Context: an optimization exercise on an open-source flow, tuned for small area, a short achievable clock period and few clock cycles. The choices shown serve that exercise and are no tape-out recipe. Where RTL was checked, it was by simulation tests only, not by an equivalence proof against the original. The series may have gaps, and a smaller design here may also do less where the tests do not look. Function not checked in runs 2 to 5: the RTL went through the layout flow alone.

### flow/design.v
module fsm (
input clk,
input Start,
input rst_n,
input comp_out,
input shape,
input jfin,
input comp_out_shape,
output reg clr_f,
output reg clr_j,
output reg datogate,
output reg loadj,
output reg loadk,
output reg writez,
output reg loadz,
output reg clrz,
output reg busy,
output reg done
);
localparam [7:0] E0=8'd0, E1=8'd1, E2=8'd2, E3=8'd3, E4=8'd4, E5=8'd5, E6=8'd6, E7=8'd7, E8=8'd8, E9=8'd9;
reg [7:0] currentState;
reg [7:0] nextState;
reg       writez_q;
always @(*) begin  
   case (currentState)
      E0: if (Start) begin   
            nextState=E1;
          end
          else begin 
            nextState=E0;            
          end  
      E1: nextState=E2;   
      E2: nextState=E3;
      E3: if(comp_out== 0)  nextState=E0;
            else nextState=E4;
      E4: if (shape== 0) nextState=E5;
			else if ( shape == 1 & comp_out_shape ==1) nextState=E8;
            else nextState=E5;
      E5: if (jfin == 1) nextState=E7;
			else nextState=E6;
	  E6: nextState=E9;   
	  E7: nextState=E8; 
	  E8: nextState=E2;
	  E9: nextState=E5;
      default : nextState=E0;
   endcase 
end
always @(posedge clk, negedge rst_n) begin
    if (!rst_n) begin
      currentState <= E0;
      writez_q <= 1'b0;
    end
    else begin
      currentState <= nextState;
      writez_q <= (nextState == E7) | ((nextState == E8) & (currentState == E7));
    end
end 
always @(*) begin
   datogate = (currentState != E0);
   clr_f    = (currentState != E0);
   clr_j    = !((currentState == E0) | (currentState == E2));
   clrz     = !((currentState == E0) | (currentState == E2));
   loadk    = (currentState == E8);
   loadj    = (currentState == E6);
   loadz    = (currentState == E9);
   writez   = writez_q;
   busy     = (currentState != E0);
   done     = (currentState == E0);
end
endmodule
module get_sizeXY
(
	input clk,	
   input bitgate,
   input reg [4:0] sizeX,
   input reg [4:0] sizeY,
	output reg [4:0] sizeX_,
   output reg [4:0] sizeY_
);
always@(posedge clk) begin 
   if (bitgate) begin
      sizeX_ <= sizeX;
      sizeY_ <= sizeY;
   end
   else begin
      sizeX_ <= sizeX;
      sizeY_ <= sizeY;    
   end  
end
endmodule 
module adder 
(  input clk, 
	input reg [4:0] a,
   input reg [4:0] b,
   output reg [5:0] r
);
      always @(posedge clk) begin
         r <= a + b - 1'b1;         
      end
endmodule 
module compK 
(		
   input reg [5:0] K,
   input reg [5:0] temp_adder,  
	output reg comp_out	
);
always@ (*) begin
   if (K < temp_adder) begin
      comp_out= 1'b1;      
   end 
   else 
      comp_out= 1'b0;      
end 
endmodule 
module KsumFor 
(
	input clk,	
   input clr_f,
   input load,
   input reg [5:0] K,     
	output reg [5:0] K_out
);
always@ (posedge clk) begin
   if (!clr_f) begin
      K_out <= 6'b000000;
   end 
   else if (load) begin 
      K_out <= K + 1'b1;
   end
  else 
      K_out <= K_out;   
end 
endmodule 
module limites_j
(  
   input clk,
   input reg [4:0] sizeY,
   input reg [4:0] sizeX,
   input reg [5:0] K,
   output reg [7:0] inicio,
   output reg [7:0] fin
);
reg signed [7:0] r1;
reg  signed [7:0] r2;
always @(*) begin 
   r1=K - sizeY  +1'b1;
   r2=sizeX-1'b1;
end  
always@(*) begin
   inicio = (0 > r1) ? 0 : r1;
   fin    = (K < r2 ) ?  K : r2;
end 
endmodule 
module jFor 
(
	input clk,	
   input clr_j,
   input load_j,
   input reg [7:0]inicio,
   input reg [5:0] j,     
	output reg [5:0] j_out
);
always@ (posedge clk) begin
   if (!clr_j) begin
      j_out <= inicio[5:0];
   end 
   else if (load_j) begin 
      j_out <= j + 1'b1;
   end
  else 
      j_out <= j;   
end 
endmodule 
module comparaj_fin
(  
   input reg [5:0] j,
   input reg [7:0] fin,
   output reg jfin
);
wire [5:0] fin_mas_uno;
assign fin_mas_uno = fin+1'b1; 
always@(*) begin
	if (j < (fin_mas_uno))  jfin = 1'b0;
     else jfin = 1'b1;;
end
endmodule 
module addressXYZ
(
   input clk,
   input reg [5:0] j,
   input reg [5:0] K,
   output reg [4:0] addrX,
   output reg [4:0] addrY,
   output reg [5:0] addrZ
);
always @(posedge clk) begin 
   addrX<= j;
   addrY<= K-j;
   addrZ<= K;
end 
endmodule 
module oper_convolution 
(
   input clk,
   input reg [7:0] dataX,
   input reg [7:0] dataY,
   input clr_z,
   input load_z,  
   input reg [15:0] dataZ_in,
   output reg [15:0] dataZ_out
);
wire [15:0] multiplica;
assign multiplica = dataX * dataY;
always@ (posedge clk) begin
   if (!clr_z) begin
      dataZ_out <= 16'b0000000000000000;
   end 
   else if (load_z) begin 
      dataZ_out <= dataZ_in + (multiplica);
   end
  else 
      dataZ_out <= dataZ_in;   
end 
endmodule 
module writez_out
(
   input reg [15:0] dataZin,
   input en_write,
   output reg writeZ,
   output reg [15:0] dataZout
 );
 always @(*) begin
   writeZ = en_write;
   dataZout = dataZin;
 end 
 endmodule
module lim_inf_shape
(  
   input clk,
   input reg [4:0] sizeX,
   output reg [4:0] inf
);
always @ (posedge clk) begin
   inf <= ((sizeX -1'b1) /2)-2'b10 ;
end 
endmodule 
module lim_sup_shape
(   
   input clk,
   input reg [4:0] sizeX,
   output reg [4:0] sup
);
always@(posedge clk) begin
   sup <= ((sizeX -1'b1) /2) + sizeX-2'b10;
end 
endmodule 
module compKShape
(
   input reg [5:0] K,
   input reg [4:0] inf, 
   input reg [4:0] sup,
    output reg comp_out_shape
);
always@ (*) begin
   if (K < (inf-1'b1) | K >= sup) begin
      comp_out_shape= 1'b1;
   end 
   else 
      comp_out_shape= 1'b0; 
end 
endmodule 
module convolution     
(
output [4:0] memX_addr,
input      [7:0] dataX,
output [4:0] memY_addr,
input      [7:0] dataY,
input start,
output [15:0] dataZ,
output [5:0] memZ_addr,
output writeZ,
input      [4:0] sizeX,
input      [4:0] sizeY,
input            shape,
output busy,
output done,
input clk,
input rst_n
);
parameter ADDR_WIDTH_MEMI = 'd6;
parameter ADDR_WIDTH_MEMO = 'd6;
parameter SIZE_CR = 'd1;
wire datogate_wire;
wire [4:0] sizeX_wire;
wire [4:0] sizeY_wire;
wire [5:0] temp_sum_wire;
wire [5:0] K_wire;
wire comp_out_wire;
wire clr_f_wire;
wire load_wire;
wire [7:0] inicio_wire;
wire [7:0] fin_wire;
wire [5:0] j_wire;
wire clr_j_wire;
wire load_j_wire;
wire jfin_wire;
wire [15:0]data_z_wire;
wire clr_z_wire;
wire load_z_wire;
wire en_write_wire;
wire [15:0] dataz_wire;
wire [4:0] inf_wire;
wire [4:0] sup_wire;
wire comp_out_shape_wire;
fsm DUT1 ( .Start(start), .datogate(datogate_wire), .clk(clk) ,.rst_n(rst_n),.comp_out(comp_out_wire), .clr_f(clr_f_wire), .clr_j(clr_j_wire),
            .shape(shape),.writez(en_write_wire), .loadj(load_j_wire), .loadk(load_wire ), .jfin(jfin_wire), .loadz(load_z_wire), .clrz(clr_z_wire),
			 .busy(busy), .done(done), .comp_out_shape(comp_out_shape_wire) );  			
get_sizeXY DUT2( .clk(clk), .bitgate(datogate_wire), .sizeX(sizeX), .sizeY(sizeY), .sizeX_(sizeX_wire), .sizeY_(sizeY_wire) );
adder DUT3 (.clk(clk), .a(sizeX_wire), .b(sizeY_wire), .r(temp_sum_wire) );
compK DUT4 (.temp_adder(temp_sum_wire), .comp_out(comp_out_wire), .K(K_wire));
KsumFor DUT5 (.clk(clk), .clr_f(clr_f_wire), .load(load_wire), .K(K_wire), .K_out(K_wire));
limites_j DUT6( .clk(clk), .sizeY(sizeY_wire), .sizeX(sizeX_wire) , .K(K_wire), .inicio(inicio_wire), .fin(fin_wire));
jFor DUT7( .clk(clk), .clr_j(clr_j_wire), .load_j(load_j_wire), .inicio(inicio_wire), .j(j_wire),.j_out(j_wire));
comparaj_fin DUT8( .j(j_wire), .fin(fin_wire), .jfin( jfin_wire));
addressXYZ DUT9( .clk(clk), .j(j_wire), .K( K_wire), .addrX(memX_addr) , .addrY(memY_addr), .addrZ(memZ_addr));  
oper_convolution DUT10 ( .clk(clk), .dataX(dataX), .dataY(dataY), .clr_z(clr_z_wire), .load_z (load_z_wire), .dataZ_in(dataz_wire), .dataZ_out(dataz_wire));
writez_out DUT11( .en_write(en_write_wire), .writeZ(writeZ), .dataZin(dataz_wire), .dataZout(dataZ) );  
lim_inf_shape DUT12 (.clk(clk), .sizeX(sizeX_wire), .inf(inf_wire));
lim_sup_shape DUT13 (.clk(clk), .sizeX(sizeX_wire), .sup(sup_wire));
compKShape DUT14 ( .K(K_wire), .inf(inf_wire),.sup(sup_wire), .comp_out_shape(comp_out_shape_wire));
endmodule
### flow/run.sh
#!/bin/bash
# synth_recipe.tcl (not shown) runs the flow's synth.tcl, then flattens the netlist and writes it again
# the make line also repeats each setting of config.mk as NAME=value (left out here)
make -C /OpenROAD-flow-scripts/flow DESIGN_CONFIG=/design/flow/config.mk WORK_HOME=/design/flow/orfs CLKGATE_MAP_FILE= SYNTH_SCRIPT=/design/flow/synth_recipe.tcl finish
### flow/config.mk
export PLATFORM = sky130hd
export DESIGN_NAME = convolution
export DESIGN_NICKNAME = convolution
export VERILOG_FILES = /design/flow/design.v
export SDC_FILE = /design/flow/constraint.sdc
export NUM_CORES = 4
export LEC_CHECK = 0
export CAP_MARGIN = 20
export CORE_MARGIN = 2
export CORE_UTILIZATION = 40
export PLACE_DENSITY = 0.6
export SLEW_MARGIN = 20
### flow/constraint.sdc
create_clock -name core_clock -period 6.0 [get_ports {clk}]
set_input_delay 1.2000 -clock core_clock [delete_from_list [all_inputs] [get_ports {clk}]]
set_output_delay 1.2000 -clock core_clock [all_outputs]
set_load 0.01 [all_outputs]
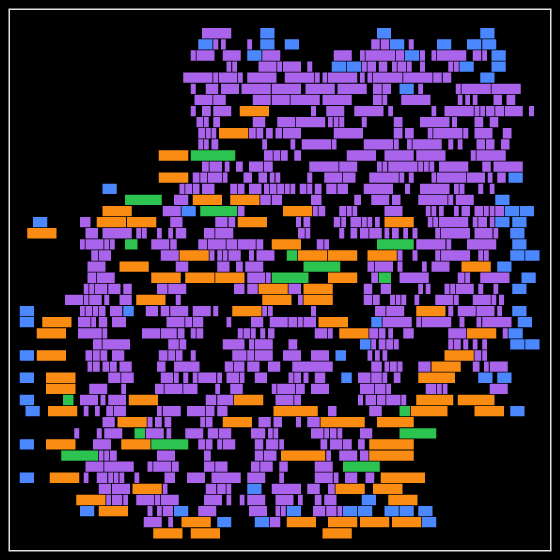
Fig. 1. Cell classes on the final placement (run 1).
flip-flops: shown in orange, cells 75, share of their area 21%. all other logic: shown in purple, cells 646, share of their area 66%. clock drivers and dummy loads: shown in green, cells 16, share of their area 4.0%. other buffers and delay cells: shown in blue, cells 69, share of their area 9.1%.
cell row count: 46
share of the core filled with cells in the final layout: 48.7%

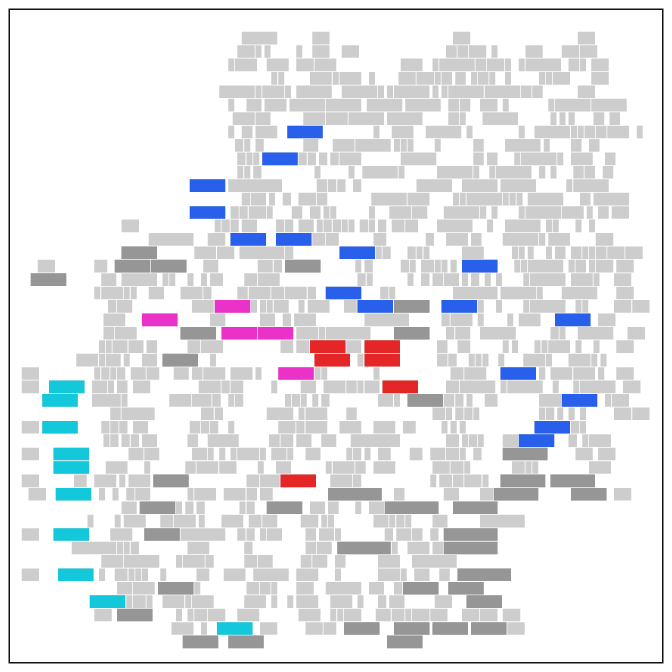
Fig. 2. Hierarchy map of the flops (run 1).
DUT10: shown in blue, placed flops 16. DUT5: shown in red, placed flops 6, where center. DUT2: shown in cyan, placed flops 10. DUT12: shown in magenta, placed flops 5.
Another 38 sequential cells are not colored.
final non-filler cell total: 1022
die area: 17500 um2

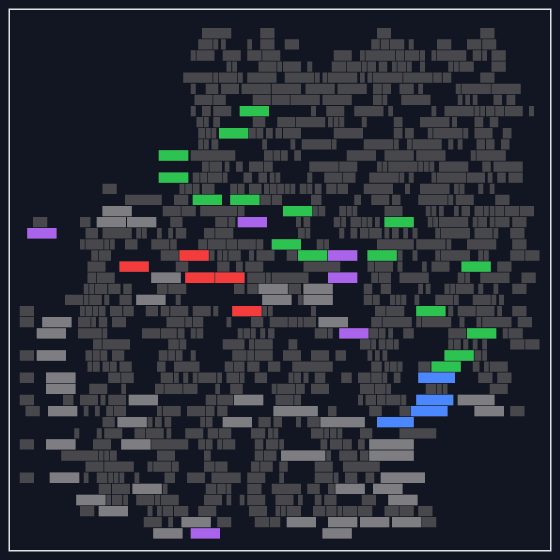
Fig. 3. Register map, names as in the netlist (run 1).
DUT1.currentState: shown in blue, placed flops 4, where lower right. DUT9.addrZ: shown in purple, placed flops 6. DUT10.dataZ_out: shown in green, placed flops 16. DUT12.inf: shown in red, placed flops 5.
Another 44 sequential cells are not colored.

==> impl_metrics.yaml, run 1 <==
floorplan:
  core_um2: 15900
  pin_count: 65
  tapcell.inserted: 216
  die_height_um: 132
worst_setup_path:
  cp_data_required_time_ns: 6.27
  regToRegEndpoint: "DUT1.writez_q"
  critPathLaunch: "dataY[1]"
  cell_with_the_biggest_individual_delay_on_the_critical_path: "clkdlybuf4s50_1"
  cp_top_family: "adder cells"
  timing.rr.start: "DUT2.sizeX_[0]"
  most_frequent_cell_on_the_critical_path: "fa_1"
  reg2reg_setup_slack_ns: 1.57
  worst_case_reg_to_reg_path_depth: 18
  worst_ep_arrival_time_ns: 5.75
timing:
  timing.final.ws_setup_ns: 0.524
  tightest_slew_ns: 0.932
  rsz0062_at_grt: "false"
  final-hold-violation-count: 0
  final_min_period_over_clock_period_pct: 91.3
  max_clock_freq_mhz: 183
  timing_max_transition_violations_final: 0
  final.hold.worst_slack_ns: 0.477
cells_and_area:
  seqAreaFraction_pct: 20.5
  inv_count: 136
  multi_input_area_share_pct: 56.8
  post_route_cells_drive_above_1_share_pct: 4.09
  n_clock_buffer: 9
  multi_input_comb_area_um2: 4410
  area_growth_syn_to_layout_pct: 18.1
  fill_cells: 1523
  mostFrequentLayoutCells: "inv_1, ha_1, nand2_1, dfxtp_1, clkdlybuf4s50_1"
  non_clock_buffer_count: 69
clock_network:
  tritoncts_clock_tree: "done"
  clk_pin_slew_worst_paths_ns: 0.06
  setup_fix_bufs_post_cts: 0
  clock_latency_ns: 0.34
  post_cts_resized: 0
  ctsHtreeMaxLevel: 3
  postCtsHoldBufs: 0
  cts_buffer_depth: 2
min_path:
  timing.hold.worst_path_depth: 0
  worstHoldEndpoint: "DUT9.addrZ[0]"
flow_run:
  drv_cap: 0
synthesis:
  synth_top_area_share_pct: 19.5
  mapped_cells: 735
  synth-xor-area-share_pct: 7.06
  synth_fp_nets: 907
  post-synth-top-count-cell: "inv_1"
  synth_area_um2: 6570
  yosys.cell_types.count: 55
  synth_top_flop_cell: "dfxtp_1"
  synth_enable_flop_cells: 6
  synth_simple_gate_area_share_pct: 14.4
  synthTopCellsByArea: "dfxtp_1, ha_1, fa_1"
  synthMuxAreaShare_pct: 0.685
  synth-async-reset-ratio_pct: 6.67
  synth_seq_cells: 75
placed_design:
  dp_cells: 1006
  gp_congestion: 0.843
  post_dp_cell_area_um2: 7450
  place_ws_ns: 0.204
route:
  drc: 0
  viasPerCell: 4.89
  first_iter_violations: 265
  wl_per_cell_um: 14.3
  m1WireLength_mm: 6.94
  wl_met3_um: 542
  route.top_layer_used: "met4"
  detail_route.wirelength_mm: 14.7
  drt_first_pass_iters: 4
  dr_wl_met2_mm: 6.96
global_route:
  top_usage_layer: "met2"
  grtUsageMet2_pct: 29.7
  track_usage_pct: 18.1
  grt_start_max_net_pins: 20
run_status:
  status: "timing/DRC/antenna clean"
Testbench counts for the RTL of run 1, summed over its fixed seeds: cycles 153,325.
--- run 2 (diff from run 1) ---
==> flow/design.v (replaced) <==
module convolution
(
output [4:0] memX_addr,
input      [7:0] dataX,
output [4:0] memY_addr,
input      [7:0] dataY,
input start,
output [15:0] dataZ,
output [5:0] memZ_addr,
output writeZ,
input      [4:0] sizeX,
input      [4:0] sizeY,
input            shape,
output busy,
output done,
input clk,
input rst_n
);
   reg        done_r;     
   reg        iss;        
   reg        s1, s2;     
   reg        l1, l2, l3, e1, e2, e3, e4, wz;
   reg        f1, f2, f3;
   reg [4:0]  nxm1, nym1;
   reg        shp;
   reg [5:0]  lo;
   reg [4:0]  hi;
   reg [5:0]  nsum;
   reg [5:0]  kend;
   reg [5:0]  cnt;
   reg [4:0]  j, i;
   reg        dir, fst;
   reg [7:0]  xr, yr;
   reg [15:0] p;
   reg [15:0] acc;
   reg [5:0]  zaddr;
   wire [4:0] h      = (sizeX - 5'd1) >> 1;
   wire [4:0] inf_w  = h - 5'd2;
   wire [5:0] lo_w   = {1'b0, inf_w} - 6'd1;
   wire [4:0] hi_w   = h + sizeX - 5'd2;
   wire j_top = (j == nxm1);
   wire i_top = (i == nym1);
   wire j_bot = (j == 5'd0);
   wire i_bot = (i == 5'd0);
   wire lastK = dir ? (j_bot | i_top) : (j_top | i_bot);
   wire endT  = shp ? (lastK & (cnt == 6'd0)) : (j_top & i_top);
   wire       lo_in_y = (lo <= {1'b0, nym1});
   wire [5:0] lo_m_y  = lo - {1'b0, nym1};
   always @(posedge clk or negedge rst_n) begin
      if (!rst_n) begin
         done_r <= 1'b1;
         iss    <= 1'b0;
         s1     <= 1'b0;
         s2     <= 1'b0;
         l1 <= 1'b0; l2 <= 1'b0; l3 <= 1'b0;
         e1 <= 1'b0; e2 <= 1'b0; e3 <= 1'b0; e4 <= 1'b0;
         wz <= 1'b0;
      end else begin
         s1 <= done_r & start & shape;
         s2 <= s1;
         if (done_r) begin
            if (start) begin
               done_r <= 1'b0;
               iss    <= ~shape;
            end
         end else if (s2) begin
            if (lo >= kend) done_r <= 1'b1;
            else            iss    <= 1'b1;
         end else if (e4) begin
            done_r <= 1'b1;
         end
         if (iss & endT) iss <= 1'b0;
         l1 <= iss & lastK;
         e1 <= iss & endT;
         l2 <= l1; l3 <= l2; wz <= l3;
         e2 <= e1; e3 <= e2; e4 <= e3;
      end
   end
   always @(posedge clk) begin
      if (done_r) begin
         nxm1 <= sizeX - 5'd1;
         nym1 <= sizeY - 5'd1;
         shp  <= shape;
         lo   <= lo_w;
         hi   <= hi_w;
         nsum <= {1'b0, sizeX} + {1'b0, sizeY} - 6'd1;
         j    <= 5'd0;
         i    <= 5'd0;
         dir  <= 1'b0;
         fst  <= 1'b1;
         zaddr <= 6'd0;
      end
      if (s1) kend <= ({1'b0, hi} < nsum) ? {1'b0, hi} : nsum;
      if (s2) begin
         j     <= lo_in_y ? 5'd0 : lo_m_y[4:0];
         i     <= lo_in_y ? lo[4:0] : nym1;
         cnt   <= kend - lo - 6'd1;
         zaddr <= lo;
      end
      if (iss) begin
         if (!lastK) begin
            if (dir) begin j <= j - 5'd1; i <= i + 5'd1; end
            else     begin j <= j + 5'd1; i <= i - 5'd1; end
            fst <= 1'b0;
         end else begin
            if (!dir) begin
               if (!j_top) j <= j + 5'd1; else i <= i + 5'd1;
            end else begin
               if (!i_top) i <= i + 5'd1; else j <= j + 5'd1;
            end
            dir <= ~dir;
            fst <= 1'b1;
            cnt <= cnt - 6'd1;
         end
      end
      f1 <= fst; f2 <= f1; f3 <= f2;
      xr  <= dataX;
      yr  <= dataY;
      p   <= xr * yr;
      acc <= (f3 ? 16'd0 : acc) + p;
      if (wz) zaddr <= zaddr + 6'd1;
   end
   assign memX_addr = j;
   assign memY_addr = i;
   assign memZ_addr = zaddr;
   assign dataZ     = acc;
   assign writeZ    = wz;
   assign done      = done_r;
   assign busy      = ~done_r;
endmodule
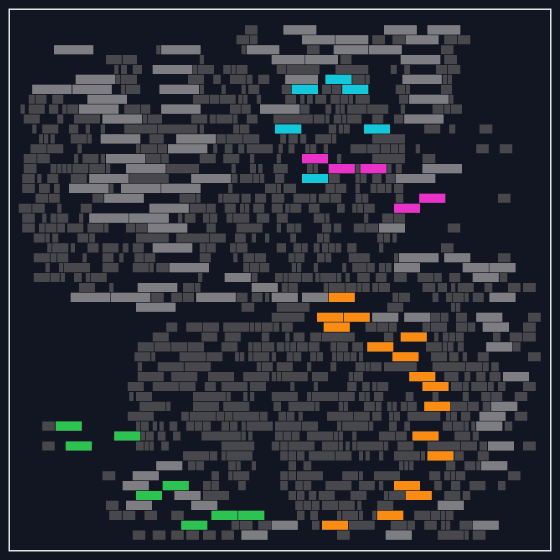
Fig. 4. Register map, names as in the netlist (run 2).
xr: shown in green, placed flops 8. i: shown in magenta, placed flops 5. cnt: shown in cyan, placed flops 6, where top center. p: shown in orange, placed flops 16.
FF/Latch Area: 2890 um2
sequential cell area share: 29.4%
share of the core filled with cells in the final layout: 48.5%

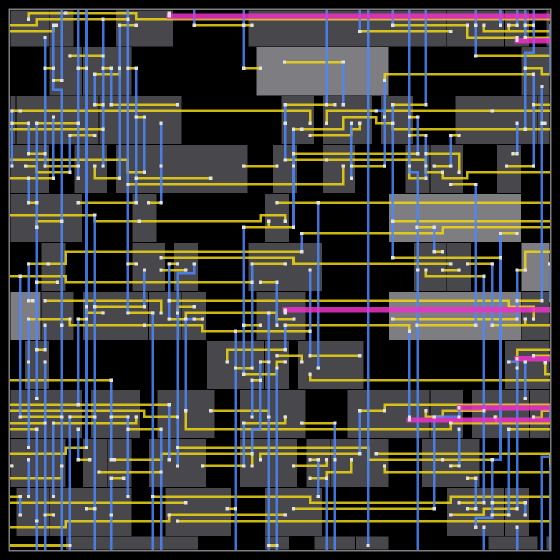
Fig. 5. A small window of the routed layout (run 2).
Region (59, 89) to (89, 119) um. Cells in gray, sequential cells in the stronger gray; small squares are vias.
met1: shown in yellow. met2: shown in blue. met3: shown in magenta.
Most frequent: nand2_1 (8), xor2_1 (7), ha_1 (7). Sequential cells in the window: 3. Netlist names of flops here include cnt (2), i (1). 65 logic cells have their middle in the window.

==> impl_metrics.yaml, run 2 <==
synthesis:
  synth_enable_flop_cells: 41
  seq_area_frac_synth_pct: 34.8
  synthMuxAreaShare_pct: 1.53
  synth-xor-area-share_pct: 7.47
  synth_area_um2: 8320
  mapped_cells: 834
  synth-async-reset-ratio_pct: 9.92
  post-synth-top-count-cell: "inv_1"
  synthesis.area_per_instance_um2: 9.98
  synth.yosys.warnings: 1
  synth_top_area_share_pct: 16.4
  yosys.cell_types.count: 70
  synthTopCellsByArea: "dfxtp_1, edfxtp_1, ha_1"
  synth_fp_nets: 1002
  synthDominantAreaCellType: "dfxtp_1"
  synth_top_family_by_area: "adder cells"
  synthTopCellsByCount: "inv_1, ha_1, dfxtp_1"
  synth_simple_gate_area_share_pct: 13.8
  synth_seq_cells: 121
  synth_fa_ha_area_share_pct: 24.4
  synth_top_flop_cell: "dfxtp_1"
  synth_compound_gate_area_share_pct: 11.4
worst_setup_path:
  worstPathCellList: "nand2_1 > fa_1 > fa_1 > inv_1 > fa_1 > inv_1 > fa_1 > inv_1 > ha_1 > o21a_1 > o31a_1 > o211ai_1 > a21oi_1 > a2111oi_0 > a21oi_1 > xnor2_1"
  worst_ep_arrival_time_ns: 5.16
  timing.critical_path.fanout_max: 8
  cell_with_the_biggest_individual_delay_on_the_critical_path: "a2111oi_0"
  critPathLaunchType: "flop"
  timing.rr.start: "yr[7]"
  cp_top_family: "adder cells"
  regToRegEndpoint: "p[15]"
  most_frequent_cell_on_the_critical_path: "fa_1"
  critPathLaunch: "yr[7]"
  critPathKind: "flop to flop"
  reg2reg_setup_slack_ns: 1.13
  levels_on_crit_path: 16
  slowest_delay_ns: 0.67
  worst_case_reg_to_reg_path_depth: 16
  cp_data_required_time_ns: 6.30
route:
  wl_met3_um: 678
  wl_per_cell_um: 13.7
  dr_wl_met2_mm: 6.94
  drc: 0
  m1WireLength_mm: 8.41
  drt_first_pass_iters: 4
  route.top_layer_used: "met4"
  dr_total_vias: 5689
  detail_route.wirelength_mm: 16.3
  first_iter_violations: 347
  viasPerCell: 4.80
placed_design:
  post_dp_cell_area_um2: 9230
  dp_cells: 1154
  gp_congestion: 0.818
  dp_hpwl_mm: 12.6
  place_ws_ns: 1.18
  buffer_ports.inserted: 64
cells_and_area:
  bufAreaShareNonClock_pct: 6.58
  multi_input_comb_area_um2: 4890
  final_cells: 1186
  n_clock_buffer: 17
  multi_input_area_share_pct: 49.6
  post_route_cells_drive_above_1_share_pct: 5.79
  non_clock_buffer_count: 65
  fill_cells: 1903
  comb.multi_input.count: 579
  final_common_cell: "inv_1"
  reg.largest.list: "acc x16, p x16"
  antennaDiodeCount: 0
  biggestCellCategory: "multi-input gates"
  postLayoutCellArea_um2: 9850
  mostFrequentLayoutCells: "inv_1, ha_1, dfxtp_1, clkdlybuf4s50_1, and2_1"
  portion_of_the_layout_cell_area_used_by_clock_cells_pct: 6.34
  area_growth_syn_to_layout_pct: 18.3
  inv_count: 119
clock_network:
  clk_pin_slew_worst_paths_ns: 0.06
  tritoncts_clock_tree: "done"
  clock_latency_ns: 0.42
  post_cts_resized: 0
  cts_buffer_depth: 2
  postCtsHoldBufs: 0
  setup_fix_bufs_post_cts: 0
min_path:
  min-delay-start: "f2"
  worstHoldEndpoint: "f3"
  timing.hold.worst_path_depth: 0
  hp-class: "flop to flop"
timing:
  final_min_period_over_clock_period_pct: 81.1
  report.final.setup_viol: 0
  timing.max_slew.rel_slack_pct: 43.2
  tightest_slew_ns: 0.852
  max_clock_freq_mhz: 205
  final-hold-violation-count: 0
  timing.final.ws_setup_ns: 1.13
  totalNegativeSetupSlack_ns: 0
  rsz0062_at_grt: "false"
  timing_max_transition_violations_final: 0
  final.hold.worst_slack_ns: 0.325
global_route:
  grt_first_pass_wirelength_mm: 28.2
  overflow: 0
  global_route.usage.met1_pct: 23.4
  track_usage_pct: 16.1
  grt_start_max_net_pins: 37
  use_met3_pct: 3.04
  grtUsageMet2_pct: 24.1
  top_usage_layer: "met2"
floorplan:
  core_um2: 20300
  start_util_pct: 41.0
  die_height_um: 148
  die-area_um2: 22000
  tapcell.inserted: 270
  row_count: 52
  pin_count: 65
flow_run:
  drv_cap: 0
run_status:
  status: "timing/DRC/antenna clean"
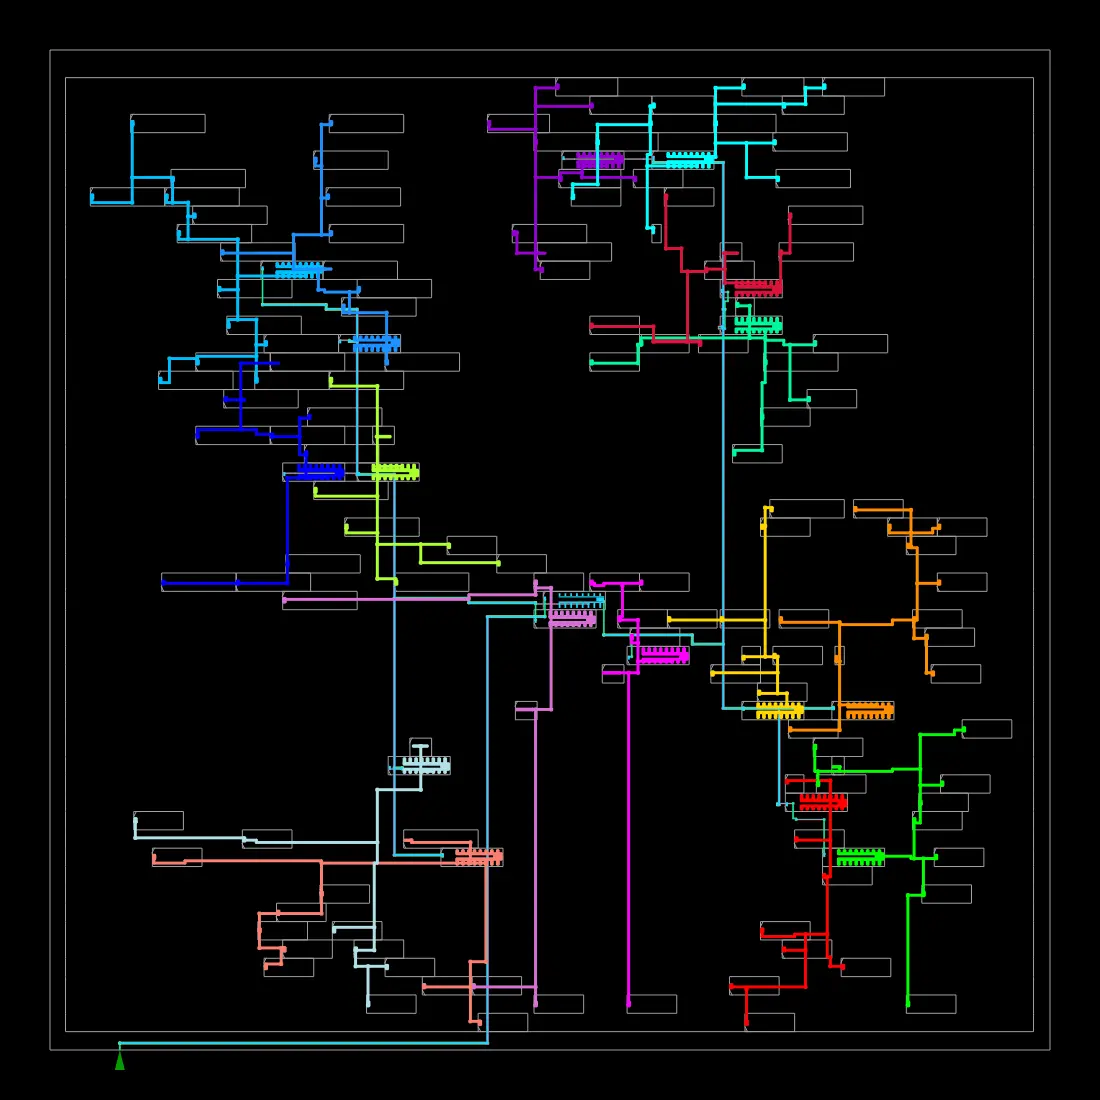
Fig. 6. The clock tree on the layout (run 2).
H-tree levels: 4
clock net sink count: 121
number of sequential cells in the layout: 121
Clk Tree Root Cell: clkbuf_16
CTS buffer count: 17

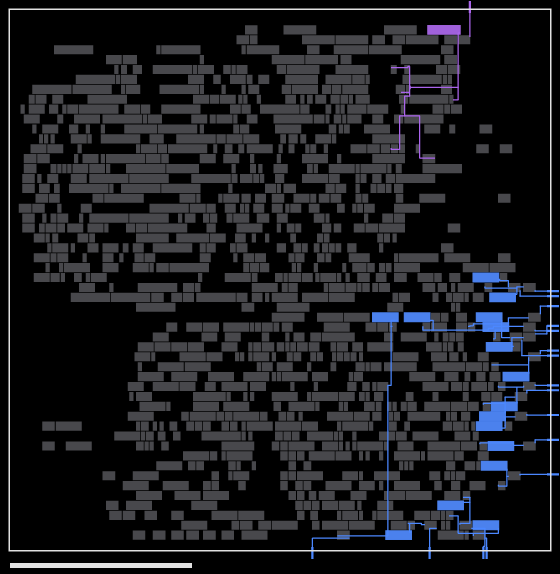
Fig. 7. Port wiring (run 2).
Bar = 50 um.
dataZ: shown in blue, bits 16, direction output, edge 12 right, 4 bottom, end cells 16, buffers 16, wire 377 um. writeZ: shown in purple, bits 1, direction output, edge top, end cells 1, buffers 1, wire 97.0 um.

--- run 3 (diff from run 2) ---
--- a/flow/config.mk
+++ b/flow/config.mk
@@ -7,2 +7,3 @@
 export LEC_CHECK = 0
+export ABC_CLOCK_PERIOD_IN_PS = 3000
 export CAP_MARGIN = 20
@@ -11,2 +12,3 @@
 export PLACE_DENSITY = 0.6
+export SETUP_SLACK_MARGIN = 2.5
 export SLEW_MARGIN = 20
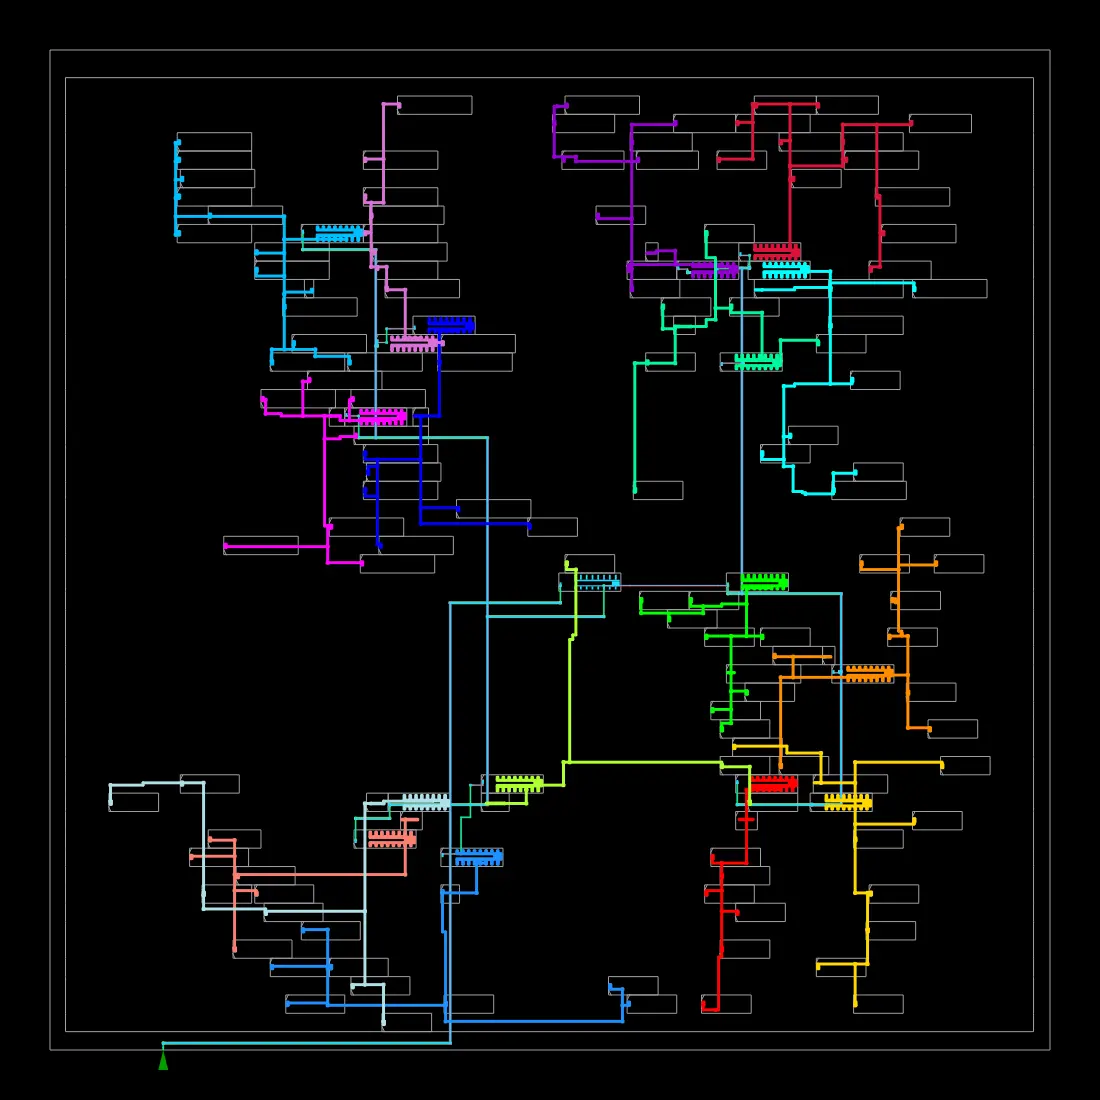
Fig. 8. The clock tree on the layout (run 3).

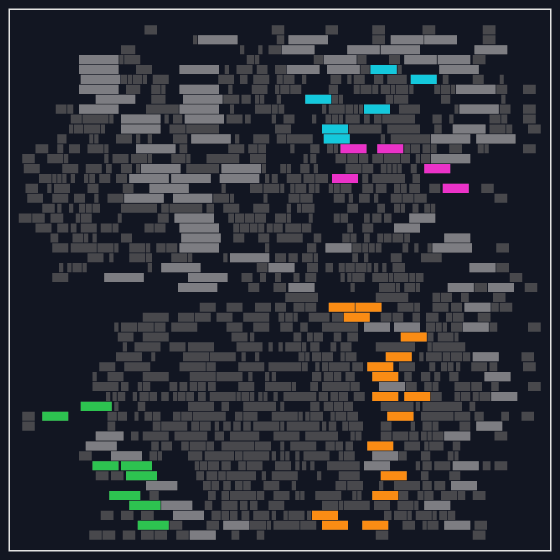
Fig. 9. Register map, names as in the netlist (run 3).
p: shown in orange, placed flops 16. i: shown in magenta, placed flops 5. xr: shown in green, placed flops 8, where lower left. cnt: shown in cyan, placed flops 6.
Another 86 sequential cells are not colored.
FF/Latch Area: 2940 um2
sequential cell area share: 28.7%
share of the core filled with cells in the final layout: 50.4%

==> impl_metrics.yaml, run 3 <==
worst_setup_path:
  timing.critical_path.fanout_max: 8
  cp_top_family: "adder cells"
  timing.rr.start: "xr[1]"
  critPathKind: "flop to flop"
  levels_on_crit_path: 15
  critPathLaunch: "xr[1]"
  worstPathCellList: "and2_4 > fa_2 > fa_1 > inv_1 > fa_1 > fa_1 > inv_2 > ha_4 > o21a_1 > o31a_1 > o211ai_1 > a21oi_2 > a2111oi_4 > a21oi_2 > xnor2_1"
  most_frequent_cell_on_the_critical_path: "fa_1"
  slowest_delay_ns: 0.53
  cp_data_required_time_ns: 6.29
synthesis:
  synth-xor-area-share_pct: 7.47
  synth_fa_ha_area_share_pct: 24.4
  synth_simple_gate_area_share_pct: 13.8
  synth_fp_nets: 1002
  synth_top_flop_cell: "dfxtp_1"
  synthTopCellsByArea: "dfxtp_1, edfxtp_1, ha_1"
  synth_seq_cells: 121
  synthMuxAreaShare_pct: 1.53
  post-synth-top-count-cell: "inv_1"
  synth_area_um2: 8320
  yosys.cell_types.count: 70
  synthesis.area_per_instance_um2: 9.98
clock_network:
  clk_pin_slew_worst_paths_ns: 0.06
  ctsHtreeMaxLevel: 4
  tritoncts_clock_tree: "done"
  cts_buffer_depth: 2
  setup_fix_bufs_post_cts: 14
  tritoncts_num_sinks: 121
  post_cts_resized: 26
  clock_latency_ns: 0.42
timing:
  tightest_slew_ns: 0.628
  max_clock_freq_mhz: 249
  rsz0062_at_grt: "true"
  totalNegativeSetupSlack_ns: 0
cells_and_area:
  postLayoutCellArea_um2: 10200
  multi_input_area_share_pct: 49.9
  final_common_cell: "inv_1"
  final_cells: 1201
  multi_input_comb_area_um2: 5110
  bufAreaShareNonClock_pct: 7.48
  inv_count: 119
  biggestCellCategory: "multi-input gates"
  fill_cells: 1913
  post_route_cells_drive_above_1_share_pct: 12.8
  antennaDiodeCount: 0
  reg.largest.list: "acc x16, p x16"
  n_clock_buffer: 19
  portion_of_the_layout_cell_area_used_by_clock_cells_pct: 6.06
floorplan:
  tapcell.inserted: 270
  die-area_um2: 22000
  die_height_um: 148
  row_count: 52
  core_um2: 20300
  start_util_pct: 41.0
placed_design:
  gp_congestion: 0.822
  dp_hpwl_mm: 12.9
  post_dp_cell_area_um2: 9330
run_status:
  status: "timing/DRC/antenna clean"
route:
  dr_total_vias: 5764
  route.top_layer_used: "met4"
  detail_route.wirelength_mm: 16.9
  m1WireLength_mm: 8.88
  dr_wl_met2_mm: 7.29
  wl_per_cell_um: 14.1
  wl_met3_um: 507
  first_iter_violations: 294
global_route:
  overflow: 0
  track_usage_pct: 16.4
  grt_first_pass_wirelength_mm: 28.6
  grtUsageMet2_pct: 25.3
  top_usage_layer: "met2"
  use_met3_pct: 2.91
  global_route.usage.met1_pct: 23.5
min_path:
  hp-class: "flop to flop"
  timing.hold.worst_path_depth: 0
  worstHoldEndpoint: "f3"
flow_run:
  drv_cap: 0
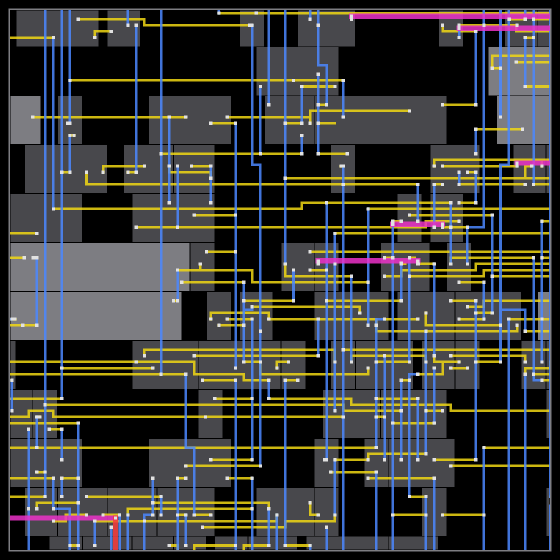
Fig. 10. A small window of the routed layout (run 3).
Region (59, 89) to (89, 119) um. Cells in gray, sequential cells in the stronger gray; small squares are vias.
met3: shown in magenta. met2: shown in blue. met4: shown in red. met1: shown in yellow.
Most frequent: inv_1 (8), ha_1 (8), nand2_1 (6). 56 logic cells have their middle in the window. Sequential cells in the window: 2. Netlist names of flops here include lo (1), nym1 (1).

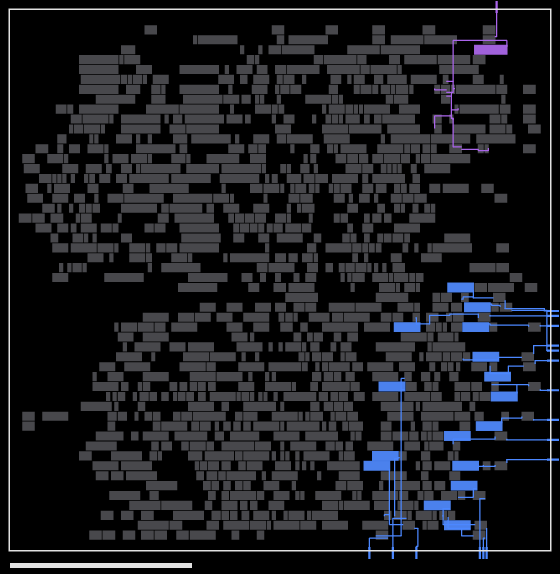
Fig. 11. Port wiring (run 3).
Bar = 50 um.
writeZ: shown in purple, bits 1, direction output, edge top, end cells 1, buffers 1, wire 84.3 um. dataZ: shown in blue, bits 16, direction output, edge 10 right, 6 bottom, end cells 16, buffers 16, wire 392 um.
Top Ports: 65
number of port buffers: 64

==> run 4: a larger rewrite; changed files in full <==
==> flow/design.v <==
module convolution
(
output [4:0] memX_addr,
input      [7:0] dataX,
output [4:0] memY_addr,
input      [7:0] dataY,
input start,
output [15:0] dataZ,
output [5:0] memZ_addr,
output writeZ,
input      [4:0] sizeX,
input      [4:0] sizeY,
input            shape,
output busy,
output done,
input clk,
input rst_n
);
   reg        done_r;     
   reg        iss;        
   reg        s1, s2;     
   reg        l1, l2, l3, e1, e2, e3, e4, wz;
   reg        f1, f2, f3;
   reg [4:0]  nxm1, nym1;
   reg        shp;
   reg [5:0]  lo;
   reg [4:0]  hi;
   reg [5:0]  nsum;
   reg [5:0]  kend;
   reg [5:0]  cnt;
   reg [4:0]  j, i;
   reg        dir, fst;
   reg [7:0]  xr, yr;
   reg [15:0] ps, pc;
   wire [15:0] ms, mc;
   reg [15:0] acc;
   reg [5:0]  zaddr;
   wire [4:0] h      = (sizeX - 5'd1) >> 1;
   wire [4:0] inf_w  = h - 5'd2;
   wire [5:0] lo_w   = {1'b0, inf_w} - 6'd1;
   wire [4:0] hi_w   = h + sizeX - 5'd2;
   wire j_top = (j == nxm1);
   wire i_top = (i == nym1);
   wire j_bot = (j == 5'd0);
   wire i_bot = (i == 5'd0);
   wire lastK = dir ? (j_bot | i_top) : (j_top | i_bot);
   wire endT  = shp ? (lastK & (cnt == 6'd0)) : (j_top & i_top);
   wire       lo_in_y = (lo <= {1'b0, nym1});
   wire [5:0] lo_m_y  = lo - {1'b0, nym1};
   always @(posedge clk or negedge rst_n) begin
      if (!rst_n) begin
         done_r <= 1'b1;
         iss    <= 1'b0;
         s1     <= 1'b0;
         s2     <= 1'b0;
         l1 <= 1'b0; l2 <= 1'b0; l3 <= 1'b0;
         e1 <= 1'b0; e2 <= 1'b0; e3 <= 1'b0; e4 <= 1'b0;
         wz <= 1'b0;
      end else begin
         s1 <= done_r & start & shape;
         s2 <= s1;
         if (done_r) begin
            if (start) begin
               done_r <= 1'b0;
               iss    <= ~shape;
            end
         end else if (s2) begin
            if (lo >= kend) done_r <= 1'b1;
            else            iss    <= 1'b1;
         end else if (e4) begin
            done_r <= 1'b1;
         end
         if (iss & endT) iss <= 1'b0;
         l1 <= iss & lastK;
         e1 <= iss & endT;
         l2 <= l1; l3 <= l2; wz <= l3;
         e2 <= e1; e3 <= e2; e4 <= e3;
      end
   end
   always @(posedge clk) begin
      if (done_r) begin
         nxm1 <= sizeX - 5'd1;
         nym1 <= sizeY - 5'd1;
         shp  <= shape;
         lo   <= lo_w;
         hi   <= hi_w;
         nsum <= {1'b0, sizeX} + {1'b0, sizeY} - 6'd1;
         j    <= 5'd0;
         i    <= 5'd0;
         dir  <= 1'b0;
         fst  <= 1'b1;
         zaddr <= 6'd0;
      end
      if (s1) kend <= ({1'b0, hi} < nsum) ? {1'b0, hi} : nsum;
      if (s2) begin
         j     <= lo_in_y ? 5'd0 : lo_m_y[4:0];
         i     <= lo_in_y ? lo[4:0] : nym1;
         cnt   <= kend - lo - 6'd1;
         zaddr <= lo;
      end
      if (iss) begin
         if (!lastK) begin
            if (dir) begin j <= j - 5'd1; i <= i + 5'd1; end
            else     begin j <= j + 5'd1; i <= i - 5'd1; end
            fst <= 1'b0;
         end else begin
            if (!dir) begin
               if (!j_top) j <= j + 5'd1; else i <= i + 5'd1;
            end else begin
               if (!i_top) i <= i + 5'd1; else j <= j + 5'd1;
            end
            dir <= ~dir;
            fst <= 1'b1;
            cnt <= cnt - 6'd1;
         end
      end
      f1 <= fst; f2 <= f1; f3 <= f2;
      xr  <= dataX;
      yr  <= dataY;
      ps  <= ms;
      pc  <= mc;
      acc <= (f3 ? 16'd0 : acc) + ps + pc;
      if (wz) zaddr <= zaddr + 6'd1;
   end
   wire m_pp0_0 = xr[0] & yr[0];
   wire m_pp0_1 = xr[0] & yr[1];
   wire m_pp0_2 = xr[0] & yr[2];
   wire m_pp0_3 = xr[0] & yr[3];
   wire m_pp0_4 = xr[0] & yr[4];
   wire m_pp0_5 = xr[0] & yr[5];
   wire m_pp0_6 = xr[0] & yr[6];
   wire m_pp0_7 = xr[0] & yr[7];
   wire m_pp1_0 = xr[1] & yr[0];
   wire m_pp1_1 = xr[1] & yr[1];
   wire m_pp1_2 = xr[1] & yr[2];
   wire m_pp1_3 = xr[1] & yr[3];
   wire m_pp1_4 = xr[1] & yr[4];
   wire m_pp1_5 = xr[1] & yr[5];
   wire m_pp1_6 = xr[1] & yr[6];
   wire m_pp1_7 = xr[1] & yr[7];
   wire m_pp2_0 = xr[2] & yr[0];
   wire m_pp2_1 = xr[2] & yr[1];
   wire m_pp2_2 = xr[2] & yr[2];
   wire m_pp2_3 = xr[2] & yr[3];
   wire m_pp2_4 = xr[2] & yr[4];
   wire m_pp2_5 = xr[2] & yr[5];
   wire m_pp2_6 = xr[2] & yr[6];
   wire m_pp2_7 = xr[2] & yr[7];
   wire m_pp3_0 = xr[3] & yr[0];
   wire m_pp3_1 = xr[3] & yr[1];
   wire m_pp3_2 = xr[3] & yr[2];
   wire m_pp3_3 = xr[3] & yr[3];
   wire m_pp3_4 = xr[3] & yr[4];
   wire m_pp3_5 = xr[3] & yr[5];
   wire m_pp3_6 = xr[3] & yr[6];
   wire m_pp3_7 = xr[3] & yr[7];
   wire m_pp4_0 = xr[4] & yr[0];
   wire m_pp4_1 = xr[4] & yr[1];
   wire m_pp4_2 = xr[4] & yr[2];
   wire m_pp4_3 = xr[4] & yr[3];
   wire m_pp4_4 = xr[4] & yr[4];
   wire m_pp4_5 = xr[4] & yr[5];
   wire m_pp4_6 = xr[4] & yr[6];
   wire m_pp4_7 = xr[4] & yr[7];
   wire m_pp5_0 = xr[5] & yr[0];
   wire m_pp5_1 = xr[5] & yr[1];
   wire m_pp5_2 = xr[5] & yr[2];
   wire m_pp5_3 = xr[5] & yr[3];
   wire m_pp5_4 = xr[5] & yr[4];
   wire m_pp5_5 = xr[5] & yr[5];
   wire m_pp5_6 = xr[5] & yr[6];
   wire m_pp5_7 = xr[5] & yr[7];
   wire m_pp6_0 = xr[6] & yr[0];
   wire m_pp6_1 = xr[6] & yr[1];
   wire m_pp6_2 = xr[6] & yr[2];
   wire m_pp6_3 = xr[6] & yr[3];
   wire m_pp6_4 = xr[6] & yr[4];
   wire m_pp6_5 = xr[6] & yr[5];
   wire m_pp6_6 = xr[6] & yr[6];
   wire m_pp6_7 = xr[6] & yr[7];
   wire m_pp7_0 = xr[7] & yr[0];
   wire m_pp7_1 = xr[7] & yr[1];
   wire m_pp7_2 = xr[7] & yr[2];
   wire m_pp7_3 = xr[7] & yr[3];
   wire m_pp7_4 = xr[7] & yr[4];
   wire m_pp7_5 = xr[7] & yr[5];
   wire m_pp7_6 = xr[7] & yr[6];
   wire m_pp7_7 = xr[7] & yr[7];
   wire m_1;
   wire m_2;
   wire m_3;
   wire m_4;
   wire m_5;
   wire m_6;
   wire m_7;
   wire m_8;
   wire m_9;
   wire m_10;
   wire m_11;
   wire m_12;
   wire m_13;
   wire m_14;
   wire m_15;
   wire m_16;
   wire m_17;
   wire m_18;
   wire m_19;
   wire m_20;
   wire m_21;
   wire m_22;
   wire m_23;
   wire m_24;
   wire m_25;
   wire m_26;
   wire m_27;
   wire m_28;
   wire m_29;
   wire m_30;
   wire m_31;
   wire m_32;
   wire m_33;
   wire m_34;
   wire m_35;
   wire m_36;
   wire m_37;
   wire m_38;
   wire m_39;
   wire m_40;
   wire m_41;
   wire m_42;
   wire m_43;
   wire m_44;
   wire m_45;
   wire m_46;
   wire m_47;
   wire m_48;
   wire m_49;
   wire m_50;
   wire m_51;
   wire m_52;
   wire m_53;
   wire m_54;
   wire m_55;
   wire m_56;
   wire m_57;
   wire m_58;
   wire m_59;
   wire m_60;
   wire m_61;
   wire m_62;
   wire m_63;
   wire m_64;
   wire m_65;
   wire m_66;
   wire m_67;
   wire m_68;
   wire m_69;
   wire m_70;
   wire m_71;
   wire m_72;
   wire m_73;
   wire m_74;
   wire m_75;
   wire m_76;
   wire m_77;
   wire m_78;
   wire m_79;
   wire m_80;
   wire m_81;
   wire m_82;
   wire m_83;
   wire m_84;
   assign m_1 = m_pp0_6 ^ m_pp1_5;
   assign m_2 = m_pp0_6 & m_pp1_5;
   assign m_3 = m_pp0_7 ^ m_pp1_6 ^ m_pp2_5;
   assign m_4 = (m_pp0_7 & m_pp1_6) | (m_pp0_7 & m_pp2_5) | (m_pp1_6 & m_pp2_5);
   assign m_5 = m_pp3_4 ^ m_pp4_3;
   assign m_6 = m_pp3_4 & m_pp4_3;
   assign m_7 = m_pp1_7 ^ m_pp2_6 ^ m_pp3_5;
   assign m_8 = (m_pp1_7 & m_pp2_6) | (m_pp1_7 & m_pp3_5) | (m_pp2_6 & m_pp3_5);
   assign m_9 = m_pp4_4 ^ m_pp5_3;
   assign m_10 = m_pp4_4 & m_pp5_3;
   assign m_11 = m_pp2_7 ^ m_pp3_6 ^ m_pp4_5;
   assign m_12 = (m_pp2_7 & m_pp3_6) | (m_pp2_7 & m_pp4_5) | (m_pp3_6 & m_pp4_5);
   assign m_13 = m_pp0_4 ^ m_pp1_3;
   assign m_14 = m_pp0_4 & m_pp1_3;
   assign m_15 = m_pp0_5 ^ m_pp1_4 ^ m_pp2_3;
   assign m_16 = (m_pp0_5 & m_pp1_4) | (m_pp0_5 & m_pp2_3) | (m_pp1_4 & m_pp2_3);
   assign m_17 = m_pp3_2 ^ m_pp4_1;
   assign m_18 = m_pp3_2 & m_pp4_1;
   assign m_19 = m_1 ^ m_pp2_4 ^ m_pp3_3;
   assign m_20 = (m_1 & m_pp2_4) | (m_1 & m_pp3_3) | (m_pp2_4 & m_pp3_3);
   assign m_21 = m_pp4_2 ^ m_pp5_1 ^ m_pp6_0;
   assign m_22 = (m_pp4_2 & m_pp5_1) | (m_pp4_2 & m_pp6_0) | (m_pp5_1 & m_pp6_0);
   assign m_23 = m_2 ^ m_3 ^ m_5;
   assign m_24 = (m_2 & m_3) | (m_2 & m_5) | (m_3 & m_5);
   assign m_25 = m_pp5_2 ^ m_pp6_1 ^ m_pp7_0;
   assign m_26 = (m_pp5_2 & m_pp6_1) | (m_pp5_2 & m_pp7_0) | (m_pp6_1 & m_pp7_0);
   assign m_27 = m_4 ^ m_6 ^ m_7;
   assign m_28 = (m_4 & m_6) | (m_4 & m_7) | (m_6 & m_7);
   assign m_29 = m_9 ^ m_pp6_2 ^ m_pp7_1;
   assign m_30 = (m_9 & m_pp6_2) | (m_9 & m_pp7_1) | (m_pp6_2 & m_pp7_1);
   assign m_31 = m_8 ^ m_10 ^ m_11;
   assign m_32 = (m_8 & m_10) | (m_8 & m_11) | (m_10 & m_11);
   assign m_33 = m_pp5_4 ^ m_pp6_3 ^ m_pp7_2;
   assign m_34 = (m_pp5_4 & m_pp6_3) | (m_pp5_4 & m_pp7_2) | (m_pp6_3 & m_pp7_2);
   assign m_35 = m_12 ^ m_pp3_7 ^ m_pp4_6;
   assign m_36 = (m_12 & m_pp3_7) | (m_12 & m_pp4_6) | (m_pp3_7 & m_pp4_6);
   assign m_37 = m_pp5_5 ^ m_pp6_4 ^ m_pp7_3;
   assign m_38 = (m_pp5_5 & m_pp6_4) | (m_pp5_5 & m_pp7_3) | (m_pp6_4 & m_pp7_3);
   assign m_39 = m_pp4_7 ^ m_pp5_6 ^ m_pp6_5;
   assign m_40 = (m_pp4_7 & m_pp5_6) | (m_pp4_7 & m_pp6_5) | (m_pp5_6 & m_pp6_5);
   assign m_41 = m_pp0_3 ^ m_pp1_2;
   assign m_42 = m_pp0_3 & m_pp1_2;
   assign m_43 = m_13 ^ m_pp2_2 ^ m_pp3_1;
   assign m_44 = (m_13 & m_pp2_2) | (m_13 & m_pp3_1) | (m_pp2_2 & m_pp3_1);
   assign m_45 = m_14 ^ m_15 ^ m_17;
   assign m_46 = (m_14 & m_15) | (m_14 & m_17) | (m_15 & m_17);
   assign m_47 = m_16 ^ m_18 ^ m_19;
   assign m_48 = (m_16 & m_18) | (m_16 & m_19) | (m_18 & m_19);
   assign m_49 = m_20 ^ m_22 ^ m_23;
   assign m_50 = (m_20 & m_22) | (m_20 & m_23) | (m_22 & m_23);
   assign m_51 = m_24 ^ m_26 ^ m_27;
   assign m_52 = (m_24 & m_26) | (m_24 & m_27) | (m_26 & m_27);
   assign m_53 = m_28 ^ m_30 ^ m_31;
   assign m_54 = (m_28 & m_30) | (m_28 & m_31) | (m_30 & m_31);
   assign m_55 = m_32 ^ m_34 ^ m_35;
   assign m_56 = (m_32 & m_34) | (m_32 & m_35) | (m_34 & m_35);
   assign m_57 = m_36 ^ m_38 ^ m_39;
   assign m_58 = (m_36 & m_38) | (m_36 & m_39) | (m_38 & m_39);
   assign m_59 = m_40 ^ m_pp5_7 ^ m_pp6_6;
   assign m_60 = (m_40 & m_pp5_7) | (m_40 & m_pp6_6) | (m_pp5_7 & m_pp6_6);
   assign m_61 = m_pp0_2 ^ m_pp1_1;
   assign m_62 = m_pp0_2 & m_pp1_1;
   assign m_63 = m_41 ^ m_pp2_1 ^ m_pp3_0;
   assign m_64 = (m_41 & m_pp2_1) | (m_41 & m_pp3_0) | (m_pp2_1 & m_pp3_0);
   assign m_65 = m_42 ^ m_43 ^ m_pp4_0;
   assign m_66 = (m_42 & m_43) | (m_42 & m_pp4_0) | (m_43 & m_pp4_0);
   assign m_67 = m_44 ^ m_45 ^ m_pp5_0;
   assign m_68 = (m_44 & m_45) | (m_44 & m_pp5_0) | (m_45 & m_pp5_0);
   assign m_69 = m_46 ^ m_47 ^ m_21;
   assign m_70 = (m_46 & m_47) | (m_46 & m_21) | (m_47 & m_21);
   assign m_71 = m_48 ^ m_49 ^ m_25;
   assign m_72 = (m_48 & m_49) | (m_48 & m_25) | (m_49 & m_25);
   assign m_73 = m_50 ^ m_51 ^ m_29;
   assign m_74 = (m_50 & m_51) | (m_50 & m_29) | (m_51 & m_29);
   assign m_75 = m_52 ^ m_53 ^ m_33;
   assign m_76 = (m_52 & m_53) | (m_52 & m_33) | (m_53 & m_33);
   assign m_77 = m_54 ^ m_55 ^ m_37;
   assign m_78 = (m_54 & m_55) | (m_54 & m_37) | (m_55 & m_37);
   assign m_79 = m_56 ^ m_57 ^ m_pp7_4;
   assign m_80 = (m_56 & m_57) | (m_56 & m_pp7_4) | (m_57 & m_pp7_4);
   assign m_81 = m_58 ^ m_59 ^ m_pp7_5;
   assign m_82 = (m_58 & m_59) | (m_58 & m_pp7_5) | (m_59 & m_pp7_5);
   assign m_83 = m_60 ^ m_pp6_7 ^ m_pp7_6;
   assign m_84 = (m_60 & m_pp6_7) | (m_60 & m_pp7_6) | (m_pp6_7 & m_pp7_6);
   assign ms = {1'b0, m_84, m_82, m_80, m_78, m_76, m_74, m_72, m_70, m_68, m_66, m_64, m_62, m_61, m_pp0_1, m_pp0_0};
   assign mc = {1'b0, m_pp7_7, m_83, m_81, m_79, m_77, m_75, m_73, m_71, m_69, m_67, m_65, m_63, m_pp2_0, m_pp1_0, 1'b0};
   assign memX_addr = j;
   assign memY_addr = i;
   assign memZ_addr = zaddr;
   assign dataZ     = acc;
   assign writeZ    = wz;
   assign done      = done_r;
   assign busy      = ~done_r;
endmodule
==> flow/config.mk <==
export PLATFORM = sky130hd
export DESIGN_NAME = convolution
export DESIGN_NICKNAME = convolution
export VERILOG_FILES = /design/flow/design.v
export SDC_FILE = /design/flow/constraint.sdc
export NUM_CORES = 4
export LEC_CHECK = 0
export ABC_CLOCK_PERIOD_IN_PS = 2500
export CAP_MARGIN = 20
export CORE_MARGIN = 2
export CORE_UTILIZATION = 40
export PLACE_DENSITY = 0.6
export SETUP_SLACK_MARGIN = 3.0
export SLEW_MARGIN = 20
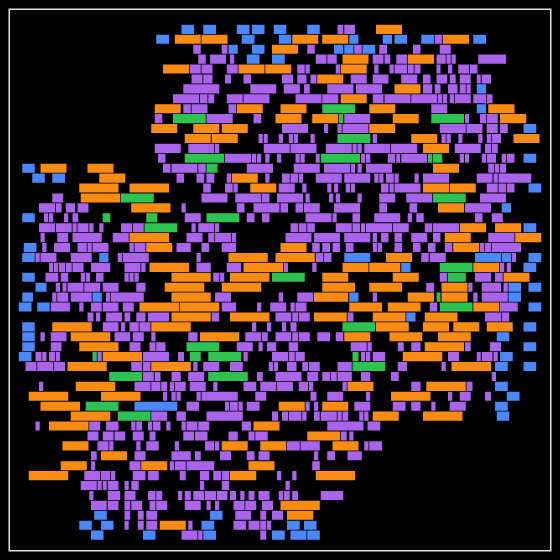
Fig. 12. Cell classes on the final placement (run 4).
total non-filler cell area in the finished layout: 10100 um2
cell row count: 52

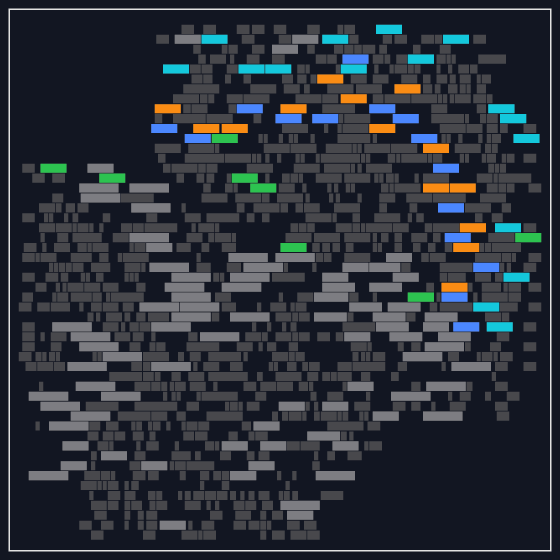
Fig. 13. Register map, names as in the netlist (run 4).
share of the core filled with cells in the final layout: 49.7%
sequential cell area share: 31.3%
FF/Latch Area: 3160 um2

==> impl_metrics.yaml, run 4 <==
run_status:
  status: "timing/DRC/antenna clean"
synthesis:
  synth.yosys.warnings: 1
  seq_area_frac_synth_pct: 38.0
  synth_compound_gate_area_share_pct: 10.6
  synth_simple_gate_area_share_pct: 12.4
  synth_fp_nets: 933
  synthTopCellsByArea: "dfxtp_1, edfxtp_1, fa_1"
  mapped_cells: 780
  post-synth-top-count-cell: "inv_1"
  synthesis.area_per_instance_um2: 10.7
  synth_seq_cells: 134
  synthTopCellsByCount: "inv_1, dfxtp_1, ha_1"
  synth-xor-area-share_pct: 6.99
floorplan:
  tapcell.inserted: 270
  pin_count: 65
  die_height_um: 148
  die-area_um2: 21900
global_route:
  top_usage_layer: "met2"
  grt_first_pass_wirelength_mm: 28.6
  grt_start_max_net_pins: 25
  track_usage_pct: 16.6
  use_met3_pct: 3.07
route:
  drt_first_pass_iters: 6
  m1WireLength_mm: 8.25
  drc: 0
  dr_wl_met2_mm: 8.00
  first_iter_violations: 247
  detail_route.wirelength_mm: 16.9
cells_and_area:
  final_common_cell: "inv_1"
  flops_and_latches: 134
  antennaDiodeCount: 0
  n_clock_buffer: 20
  final_cells: 1149
  comb.multi_input.count: 516
timing:
  report.final.setup_viol: 0
  timing_max_transition_violations_final: 0
clock_network:
  clock_latency_ns: 0.42
  setup_fix_bufs_post_cts: 7
  cts_buffer_depth: 2
  tritoncts_num_sinks: 134
  tritoncts_clock_tree: "done"
  tritoncts.num_buffers: 17
placed_design:
  buffer_ports.inserted: 64
  gp_congestion: 0.837
  place_ws_ns: 2.22
worst_setup_path:
  regToRegEndpoint: "acc[15]"
  worst_case_reg_to_reg_path_depth: 13
  cp_data_required_time_ns: 6.29
  critPathKind: "flop to flop"
  reg2reg_setup_slack_ns: 2.99
  critPathLaunch: "f3"
flow_run:
  drv_cap: 0
min_path:
  min-delay-start: "f2"
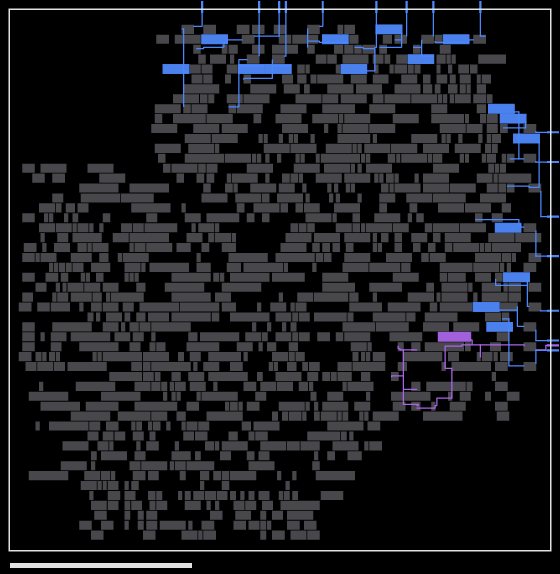
Fig. 14. Port wiring (run 4).
Bar = 50 um.
dataZ: shown in blue, bits 16, direction output, edge 9 top, 7 right, end cells 16, buffers 16, wire 385 um. writeZ: shown in purple, bits 1, direction output, edge right, end cells 1, buffers 1, wire 93.9 um.

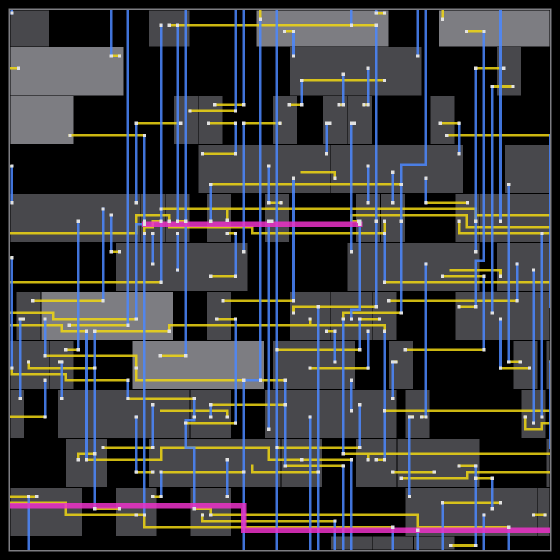
Fig. 15. A small window of the routed layout (run 4).
Region (59, 89) to (89, 119) um. Cells in gray, sequential cells in the stronger gray; small squares are vias.
met2: shown in blue. met3: shown in magenta. met1: shown in yellow.
50 logic cells have their middle in the window. Most frequent: inv_1 (15), fa_1 (11), and2_1 (10). Sequential cells in the window: 5. Netlist names of flops here include ps (2), xr (2).

--- run 5 (diff from run 4) ---
--- a/flow/design.v
+++ b/flow/design.v
@@ -19,4 +19,4 @@
    reg        done_r;     
-   reg        iss;        
-   reg        s1, s2;     
+   reg        act;        
+   reg        on;         
    reg        l1, l2, l3, e1, e2, e3, e4, wz;
@@ -25,8 +25,7 @@
    reg        shp;
-   reg [5:0]  lo;
-   reg [4:0]  hi;
-   reg [5:0]  nsum;
-   reg [5:0]  kend;
-   reg [5:0]  cnt;
+   reg [4:0]  lo;
+   reg [4:0]  him1;
+   reg        empty;
    reg [4:0]  j, i;
+   reg [4:0]  kq;
    reg        dir, fst;
@@ -37,6 +36,6 @@
    reg [5:0]  zaddr;
-   wire [4:0] h      = (sizeX - 5'd1) >> 1;
-   wire [4:0] inf_w  = h - 5'd2;
+   wire [4:0] h_w    = (sizeX - 5'd1) >> 1;
+   wire [4:0] inf_w  = h_w - 5'd2;
    wire [5:0] lo_w   = {1'b0, inf_w} - 6'd1;
-   wire [4:0] hi_w   = h + sizeX - 5'd2;
+   wire [4:0] hi_w   = h_w + sizeX - 5'd2;
    wire j_top = (j == nxm1);
@@ -46,5 +45,10 @@
    wire lastK = dir ? (j_bot | i_top) : (j_top | i_bot);
-   wire endT  = shp ? (lastK & (cnt == 6'd0)) : (j_top & i_top);
-   wire       lo_in_y = (lo <= {1'b0, nym1});
-   wire [5:0] lo_m_y  = lo - {1'b0, nym1};
+   wire corner = j_top & i_top;
+   wire endT  = corner | (shp & lastK & (kq == him1));
+   wire adv  = on ? lastK : 1'b1;
+   wire rsel = on ? dir : 1'b1;
+   wire jdec = ~adv & dir;
+   wire jinc = (~adv & ~dir) | (adv & (rsel ? i_top : ~j_top));
+   wire idec = ~adv & ~dir;
+   wire iinc = (~adv & dir) | (adv & (rsel ? ~i_top : j_top));
    always @(posedge clk or negedge rst_n) begin
@@ -52,5 +56,4 @@
          done_r <= 1'b1;
-         iss    <= 1'b0;
-         s1     <= 1'b0;
-         s2     <= 1'b0;
+         act    <= 1'b0;
+         on     <= 1'b0;
          l1 <= 1'b0; l2 <= 1'b0; l3 <= 1'b0;
@@ -59,4 +62,2 @@
       end else begin
-         s1 <= done_r & start & shape;
-         s2 <= s1;
          if (done_r) begin
@@ -64,7 +65,17 @@
                done_r <= 1'b0;
-               iss    <= ~shape;
+               act    <= 1'b1;
+               on     <= ~shape;
+            end
+         end else if (act & ~on) begin
+            if (empty | (corner & (kq != lo))) begin
+               act    <= 1'b0;
+               done_r <= 1'b1;
+            end else if (kq == lo) begin
+               on <= 1'b1;
+            end
+         end else if (act) begin
+            if (endT) begin
+               act <= 1'b0;
+               on  <= 1'b0;
             end
-         end else if (s2) begin
-            if (lo >= kend) done_r <= 1'b1;
-            else            iss    <= 1'b1;
          end else if (e4) begin
@@ -72,5 +83,4 @@
          end
-         if (iss & endT) iss <= 1'b0;
-         l1 <= iss & lastK;
-         e1 <= iss & endT;
+         l1 <= on & lastK;
+         e1 <= on & endT;
          l2 <= l1; l3 <= l2; wz <= l3;
@@ -80,37 +90,26 @@
    always @(posedge clk) begin
+      nxm1  <= sizeX - 5'd1;
+      nym1  <= sizeY - 5'd1;
+      shp   <= shape;
+      lo    <= lo_w[4:0];
+      him1  <= hi_w - 5'd1;
+      empty <= shape & (lo_w >= {1'b0, hi_w});
       if (done_r) begin
-         nxm1 <= sizeX - 5'd1;
-         nym1 <= sizeY - 5'd1;
-         shp  <= shape;
-         lo   <= lo_w;
-         hi   <= hi_w;
-         nsum <= {1'b0, sizeX} + {1'b0, sizeY} - 6'd1;
-         j    <= 5'd0;
-         i    <= 5'd0;
-         dir  <= 1'b0;
-         fst  <= 1'b1;
+         j     <= 5'd0;
+         i     <= 5'd0;
+         kq    <= 5'd0;
+         dir   <= 1'b0;
+         fst   <= 1'b1;
          zaddr <= 6'd0;
-      end
-      if (s1) kend <= ({1'b0, hi} < nsum) ? {1'b0, hi} : nsum;
-      if (s2) begin
-         j     <= lo_in_y ? 5'd0 : lo_m_y[4:0];
-         i     <= lo_in_y ? lo[4:0] : nym1;
-         cnt   <= kend - lo - 6'd1;
-         zaddr <= lo;
-      end
-      if (iss) begin
-         if (!lastK) begin
-            if (dir) begin j <= j - 5'd1; i <= i + 5'd1; end
-            else     begin j <= j + 5'd1; i <= i - 5'd1; end
-            fst <= 1'b0;
-         end else begin
-            if (!dir) begin
-               if (!j_top) j <= j + 5'd1; else i <= i + 5'd1;
-            end else begin
-               if (!i_top) i <= i + 5'd1; else j <= j + 5'd1;
+      end else begin
+         if (act & ~(~on & (kq == lo))) begin
+            j <= j + {{4{jdec}}, jdec | jinc};
+            i <= i + {{4{idec}}, idec | iinc};
+            if (adv) begin
+               kq  <= kq + 5'd1;
+               dir <= on & ~dir;
             end
-            dir <= ~dir;
-            fst <= 1'b1;
-            cnt <= cnt - 6'd1;
+            fst <= adv;
          end
+         if (wz | (act & ~on & (kq != lo))) zaddr <= zaddr + 6'd1;
       end
@@ -122,3 +121,2 @@
       acc <= (f3 ? 16'd0 : acc) + ps + pc;
-      if (wz) zaddr <= zaddr + 6'd1;
    end
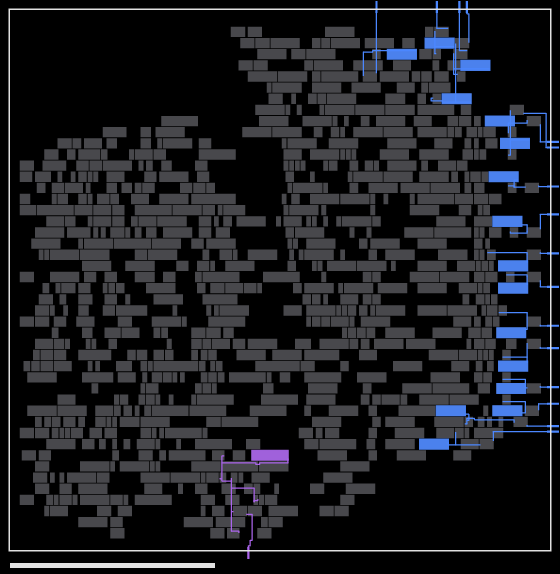
Fig. 16. Port wiring (run 5).
Bar = 50 um.

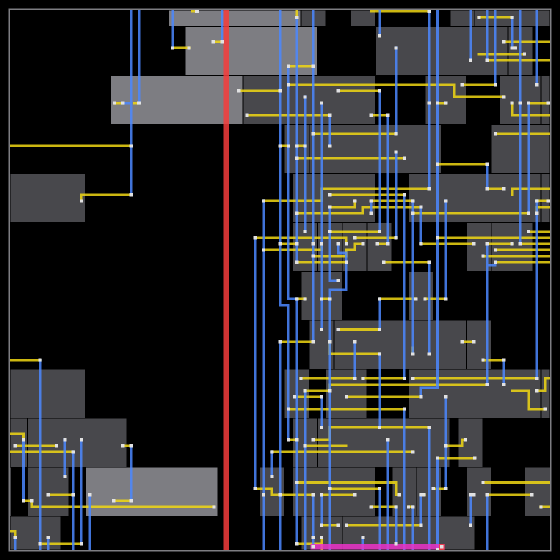
Fig. 17. A small window of the routed layout (run 5).
Region (51, 77) to (81, 107) um. Cells in gray, sequential cells in the stronger gray; small squares are vias.
met1: shown in yellow. met3: shown in magenta. met2: shown in blue. met4: shown in red.
Netlist names of flops here include yr (2), kq (1). Sequential cells in the window: 3. Most frequent: inv_1 (11), fa_1 (8), nand2_1 (7). 41 logic cells have their middle in the window.

==> impl_metrics.yaml, run 5 <==
clock_network:
  clock_latency_ns: 0.42
  setup_fix_bufs_post_cts: 6
  tritoncts_clock_tree: "done"
  tritoncts.num_buffers: 17
  postCtsHoldBufs: 0
  ctsHtreeMaxLevel: 4
  post_cts_resized: 24
  clockRootBuffer: "clkbuf_16"
  cts_buffer_depth: 2
  clk_pin_slew_worst_paths_ns: 0.05
floorplan:
  pin_count: 65
  tapcell.inserted: 216
  die-area_um2: 17400
  core_um2: 15900
  start_util_pct: 41.0
route:
  route.top_layer_used: "met4"
  wl_met3_um: 396
  first_iter_violations: 190
  dr_total_vias: 4483
  detail_route.wirelength_mm: 12.3
  drt_first_pass_iters: 4
  dr_wl_met2_mm: 6.30
  drc: 0
  viasPerCell: 4.71
  m1WireLength_mm: 5.28
  wl_per_cell_um: 12.9
timing:
  timing_max_transition_violations_final: 0
  report.final.setup_viol: 0
  max_clock_freq_mhz: 309
  timing.final.ws_setup_ns: 2.76
  final-hold-violation-count: 0
  final.hold.worst_slack_ns: 0.322
  rsz0062_at_grt: "true"
  totalNegativeSetupSlack_ns: 0
  final_min_period_over_clock_period_pct: 54.0
  timing.max_slew.rel_slack_pct: 68.9
  tightest_slew_ns: 0.465
synthesis:
  synth_top_family_by_area: "adder cells"
  synth-async-reset-ratio_pct: 9.17
  synth_top_area_share_pct: 33.4
  synthMuxAreaShare_pct: 0.995
  synthTopCellsByCount: "dfxtp_1, inv_1, fa_1"
  synth_fa_ha_area_share_pct: 25.2
  synth.yosys.warnings: 1
  post-synth-top-count-cell: "dfxtp_1"
  yosys.cell_types.count: 53
  synth_fp_nets: 767
  seq_area_frac_synth_pct: 37.6
  synthesis.area_per_instance_um2: 10.2
  synth_enable_flop_cells: 0
  synth_compound_gate_area_share_pct: 8.33
  synth_simple_gate_area_share_pct: 15.4
  synth_area_um2: 6540
  synthDominantAreaCellType: "dfxtp_1"
  mapped_cells: 638
  synth-xor-area-share_pct: 8.04
  synth_seq_cells: 120
  synth_top_flop_cell: "dfxtp_1"
  synthTopCellsByArea: "dfxtp_1, fa_1, ha_1"
worst_setup_path:
  worst_ep_arrival_time_ns: 3.54
  levels_on_crit_path: 15
  critPathLaunch: "sizeX[1]"
  worst_case_reg_to_reg_path_depth: 12
  cell_with_the_biggest_individual_delay_on_the_critical_path: "fa_1"
  cp_top_family: "adder cells"
  cp_data_required_time_ns: 6.30
  critPathLaunchType: "input port"
  most_frequent_cell_on_the_critical_path: "o21a_1"
  timing.rr.start: "f3"
  slowest_delay_ns: 0.52
  type_of_element_capturing_the_critical_path: "flop"
  regToRegEndpoint: "acc[11]"
  worstPathCellList: "buf_4 > inv_2 > ha_4 > xnor2_2 > ha_1 > inv_1 > ha_2 > fa_1 > inv_2 > ha_4 > o21a_1 > o21a_1 > o21ai_1 > o21ai_1 > o21a_1"
  timing.critical_path.fanout_max: 3
  reg2reg_setup_slack_ns: 3.13
global_route:
  overflow: 0
  track_usage_pct: 15.2
  grt_start_max_net_pins: 23
  use_met3_pct: 3.58
  top_usage_layer: "met2"
  global_route.usage.met1_pct: 16.9
  grt_first_pass_wirelength_mm: 21.4
  grtUsageMet2_pct: 27.1
cells_and_area:
  final_common_cell: "dfxtp_1"
  inv_count: 68
  non_clock_buffer_count: 74
  multi_input_area_share_pct: 47.3
  ff_latch_area_um2: 2470
  comb.multi_input.count: 443
  area_growth_syn_to_layout_pct: 24.6
  postLayoutCoreUtil_pct: 51.1
  portion_of_the_layout_cell_area_used_by_clock_cells_pct: 7.05
  post_route_cells_drive_above_1_share_pct: 9.92
  mostFrequentLayoutCells: "dfxtp_1, inv_1, clkdlybuf4s50_1, fa_1, and2_1"
  fill_cells: 1415
  bufAreaShareNonClock_pct: 8.82
  multi_input_comb_area_um2: 3850
  final_cells: 952
  antennaDiodeCount: 0
  biggestCellCategory: "multi-input gates"
min_path:
  timing.hold.worst_path_depth: 0
  hp-class: "flop to flop"
  worstHoldEndpoint: "f3"
  min-delay-start: "f2"
placed_design:
  buffer_ports.inserted: 64
  dp_hpwl_mm: 9.39
  place_ws_ns: 1.63
  post_dp_cell_area_um2: 7450
  gp_congestion: 0.851
run_status:
  status: "timing/DRC/antenna clean"
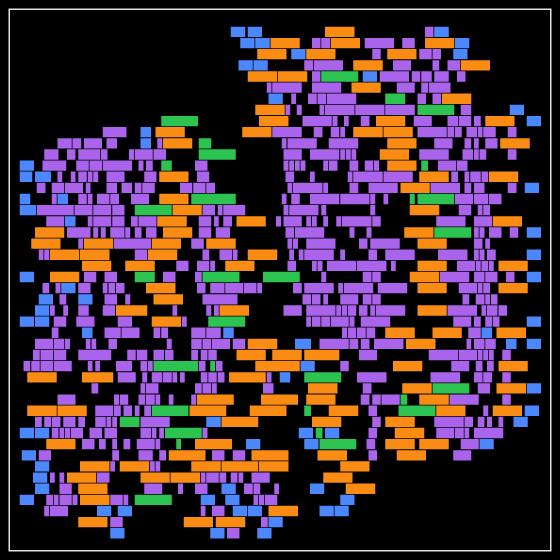
Fig. 18. Cell classes on the final placement (run 5).
flip-flops: shown in orange, cells 120, share of their area 31%. all other logic: shown in purple, cells 511, share of their area 52%. other buffers and delay cells: shown in blue, cells 74, share of their area 9.1%. clock drivers and dummy loads: shown in green, cells 31, share of their area 7.3%.
cell row count: 46
total non-filler cell area in the finished layout: 8150 um2

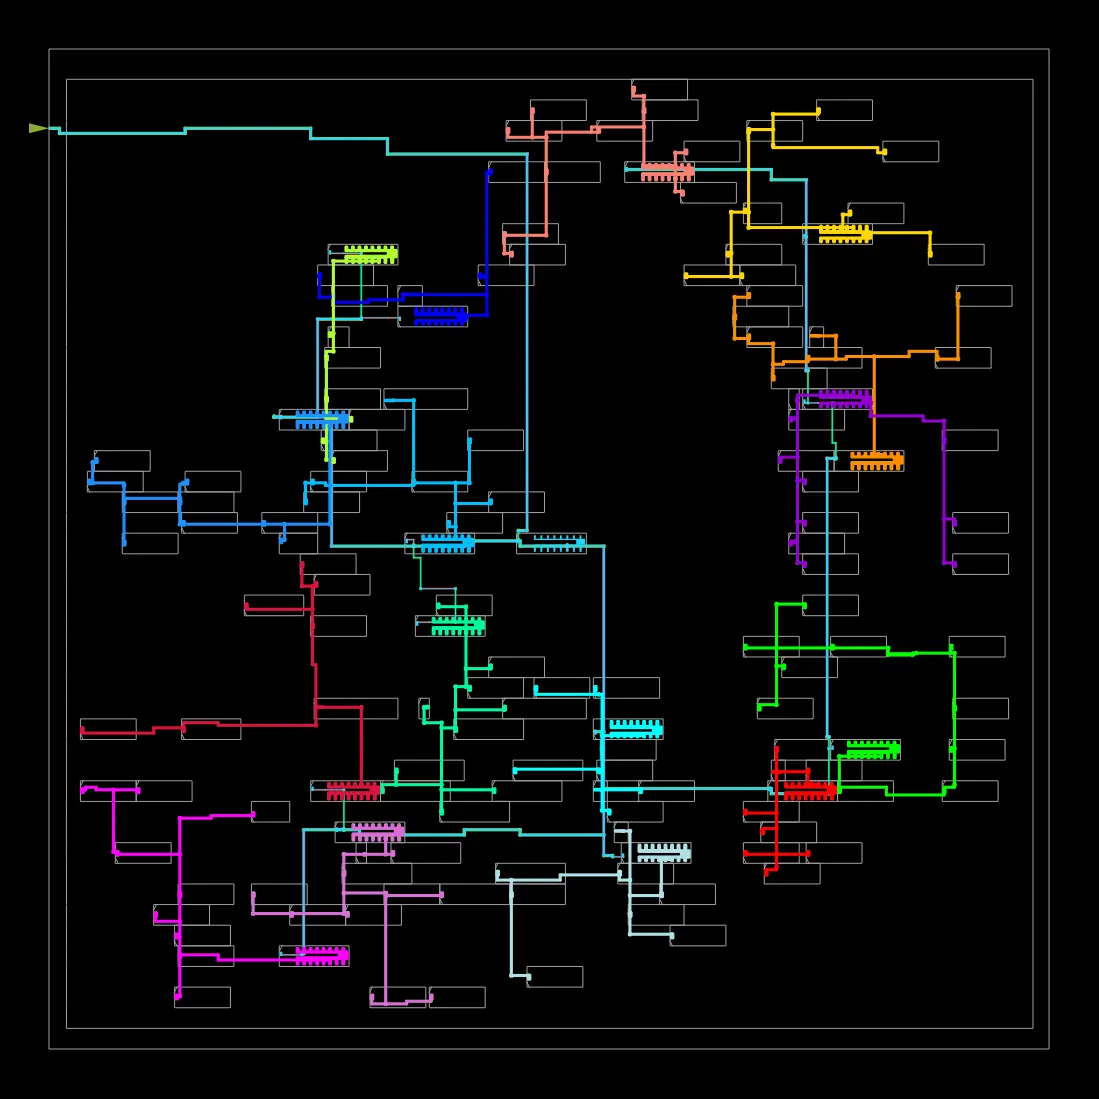
Fig. 19. The clock tree on the layout (run 5).
clock net sink count: 120
number of sequential cells in the layout: 120

--- run 6 (diff from run 5) ---
--- a/flow/design.v
+++ b/flow/design.v
@@ -21,2 +21,3 @@
    reg        on;         
+   reg        w1;         
    reg        l1, l2, l3, e1, e2, e3, e4, wz;
@@ -36,6 +37,6 @@
    reg [5:0]  zaddr;
-   wire [4:0] h_w    = (sizeX - 5'd1) >> 1;
+   wire [4:0] h_w    = nxm1 >> 1;
    wire [4:0] inf_w  = h_w - 5'd2;
    wire [5:0] lo_w   = {1'b0, inf_w} - 6'd1;
-   wire [4:0] hi_w   = h_w + sizeX - 5'd2;
+   wire [4:0] hi_w   = h_w + nxm1 - 5'd1;
    wire j_top = (j == nxm1);
@@ -58,2 +59,3 @@
          on     <= 1'b0;
+         w1     <= 1'b0;
          l1 <= 1'b0; l2 <= 1'b0; l3 <= 1'b0;
@@ -62,2 +64,3 @@
       end else begin
+         w1 <= done_r & start & shape;
          if (done_r) begin
@@ -68,2 +71,3 @@
             end
+         end else if (w1) begin
          end else if (act & ~on) begin
@@ -95,3 +99,3 @@
       him1  <= hi_w - 5'd1;
-      empty <= shape & (lo_w >= {1'b0, hi_w});
+      empty <= lo_w >= {1'b0, hi_w};
       if (done_r) begin
@@ -104,3 +108,3 @@
       end else begin
-         if (act & ~(~on & (kq == lo))) begin
+         if (act & ~w1 & ~(~on & (kq == lo))) begin
             j <= j + {{4{jdec}}, jdec | jinc};
@@ -113,3 +117,3 @@
          end
-         if (wz | (act & ~on & (kq != lo))) zaddr <= zaddr + 6'd1;
+         if (wz | (act & ~w1 & ~on & (kq != lo))) zaddr <= zaddr + 6'd1;
       end
--- a/flow/config.mk
+++ b/flow/config.mk
@@ -7,3 +7,3 @@
 export LEC_CHECK = 0
-export ABC_CLOCK_PERIOD_IN_PS = 2500
+export ABC_CLOCK_PERIOD_IN_PS = 2000
 export CAP_MARGIN = 20
@@ -12,3 +12,3 @@
 export PLACE_DENSITY = 0.6
-export SETUP_SLACK_MARGIN = 3.0
+export SETUP_SLACK_MARGIN = 4.0
 export SLEW_MARGIN = 20
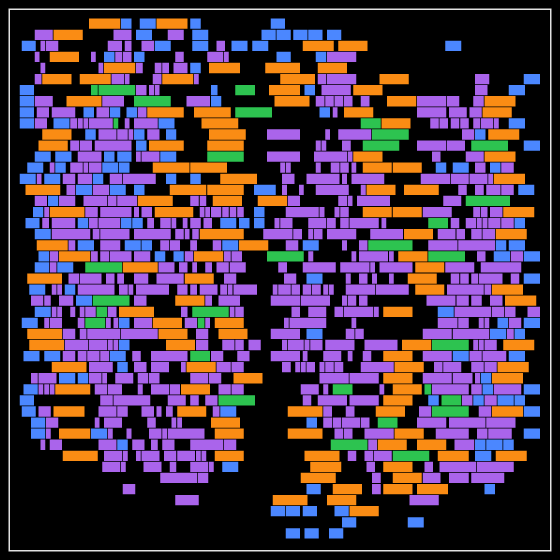
Fig. 20. Cell classes on the final placement (run 6).
other buffers and delay cells: shown in blue, cells 149, share of their area 15%. flip-flops: shown in orange, cells 121, share of their area 27%. all other logic: shown in purple, cells 506, share of their area 51%. clock drivers and dummy loads: shown in green, cells 32, share of their area 6.6%.

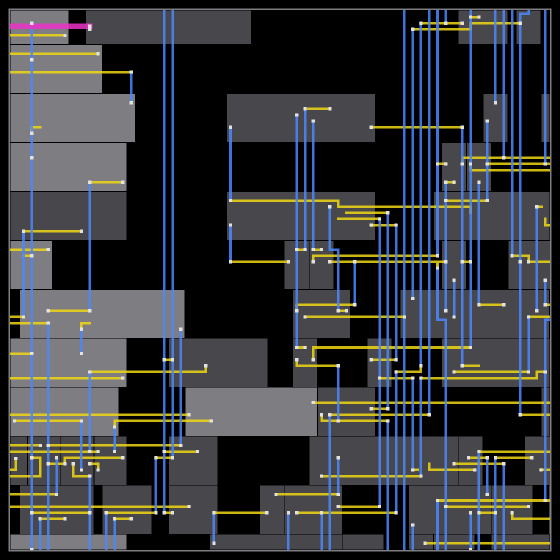
Fig. 21. A small window of the routed layout (run 6).
Region (51, 78) to (81, 108) um. Cells in gray, sequential cells in the stronger gray; small squares are vias.
met1: shown in yellow. met2: shown in blue. met3: shown in magenta.
42 logic cells have their middle in the window. Sequential cells in the window: 7. Most frequent: fa_2 (6), nand2_1 (5), dfrtp_1 (5).

==> impl_metrics.yaml, run 6 <==
worst_setup_path:
  worst_ep_arrival_time_ns: 3.01
  cp_top_family: "adder cells"
  cp_data_required_time_ns: 6.29
  slowest_delay_ns: 0.45
  cell_with_the_biggest_individual_delay_on_the_critical_path: "fa_2"
  reg2reg_setup_slack_ns: 3.27
  levels_on_crit_path: 10
  timing.critical_path.fanout_max: 5
  critPathKind: "flop to flop"
  critPathLaunchType: "flop"
  worstPathCellList: "buf_6 > nor2b_4 > fa_2 > fa_2 > a21o_1 > a21oi_4 > o21ai_4 > a311o_1 > nor4_2 > nor3_2"
  critPathLaunch: "f3"
  timing.rr.start: "f3"
  most_frequent_cell_on_the_critical_path: "fa_2"
  regToRegEndpoint: "acc[15]"
  type_of_element_capturing_the_critical_path: "flop"
placed_design:
  dp_cells: 912
  gp_congestion: 0.815
  place_ws_ns: 2.96
  dp_hpwl_mm: 9.81
  post_dp_cell_area_um2: 7710
route:
  m1WireLength_mm: 6.08
  wl_met3_um: 590
  route.top_layer_used: "met4"
  viasPerCell: 4.84
  drt_first_pass_iters: 4
  drc: 0
  dr_wl_met2_mm: 8.20
  dr_total_vias: 4973
  wl_per_cell_um: 14.7
min_path:
  hp-class: "flop to flop"
  worstHoldEndpoint: "f3"
timing:
  final-hold-violation-count: 0
  final.hold.worst_slack_ns: 0.325
  report.final.setup_viol: 0
  max_clock_freq_mhz: 367
  totalNegativeSetupSlack_ns: 0
  final_min_period_over_clock_period_pct: 45.4
  timing.final.ws_setup_ns: 3.27
  timing_max_transition_violations_final: 0
  tightest_slew_ns: 0.528
synthesis:
  synthTopCellsByCount: "dfxtp_1, inv_1, and2_1, fa_1, ha_1"
  synth_compound_gate_area_share_pct: 8.91
  synth_fp_nets: 771
  synth-xor-area-share_pct: 7.29
  synth_top_flop_cell: "dfxtp_1"
  synth.yosys.warnings: 1
  synth_top_family_by_area: "adder cells"
  synthMuxAreaShare_pct: 0.833
  seq_area_frac_synth_pct: 37.6
  yosys.cell_types.count: 61
  synth_top_area_share_pct: 33.0
  synth_simple_gate_area_share_pct: 15.1
  synth-async-reset-ratio_pct: 9.92
  synthDominantAreaCellType: "dfxtp_1"
  post-synth-top-count-cell: "dfxtp_1"
  synth_enable_flop_cells: 0
  synth_seq_cells: 121
  mapped_cells: 636
  synthTopCellsByArea: "dfxtp_1, fa_1, ha_1"
  synth_fa_ha_area_share_pct: 25.9
floorplan:
  core_um2: 16300
  tapcell.inserted: 220
  row_count: 47
  start_util_pct: 40.4
cells_and_area:
  reg.largest.list: "acc x16, ps x15, pc x14"
  n_clock_buffer: 26
  multi_input_comb_area_um2: 4560
  postLayoutCellArea_um2: 9750
  biggestCellCategory: "multi-input gates"
  area_growth_syn_to_layout_pct: 47.5
  multi_input_area_share_pct: 46.8
  comb.multi_input.count: 440
  non_clock_buffer_count: 149
  mostFrequentLayoutCells: "buf_6, dfxtp_1, buf_4, and2_1, inv_1"
  inv_count: 66
  antennaDiodeCount: 0
  final_cells: 1028
  fill_cells: 1308
  portion_of_the_layout_cell_area_used_by_clock_cells_pct: 6.38
clock_network:
  cts_buffer_depth: 2
  ctsHtreeMaxLevel: 4
  post_cts_resized: 282
  clockRootBuffer: "clkbuf_16"
  clk_pin_slew_worst_paths_ns: 0.05
  postCtsHoldBufs: 0
  tritoncts_clock_tree: "done"
run_status:
  status: "timing/DRC/antenna clean"
global_route:
  overflow: 0
  grtUsageMet2_pct: 32.2
  grt_start_max_net_pins: 19
  grt_first_pass_wirelength_mm: 24.4
  top_usage_layer: "met2"
  track_usage_pct: 17.4
  global_route.usage.met1_pct: 19.4
flow_run:
  drv_cap: 0
Testbench counts for the RTL of run 6, summed over its fixed seeds: cycles 40,637.
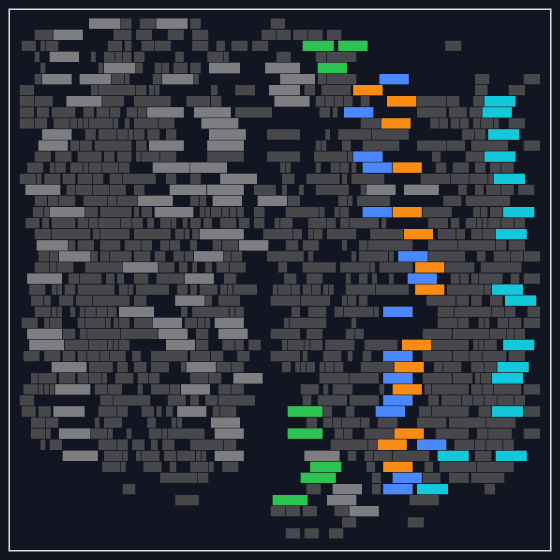
Fig. 22. Register map, names as in the netlist (run 6).
sequential cell area share: 26.7%
FF/Latch Area: 2610 um2
share of the core filled with cells in the final layout: 59.7%

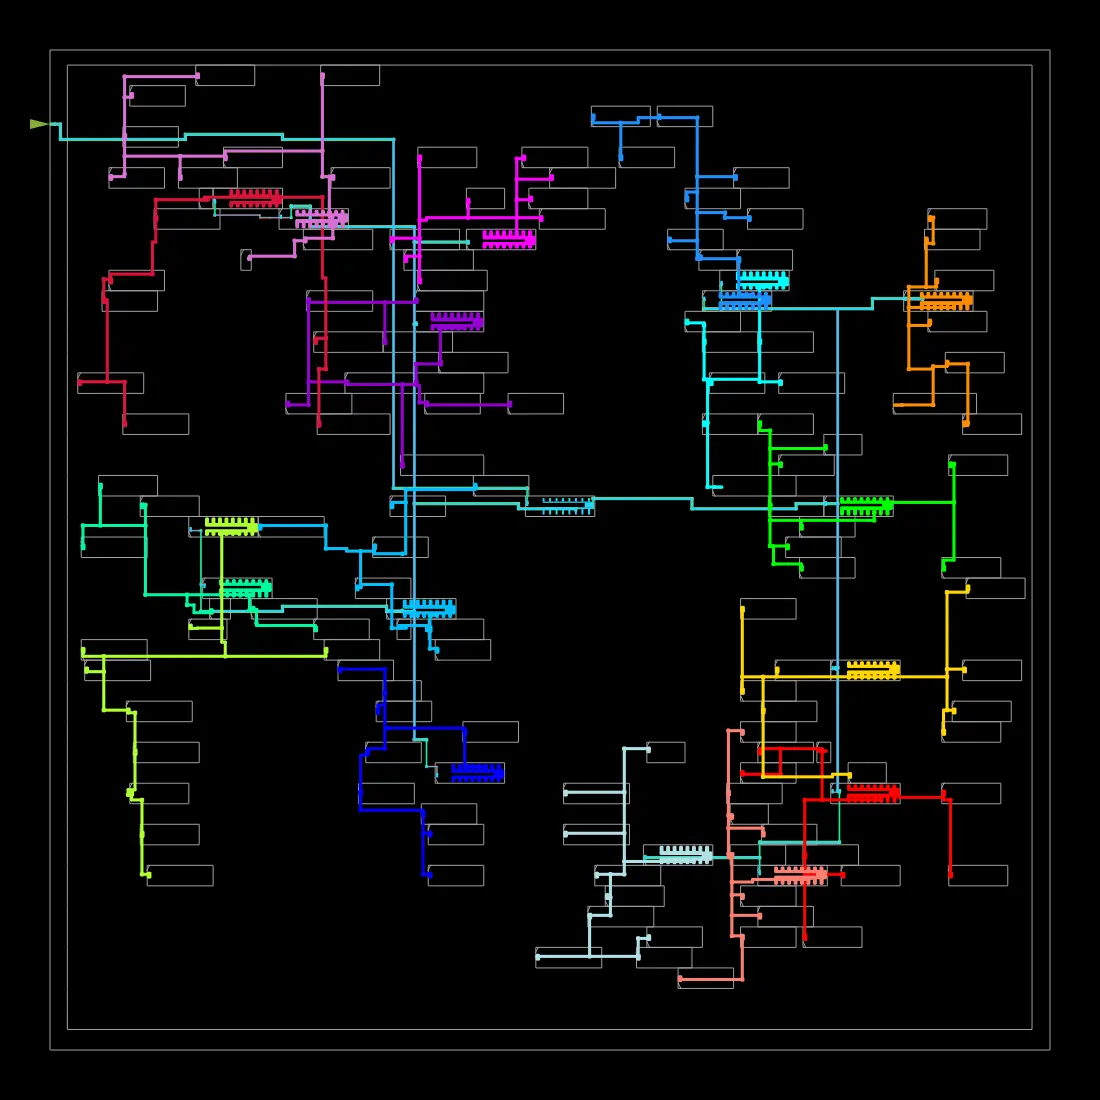
Fig. 23. The clock tree on the layout (run 6).
number of sequential cells in the layout: 121
clock net sink count: 121

--- run 7 (diff from run 6) ---
--- a/flow/config.mk
+++ b/flow/config.mk
@@ -7,3 +7,3 @@
 export LEC_CHECK = 0
-export ABC_CLOCK_PERIOD_IN_PS = 2000
+export ABC_CLOCK_PERIOD_IN_PS = 2500
 export CAP_MARGIN = 20
@@ -11,4 +11,5 @@
 export CORE_UTILIZATION = 40
+export CTS_BUF_LIST = sky130_fd_sc_hd__clkbuf_4
 export PLACE_DENSITY = 0.6
-export SETUP_SLACK_MARGIN = 4.0
+export SETUP_SLACK_MARGIN = 3.5
 export SLEW_MARGIN = 20
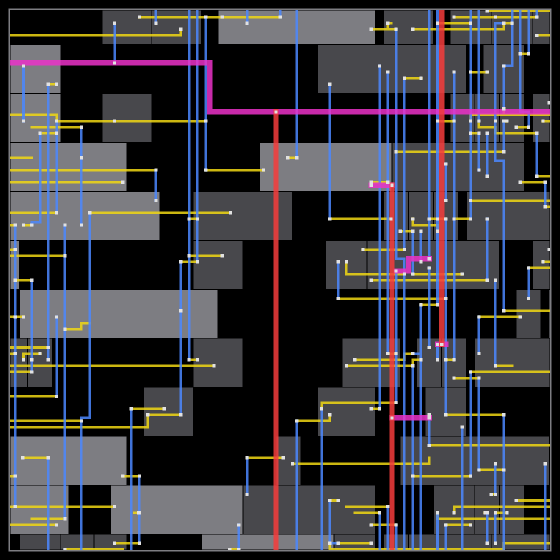
Fig. 24. A small window of the routed layout (run 7).
Region (51, 78) to (81, 108) um. Cells in gray, sequential cells in the stronger gray; small squares are vias.

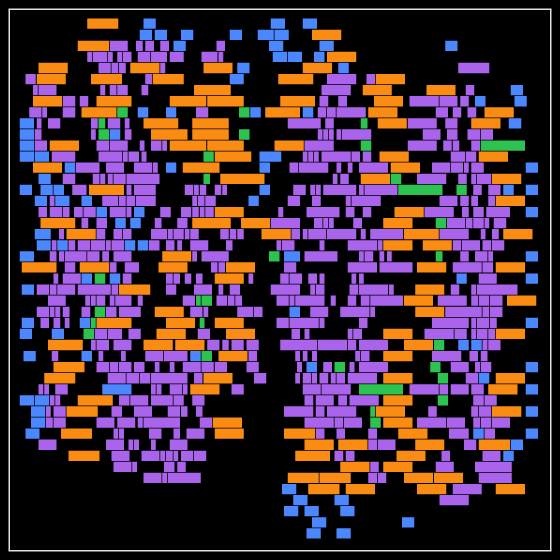
Fig. 25. Cell classes on the final placement (run 7).
area of the core region: 16300 um2
share of the core filled with cells in the final layout: 51.5%
cell row count: 47

==> impl_metrics.yaml, run 7 <==
worst_setup_path:
  worstPathCellList: "nor2b_4 > fa_1 > ha_4 > fa_2 > a21o_1 > a21oi_2 > o21ai_2 > a311o_1 > buf_4 > xor2_1"
  type_of_element_capturing_the_critical_path: "flop"
  critPathLaunchType: "flop"
  levels_on_crit_path: 10
  critPathKind: "flop to flop"
  critPathLaunch: "acc[1]"
  cp_data_required_time_ns: 6.43
  cp_top_family: "adder cells"
  reg2reg_setup_slack_ns: 3.22
  slowest_delay_ns: 0.50
  worst_case_reg_to_reg_path_depth: 10
  regToRegEndpoint: "acc[13]"
  timing.critical_path.fanout_max: 3
  cell_with_the_biggest_individual_delay_on_the_critical_path: "fa_1"
  timing.rr.start: "acc[1]"
global_route:
  use_met3_pct: 4.10
  overflow: 0
  grt_first_pass_wirelength_mm: 22.9
  grtUsageMet2_pct: 30.4
  grt_start_max_net_pins: 19
  top_usage_layer: "met2"
  track_usage_pct: 16.4
  global_route.usage.met1_pct: 17.7
synthesis:
  synth_area_um2: 6610
  synth_top_area_share_pct: 33.0
  synthTopCellsByCount: "dfxtp_1, inv_1, and2_1, fa_1, ha_1"
  synth_compound_gate_area_share_pct: 8.91
  synth_fa_ha_area_share_pct: 25.9
  synth_enable_flop_cells: 0
  synthesis.area_per_instance_um2: 10.4
  synth.yosys.warnings: 1
  post-synth-top-count-cell: "dfxtp_1"
  synth_top_flop_cell: "dfxtp_1"
  seq_area_frac_synth_pct: 37.6
  mapped_cells: 636
  synth_fp_nets: 771
  synthDominantAreaCellType: "dfxtp_1"
  synth_seq_cells: 121
  synthTopCellsByArea: "dfxtp_1, fa_1, ha_1"
  synthMuxAreaShare_pct: 0.833
  yosys.cell_types.count: 61
  synth-async-reset-ratio_pct: 9.92
  synth_simple_gate_area_share_pct: 15.1
  synth_top_family_by_area: "adder cells"
  synth-xor-area-share_pct: 7.29
cells_and_area:
  reg.largest.list: "acc x16, ps x15, pc x14"
  multi_input_area_share_pct: 49.1
  non_clock_buffer_count: 103
  seqAreaFraction_pct: 30.4
  fill_cells: 1512
  inv_count: 66
  final_common_cell: "dfxtp_1"
  multi_input_comb_area_um2: 4130
  mostFrequentLayoutCells: "dfxtp_1, inv_1, and2_1, ha_1, fa_1"
  post_route_cells_drive_above_1_share_pct: 23.6
  bufAreaShareNonClock_pct: 10.9
  comb.multi_input.count: 440
  biggestCellCategory: "multi-input gates"
  ff_latch_area_um2: 2560
  area_growth_syn_to_layout_pct: 27.4
  portion_of_the_layout_cell_area_used_by_clock_cells_pct: 3.36
  n_clock_buffer: 20
  flops_and_latches: 121
  postLayoutCellArea_um2: 8420
  antennaDiodeCount: 0
  final_cells: 982
min_path:
  timing.hold.worst_path_depth: 0
  hp-class: "flop to flop"
  worstHoldEndpoint: "f2"
  min-delay-start: "f1"
clock_network:
  ctsHtreeMaxLevel: 4
  tritoncts.num_buffers: 17
  cts_buffer_depth: 2
  setup_fix_bufs_post_cts: 21
  clock_latency_ns: 0.54
  tritoncts_num_sinks: 121
  clk_pin_slew_worst_paths_ns: 0.11
  post_cts_resized: 93
  tritoncts_clock_tree: "done"
  postCtsHoldBufs: 0
placed_design:
  post_dp_cell_area_um2: 7560
  dp_cells: 911
  buffer_ports.inserted: 64
  gp_congestion: 0.826
  place_ws_ns: 2.97
timing:
  timing.final.ws_setup_ns: 3.22
  max_clock_freq_mhz: 360
  timing.max_slew.rel_slack_pct: 49.1
  tightest_slew_ns: 0.761
  clock_skew_ns: 0.0161
  rsz0062_at_grt: "true"
  final.hold.worst_slack_ns: 0.324
  final_min_period_over_clock_period_pct: 46.3
  totalNegativeSetupSlack_ns: 0
  final-hold-violation-count: 0
flow_run:
  drv_cap: 0
route:
  first_iter_violations: 157
  dr_wl_met2_mm: 7.22
  wl_met3_um: 446
  detail_route.wirelength_mm: 13.5
  route.top_layer_used: "met4"
  viasPerCell: 4.80
  antenna_violating_nets_post_route: 0
  dr_total_vias: 4718
  drc: 0
  m1WireLength_mm: 5.58
  drt_first_pass_iters: 6
  wl_per_cell_um: 13.8
floorplan:
  tapcell.inserted: 220
  start_util_pct: 40.4
  die-area_um2: 17600
  pin_count: 65
run_status:
  status: "timing/DRC/antenna clean"
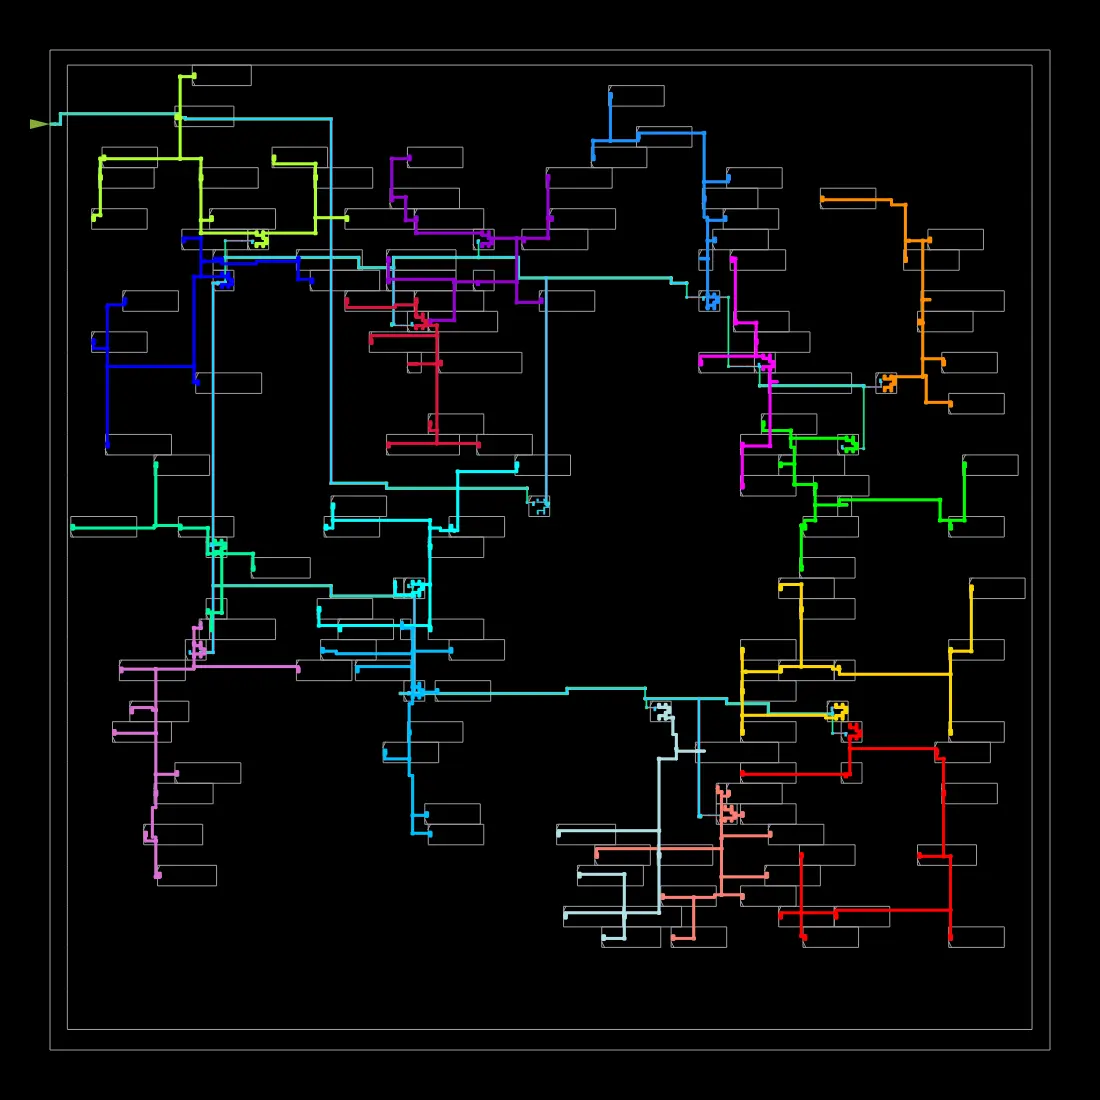
Fig. 26. The clock tree on the layout (run 7).
Clk Tree Root Cell: clkbuf_4

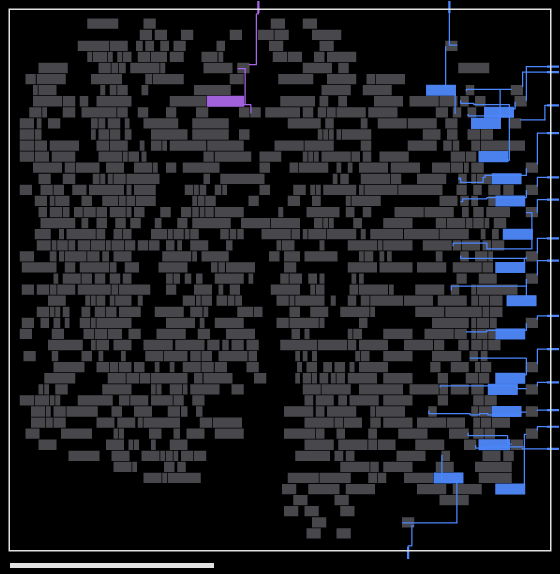
Fig. 27. Port wiring (run 7).
Bar = 50 um.
writeZ: shown in purple, bits 1, direction output, edge top, end cells 1, buffers 1, wire 30.0 um. dataZ: shown in blue, bits 16, direction output, edge 14 right, 1 bottom, 1 top, end cells 16, buffers 16, wire 460 um.

--- run 8 (diff from run 7) ---
--- a/flow/config.mk
+++ b/flow/config.mk
@@ -11,3 +11,2 @@
 export CORE_UTILIZATION = 40
-export CTS_BUF_LIST = sky130_fd_sc_hd__clkbuf_4
 export PLACE_DENSITY = 0.6
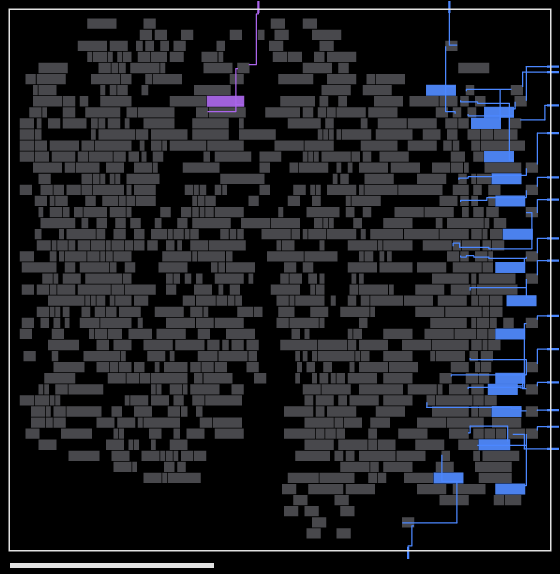
Fig. 28. Port wiring (run 8).
Bar = 50 um.
writeZ: shown in purple, bits 1, direction output, edge top, end cells 1, buffers 1, wire 35.1 um. dataZ: shown in blue, bits 16, direction output, edge 14 right, 1 bottom, 1 top, end cells 16, buffers 16, wire 480 um.

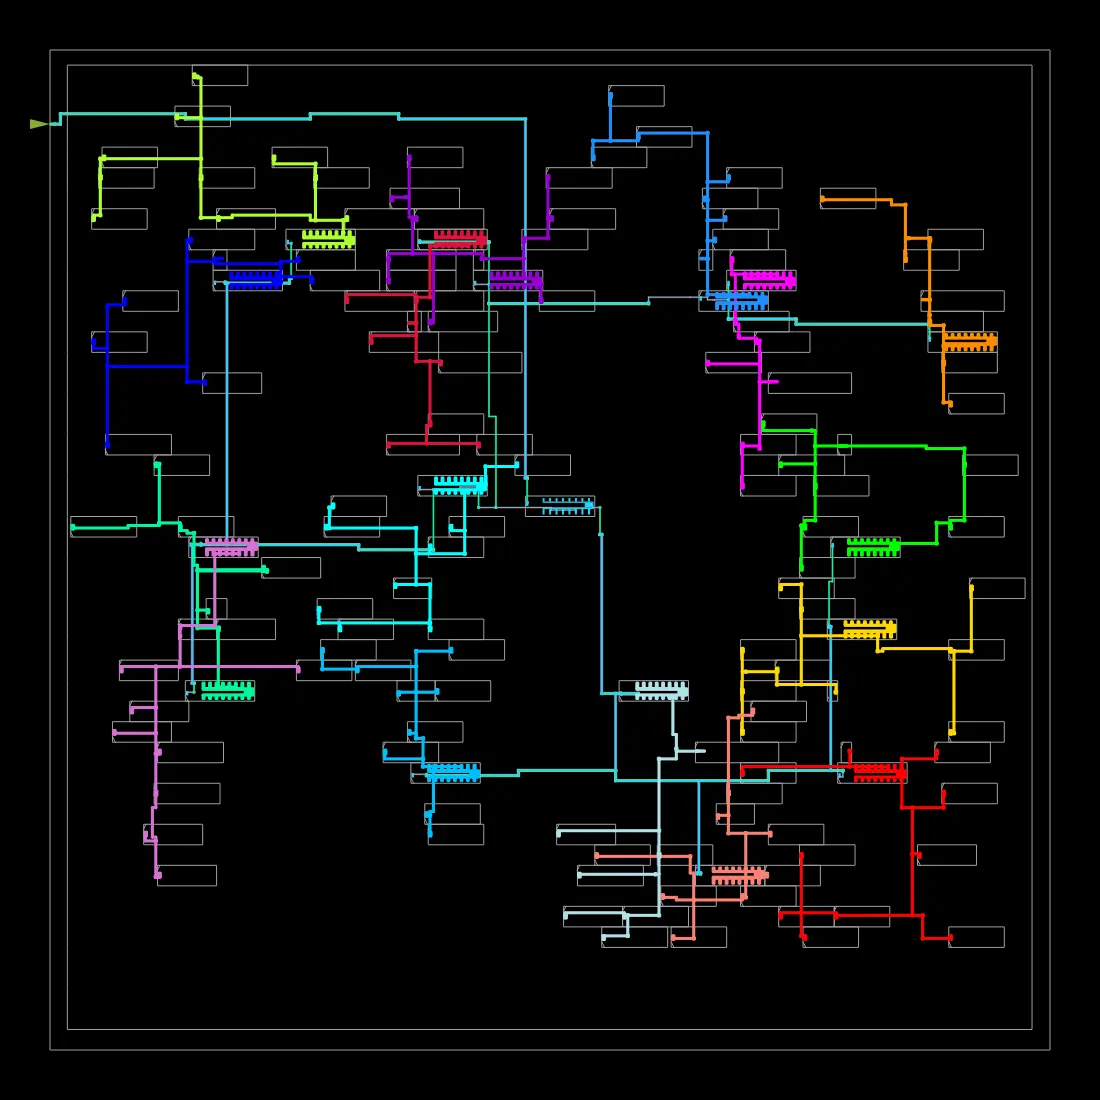
Fig. 29. The clock tree on the layout (run 8).
Clk Tree Root Cell: clkbuf_16

==> impl_metrics.yaml, run 8 <==
worst_setup_path:
  timing.critical_path.fanout_max: 6
  worst_ep_arrival_time_ns: 3.11
  cp_data_required_time_ns: 6.29
  regToRegEndpoint: "acc[15]"
  most_frequent_cell_on_the_critical_path: "fa_2"
  cp_top_family: "adder cells"
  critPathLaunch: "f3"
  timing.rr.start: "f3"
  levels_on_crit_path: 10
  critPathKind: "flop to flop"
  type_of_element_capturing_the_critical_path: "flop"
cells_and_area:
  fill_cells: 1449
  final_common_cell: "dfxtp_1"
  postLayoutCellArea_um2: 8870
  portion_of_the_layout_cell_area_used_by_clock_cells_pct: 6.87
  comb.multi_input.count: 440
  mostFrequentLayoutCells: "dfxtp_1, inv_1, and2_1, fa_1, ha_1"
  inv_count: 66
  antennaDiodeCount: 0
  n_clock_buffer: 24
  post_route_cells_drive_above_1_share_pct: 25.0
  seqAreaFraction_pct: 28.8
route:
  wl_met3_um: 593
  drt_first_pass_iters: 4
  dr_total_vias: 4732
  drc: 0
  route.top_layer_used: "met4"
timing:
  totalNegativeSetupSlack_ns: 0
  timing.final.ws_setup_ns: 3.18
  tightest_slew_ns: 0.779
  clock_skew_ns: 0.00717
  max_clock_freq_mhz: 354
  final.hold.worst_slack_ns: 0.323
  timing.max_slew.rel_slack_pct: 47.9
synthesis:
  synth_fp_nets: 771
  synth_fa_ha_area_share_pct: 25.9
  synth-async-reset-ratio_pct: 9.92
  synthesis.area_per_instance_um2: 10.4
  synthDominantAreaCellType: "dfxtp_1"
  synthMuxAreaShare_pct: 0.833
  synth_seq_cells: 121
  seq_area_frac_synth_pct: 37.6
  synth_top_family_by_area: "adder cells"
  synth_top_area_share_pct: 33.0
  yosys.cell_types.count: 61
floorplan:
  die_height_um: 133
  tapcell.inserted: 220
  start_util_pct: 40.4
placed_design:
  dp_cells: 911
  gp_congestion: 0.826
min_path:
  hp-class: "flop to flop"
  min-delay-start: "f1"
  worstHoldEndpoint: "f2"
  timing.hold.worst_path_depth: 0
global_route:
  use_met3_pct: 4.75
run_status:
  status: "timing/DRC/antenna clean"
clock_network:
  tritoncts_num_sinks: 121
  tritoncts.num_buffers: 17
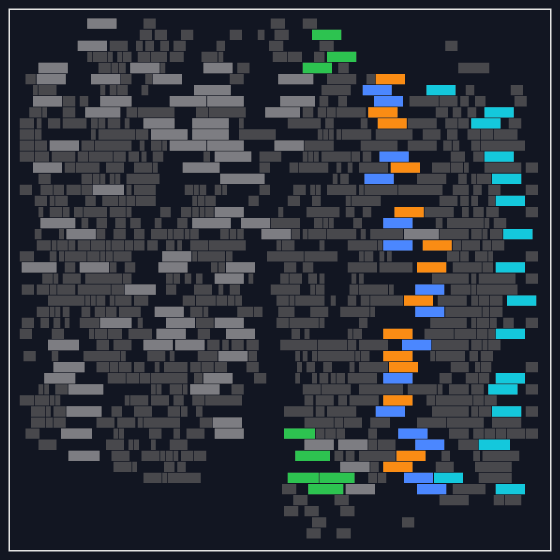
Fig. 30. Register map, names as in the netlist (run 8).
acc: shown in cyan, placed flops 16. xr: shown in green, placed flops 8. ps: shown in blue, placed flops 15. pc: shown in orange, placed flops 14.
Another 68 sequential cells are not colored.
FF/Latch Area: 2550 um2

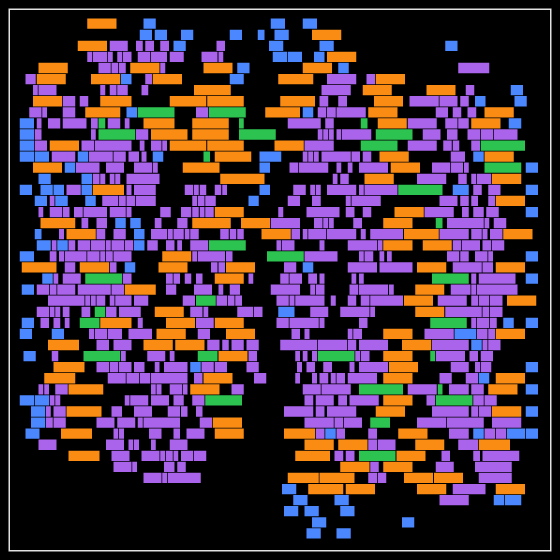
Fig. 31. Cell classes on the final placement (run 8).
clock drivers and dummy loads: shown in green, cells 32, share of their area 7.1%. flip-flops: shown in orange, cells 121, share of their area 30%. all other logic: shown in purple, cells 506, share of their area 53%. other buffers and delay cells: shown in blue, cells 101, share of their area 10%.

--- run 9 (diff from run 8) ---
--- a/flow/config.mk
+++ b/flow/config.mk
@@ -11,2 +11,3 @@
 export CORE_UTILIZATION = 40
+export CTS_BUF_LIST = sky130_fd_sc_hd__clkbuf_2 sky130_fd_sc_hd__clkbuf_4
 export PLACE_DENSITY = 0.6
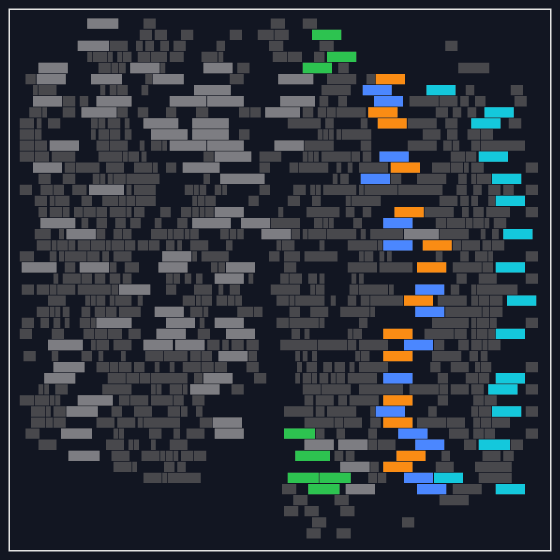
Fig. 32. Register map, names as in the netlist (run 9).
ps: shown in blue, placed flops 15. pc: shown in orange, placed flops 14. xr: shown in green, placed flops 8. acc: shown in cyan, placed flops 16.
Another 68 sequential cells are not colored.

==> impl_metrics.yaml, run 9 <==
cells_and_area:
  final_cells: 982
  area_growth_syn_to_layout_pct: 27.4
  multi_input_comb_area_um2: 4130
  fill_cells: 1512
  antennaDiodeCount: 0
  portion_of_the_layout_cell_area_used_by_clock_cells_pct: 3.36
  bufAreaShareNonClock_pct: 10.9
  postLayoutCoreUtil_pct: 51.5
  comb.multi_input.count: 440
  seqAreaFraction_pct: 30.4
  multi_input_area_share_pct: 49.1
  final_common_cell: "dfxtp_1"
  non_clock_buffer_count: 103
  reg.largest.list: "acc x16, ps x15, pc x14"
  post_route_cells_drive_above_1_share_pct: 23.6
  mostFrequentLayoutCells: "dfxtp_1, inv_1, and2_1, ha_1, fa_1"
  nNetsFinal: 884
  flops_and_latches: 121
  biggestCellCategory: "multi-input gates"
  inv_count: 66
  postLayoutCellArea_um2: 8420
  n_clock_buffer: 20
  ff_latch_area_um2: 2560
  largest_register_ff_count: 16
  registers.top_by_ff_count: "acc"
worst_setup_path:
  cell_with_the_biggest_individual_delay_on_the_critical_path: "fa_1"
  worstPathCellList: "nor2b_4 > fa_1 > ha_4 > fa_2 > a21o_1 > a21oi_2 > o21ai_2 > a311o_1 > buf_4 > xor2_1"
  regToRegEndpoint: "acc[13]"
  cp_top_family: "adder cells"
  cp_data_required_time_ns: 6.43
  worst_case_reg_to_reg_path_depth: 10
  slowest_delay_ns: 0.50
  timing.rr.start: "acc[1]"
  worst_setup_path_endpoint: "acc[13]"
  levels_on_crit_path: 10
  worst_ep_arrival_time_ns: 3.21
  critPathKind: "flop to flop"
  critPathLaunch: "acc[1]"
  critPathLaunchType: "flop"
  type_of_element_capturing_the_critical_path: "flop"
  timing.critical_path.fanout_max: 3
  reg2reg_setup_slack_ns: 3.22
  crit_buf_inv: 1
timing:
  rsz0062_at_grt: "true"
  timing_max_transition_violations_final: 0
  timing.max_slew.rel_slack_pct: 49.1
  totalNegativeSetupSlack_ns: 0
  final.hold.worst_slack_ns: 0.324
  tightest_slew_ns: 0.761
  timing.final.ws_setup_ns: 3.22
  report.final.setup_viol: 0
  final-hold-violation-count: 0
  clock_skew_ns: 0.0161
  max_clock_freq_mhz: 360
  final_min_period_over_clock_period_pct: 46.3
  finalWorstPathRequiredPeriod_ns: 2.78
synthesis:
  synth_compound_gate_area_share_pct: 8.91
  synthTopCellsByArea: "dfxtp_1, fa_1, ha_1"
  mapped_cells: 636
  synthTopCellsByCount: "dfxtp_1, inv_1, and2_1, fa_1, ha_1"
  synth_enable_flop_cells: 0
  post-synth-top-count-cell: "dfxtp_1"
  synth_top_flop_cell: "dfxtp_1"
  yosys.cell_types.count: 61
  synthesis.area_per_instance_um2: 10.4
  synth_fp_nets: 771
  seq_area_frac_synth_pct: 37.6
  synth.yosys.warnings: 1
  synth_simple_gate_area_share_pct: 15.1
  synthDominantAreaCellType: "dfxtp_1"
  synth-xor-area-share_pct: 7.29
  synth_area_um2: 6610
  synth-async-reset-ratio_pct: 9.92
  synth_seq_cells: 121
  synthMuxAreaShare_pct: 0.833
  synth_fa_ha_area_share_pct: 25.9
  synth_top_area_share_pct: 33.0
  synth_top_family_by_area: "adder cells"
clock_network:
  tritoncts.num_buffers: 17
  clk_pin_slew_worst_paths_ns: 0.11
  tritoncts_clock_tree: "done"
  postCtsHoldBufs: 0
  ctsHtreeMaxLevel: 4
  clockRootBuffer: "clkbuf_4"
  post_cts_resized: 93
  setup_fix_bufs_post_cts: 21
  tritoncts_num_sinks: 121
  clock_latency_ns: 0.54
  cts_buffer_depth: 2
route:
  wl_per_cell_um: 13.8
  drc: 0
  first_iter_violations: 157
  detail_route.wirelength_mm: 13.5
  viasPerCell: 4.80
  m1WireLength_mm: 5.58
  antenna_violating_nets_post_route: 0
  dr_wl_met2_mm: 7.22
  wl_met3_um: 446
  drt_first_pass_iters: 6
  dr_total_vias: 4718
  route.top_layer_used: "met4"
floorplan:
  row_count: 47
  pin_count: 65
  core_um2: 16300
  die-area_um2: 17600
  die_height_um: 133
  die_x_um: 133
  tapcell.inserted: 220
  start_util_pct: 40.4
global_route:
  grt_first_pass_wirelength_mm: 22.9
  grtUsageMet2_pct: 30.4
  track_usage_pct: 16.4
  global_route.usage.met1_pct: 17.7
  grt_start_max_net_pins: 19
  first_global_vias: 4970
  overflow: 0
  top_usage_layer: "met2"
  initial_antenna_violation_count: 0
  use_met3_pct: 4.10
flow_run:
  drv_cap: 0
placed_design:
  buffer_ports.inserted: 64
  place_ws_ns: 2.97
  post_dp_cell_area_um2: 7560
  gp_congestion: 0.826
  dp_cells: 911
  dp_hpwl_mm: 9.98
min_path:
  worstHoldEndpoint: "f2"
  timing.hold.worst_path_depth: 0
  hp-class: "flop to flop"
  min-delay-start: "f1"
run_status:
  status: "timing/DRC/antenna clean"

==> afterwards: timing with drivers on the ports <==
The results above use ideal ports. As a check the final layouts listed here were re-extracted and re-timed, cells and wires unchanged. Step 1, drivers: a clkbuf_16 drives clk and a buf_2 each remaining input, both assumed. Step 2 adds t to the input delays and takes it off the output delays; t is the mean of the earliest and latest rising clock arrival at the registers after step 1. Input paths then give back, and output paths get back, about the clock's delay inside the block. a / b / c = ideal / step 1 / step 2; a / b = the first two.
run | shift t [ns] | setup WS [ns] | worst data-port slew with drivers (ns)
run 1 | 0.373 | 0.524 / 0.531 / 0.158 | 0.04
run 2 | 0.456 | 1.133 / 1.133 / 1.133 | 0.03
run 3 | 0.457 | 1.987 / 1.987 / 1.987 | 0.04
run 4 | 0.458 | 2.990 / 2.990 / 2.610 | 0.03
run 5 | 0.451 | 2.762 / 2.766 / 2.315 | 0.06
run 6 | 0.455 | 3.274 / 3.274 / 3.274 | 0.05
run 7 | 0.571 | 3.223 / 3.223 / 3.223 | 0.04
run 8 | 0.459 | 3.175 / 3.175 / 3.175 | 0.04
run 9 | 0.571 | 3.223 / 3.223 / 3.223 | 0.04
After both steps every run listed still meets setup and hold. For run 5, which loses most, drivers alone change the setup slack by +0.004 ns; drivers and shift together by -0.447 ns.
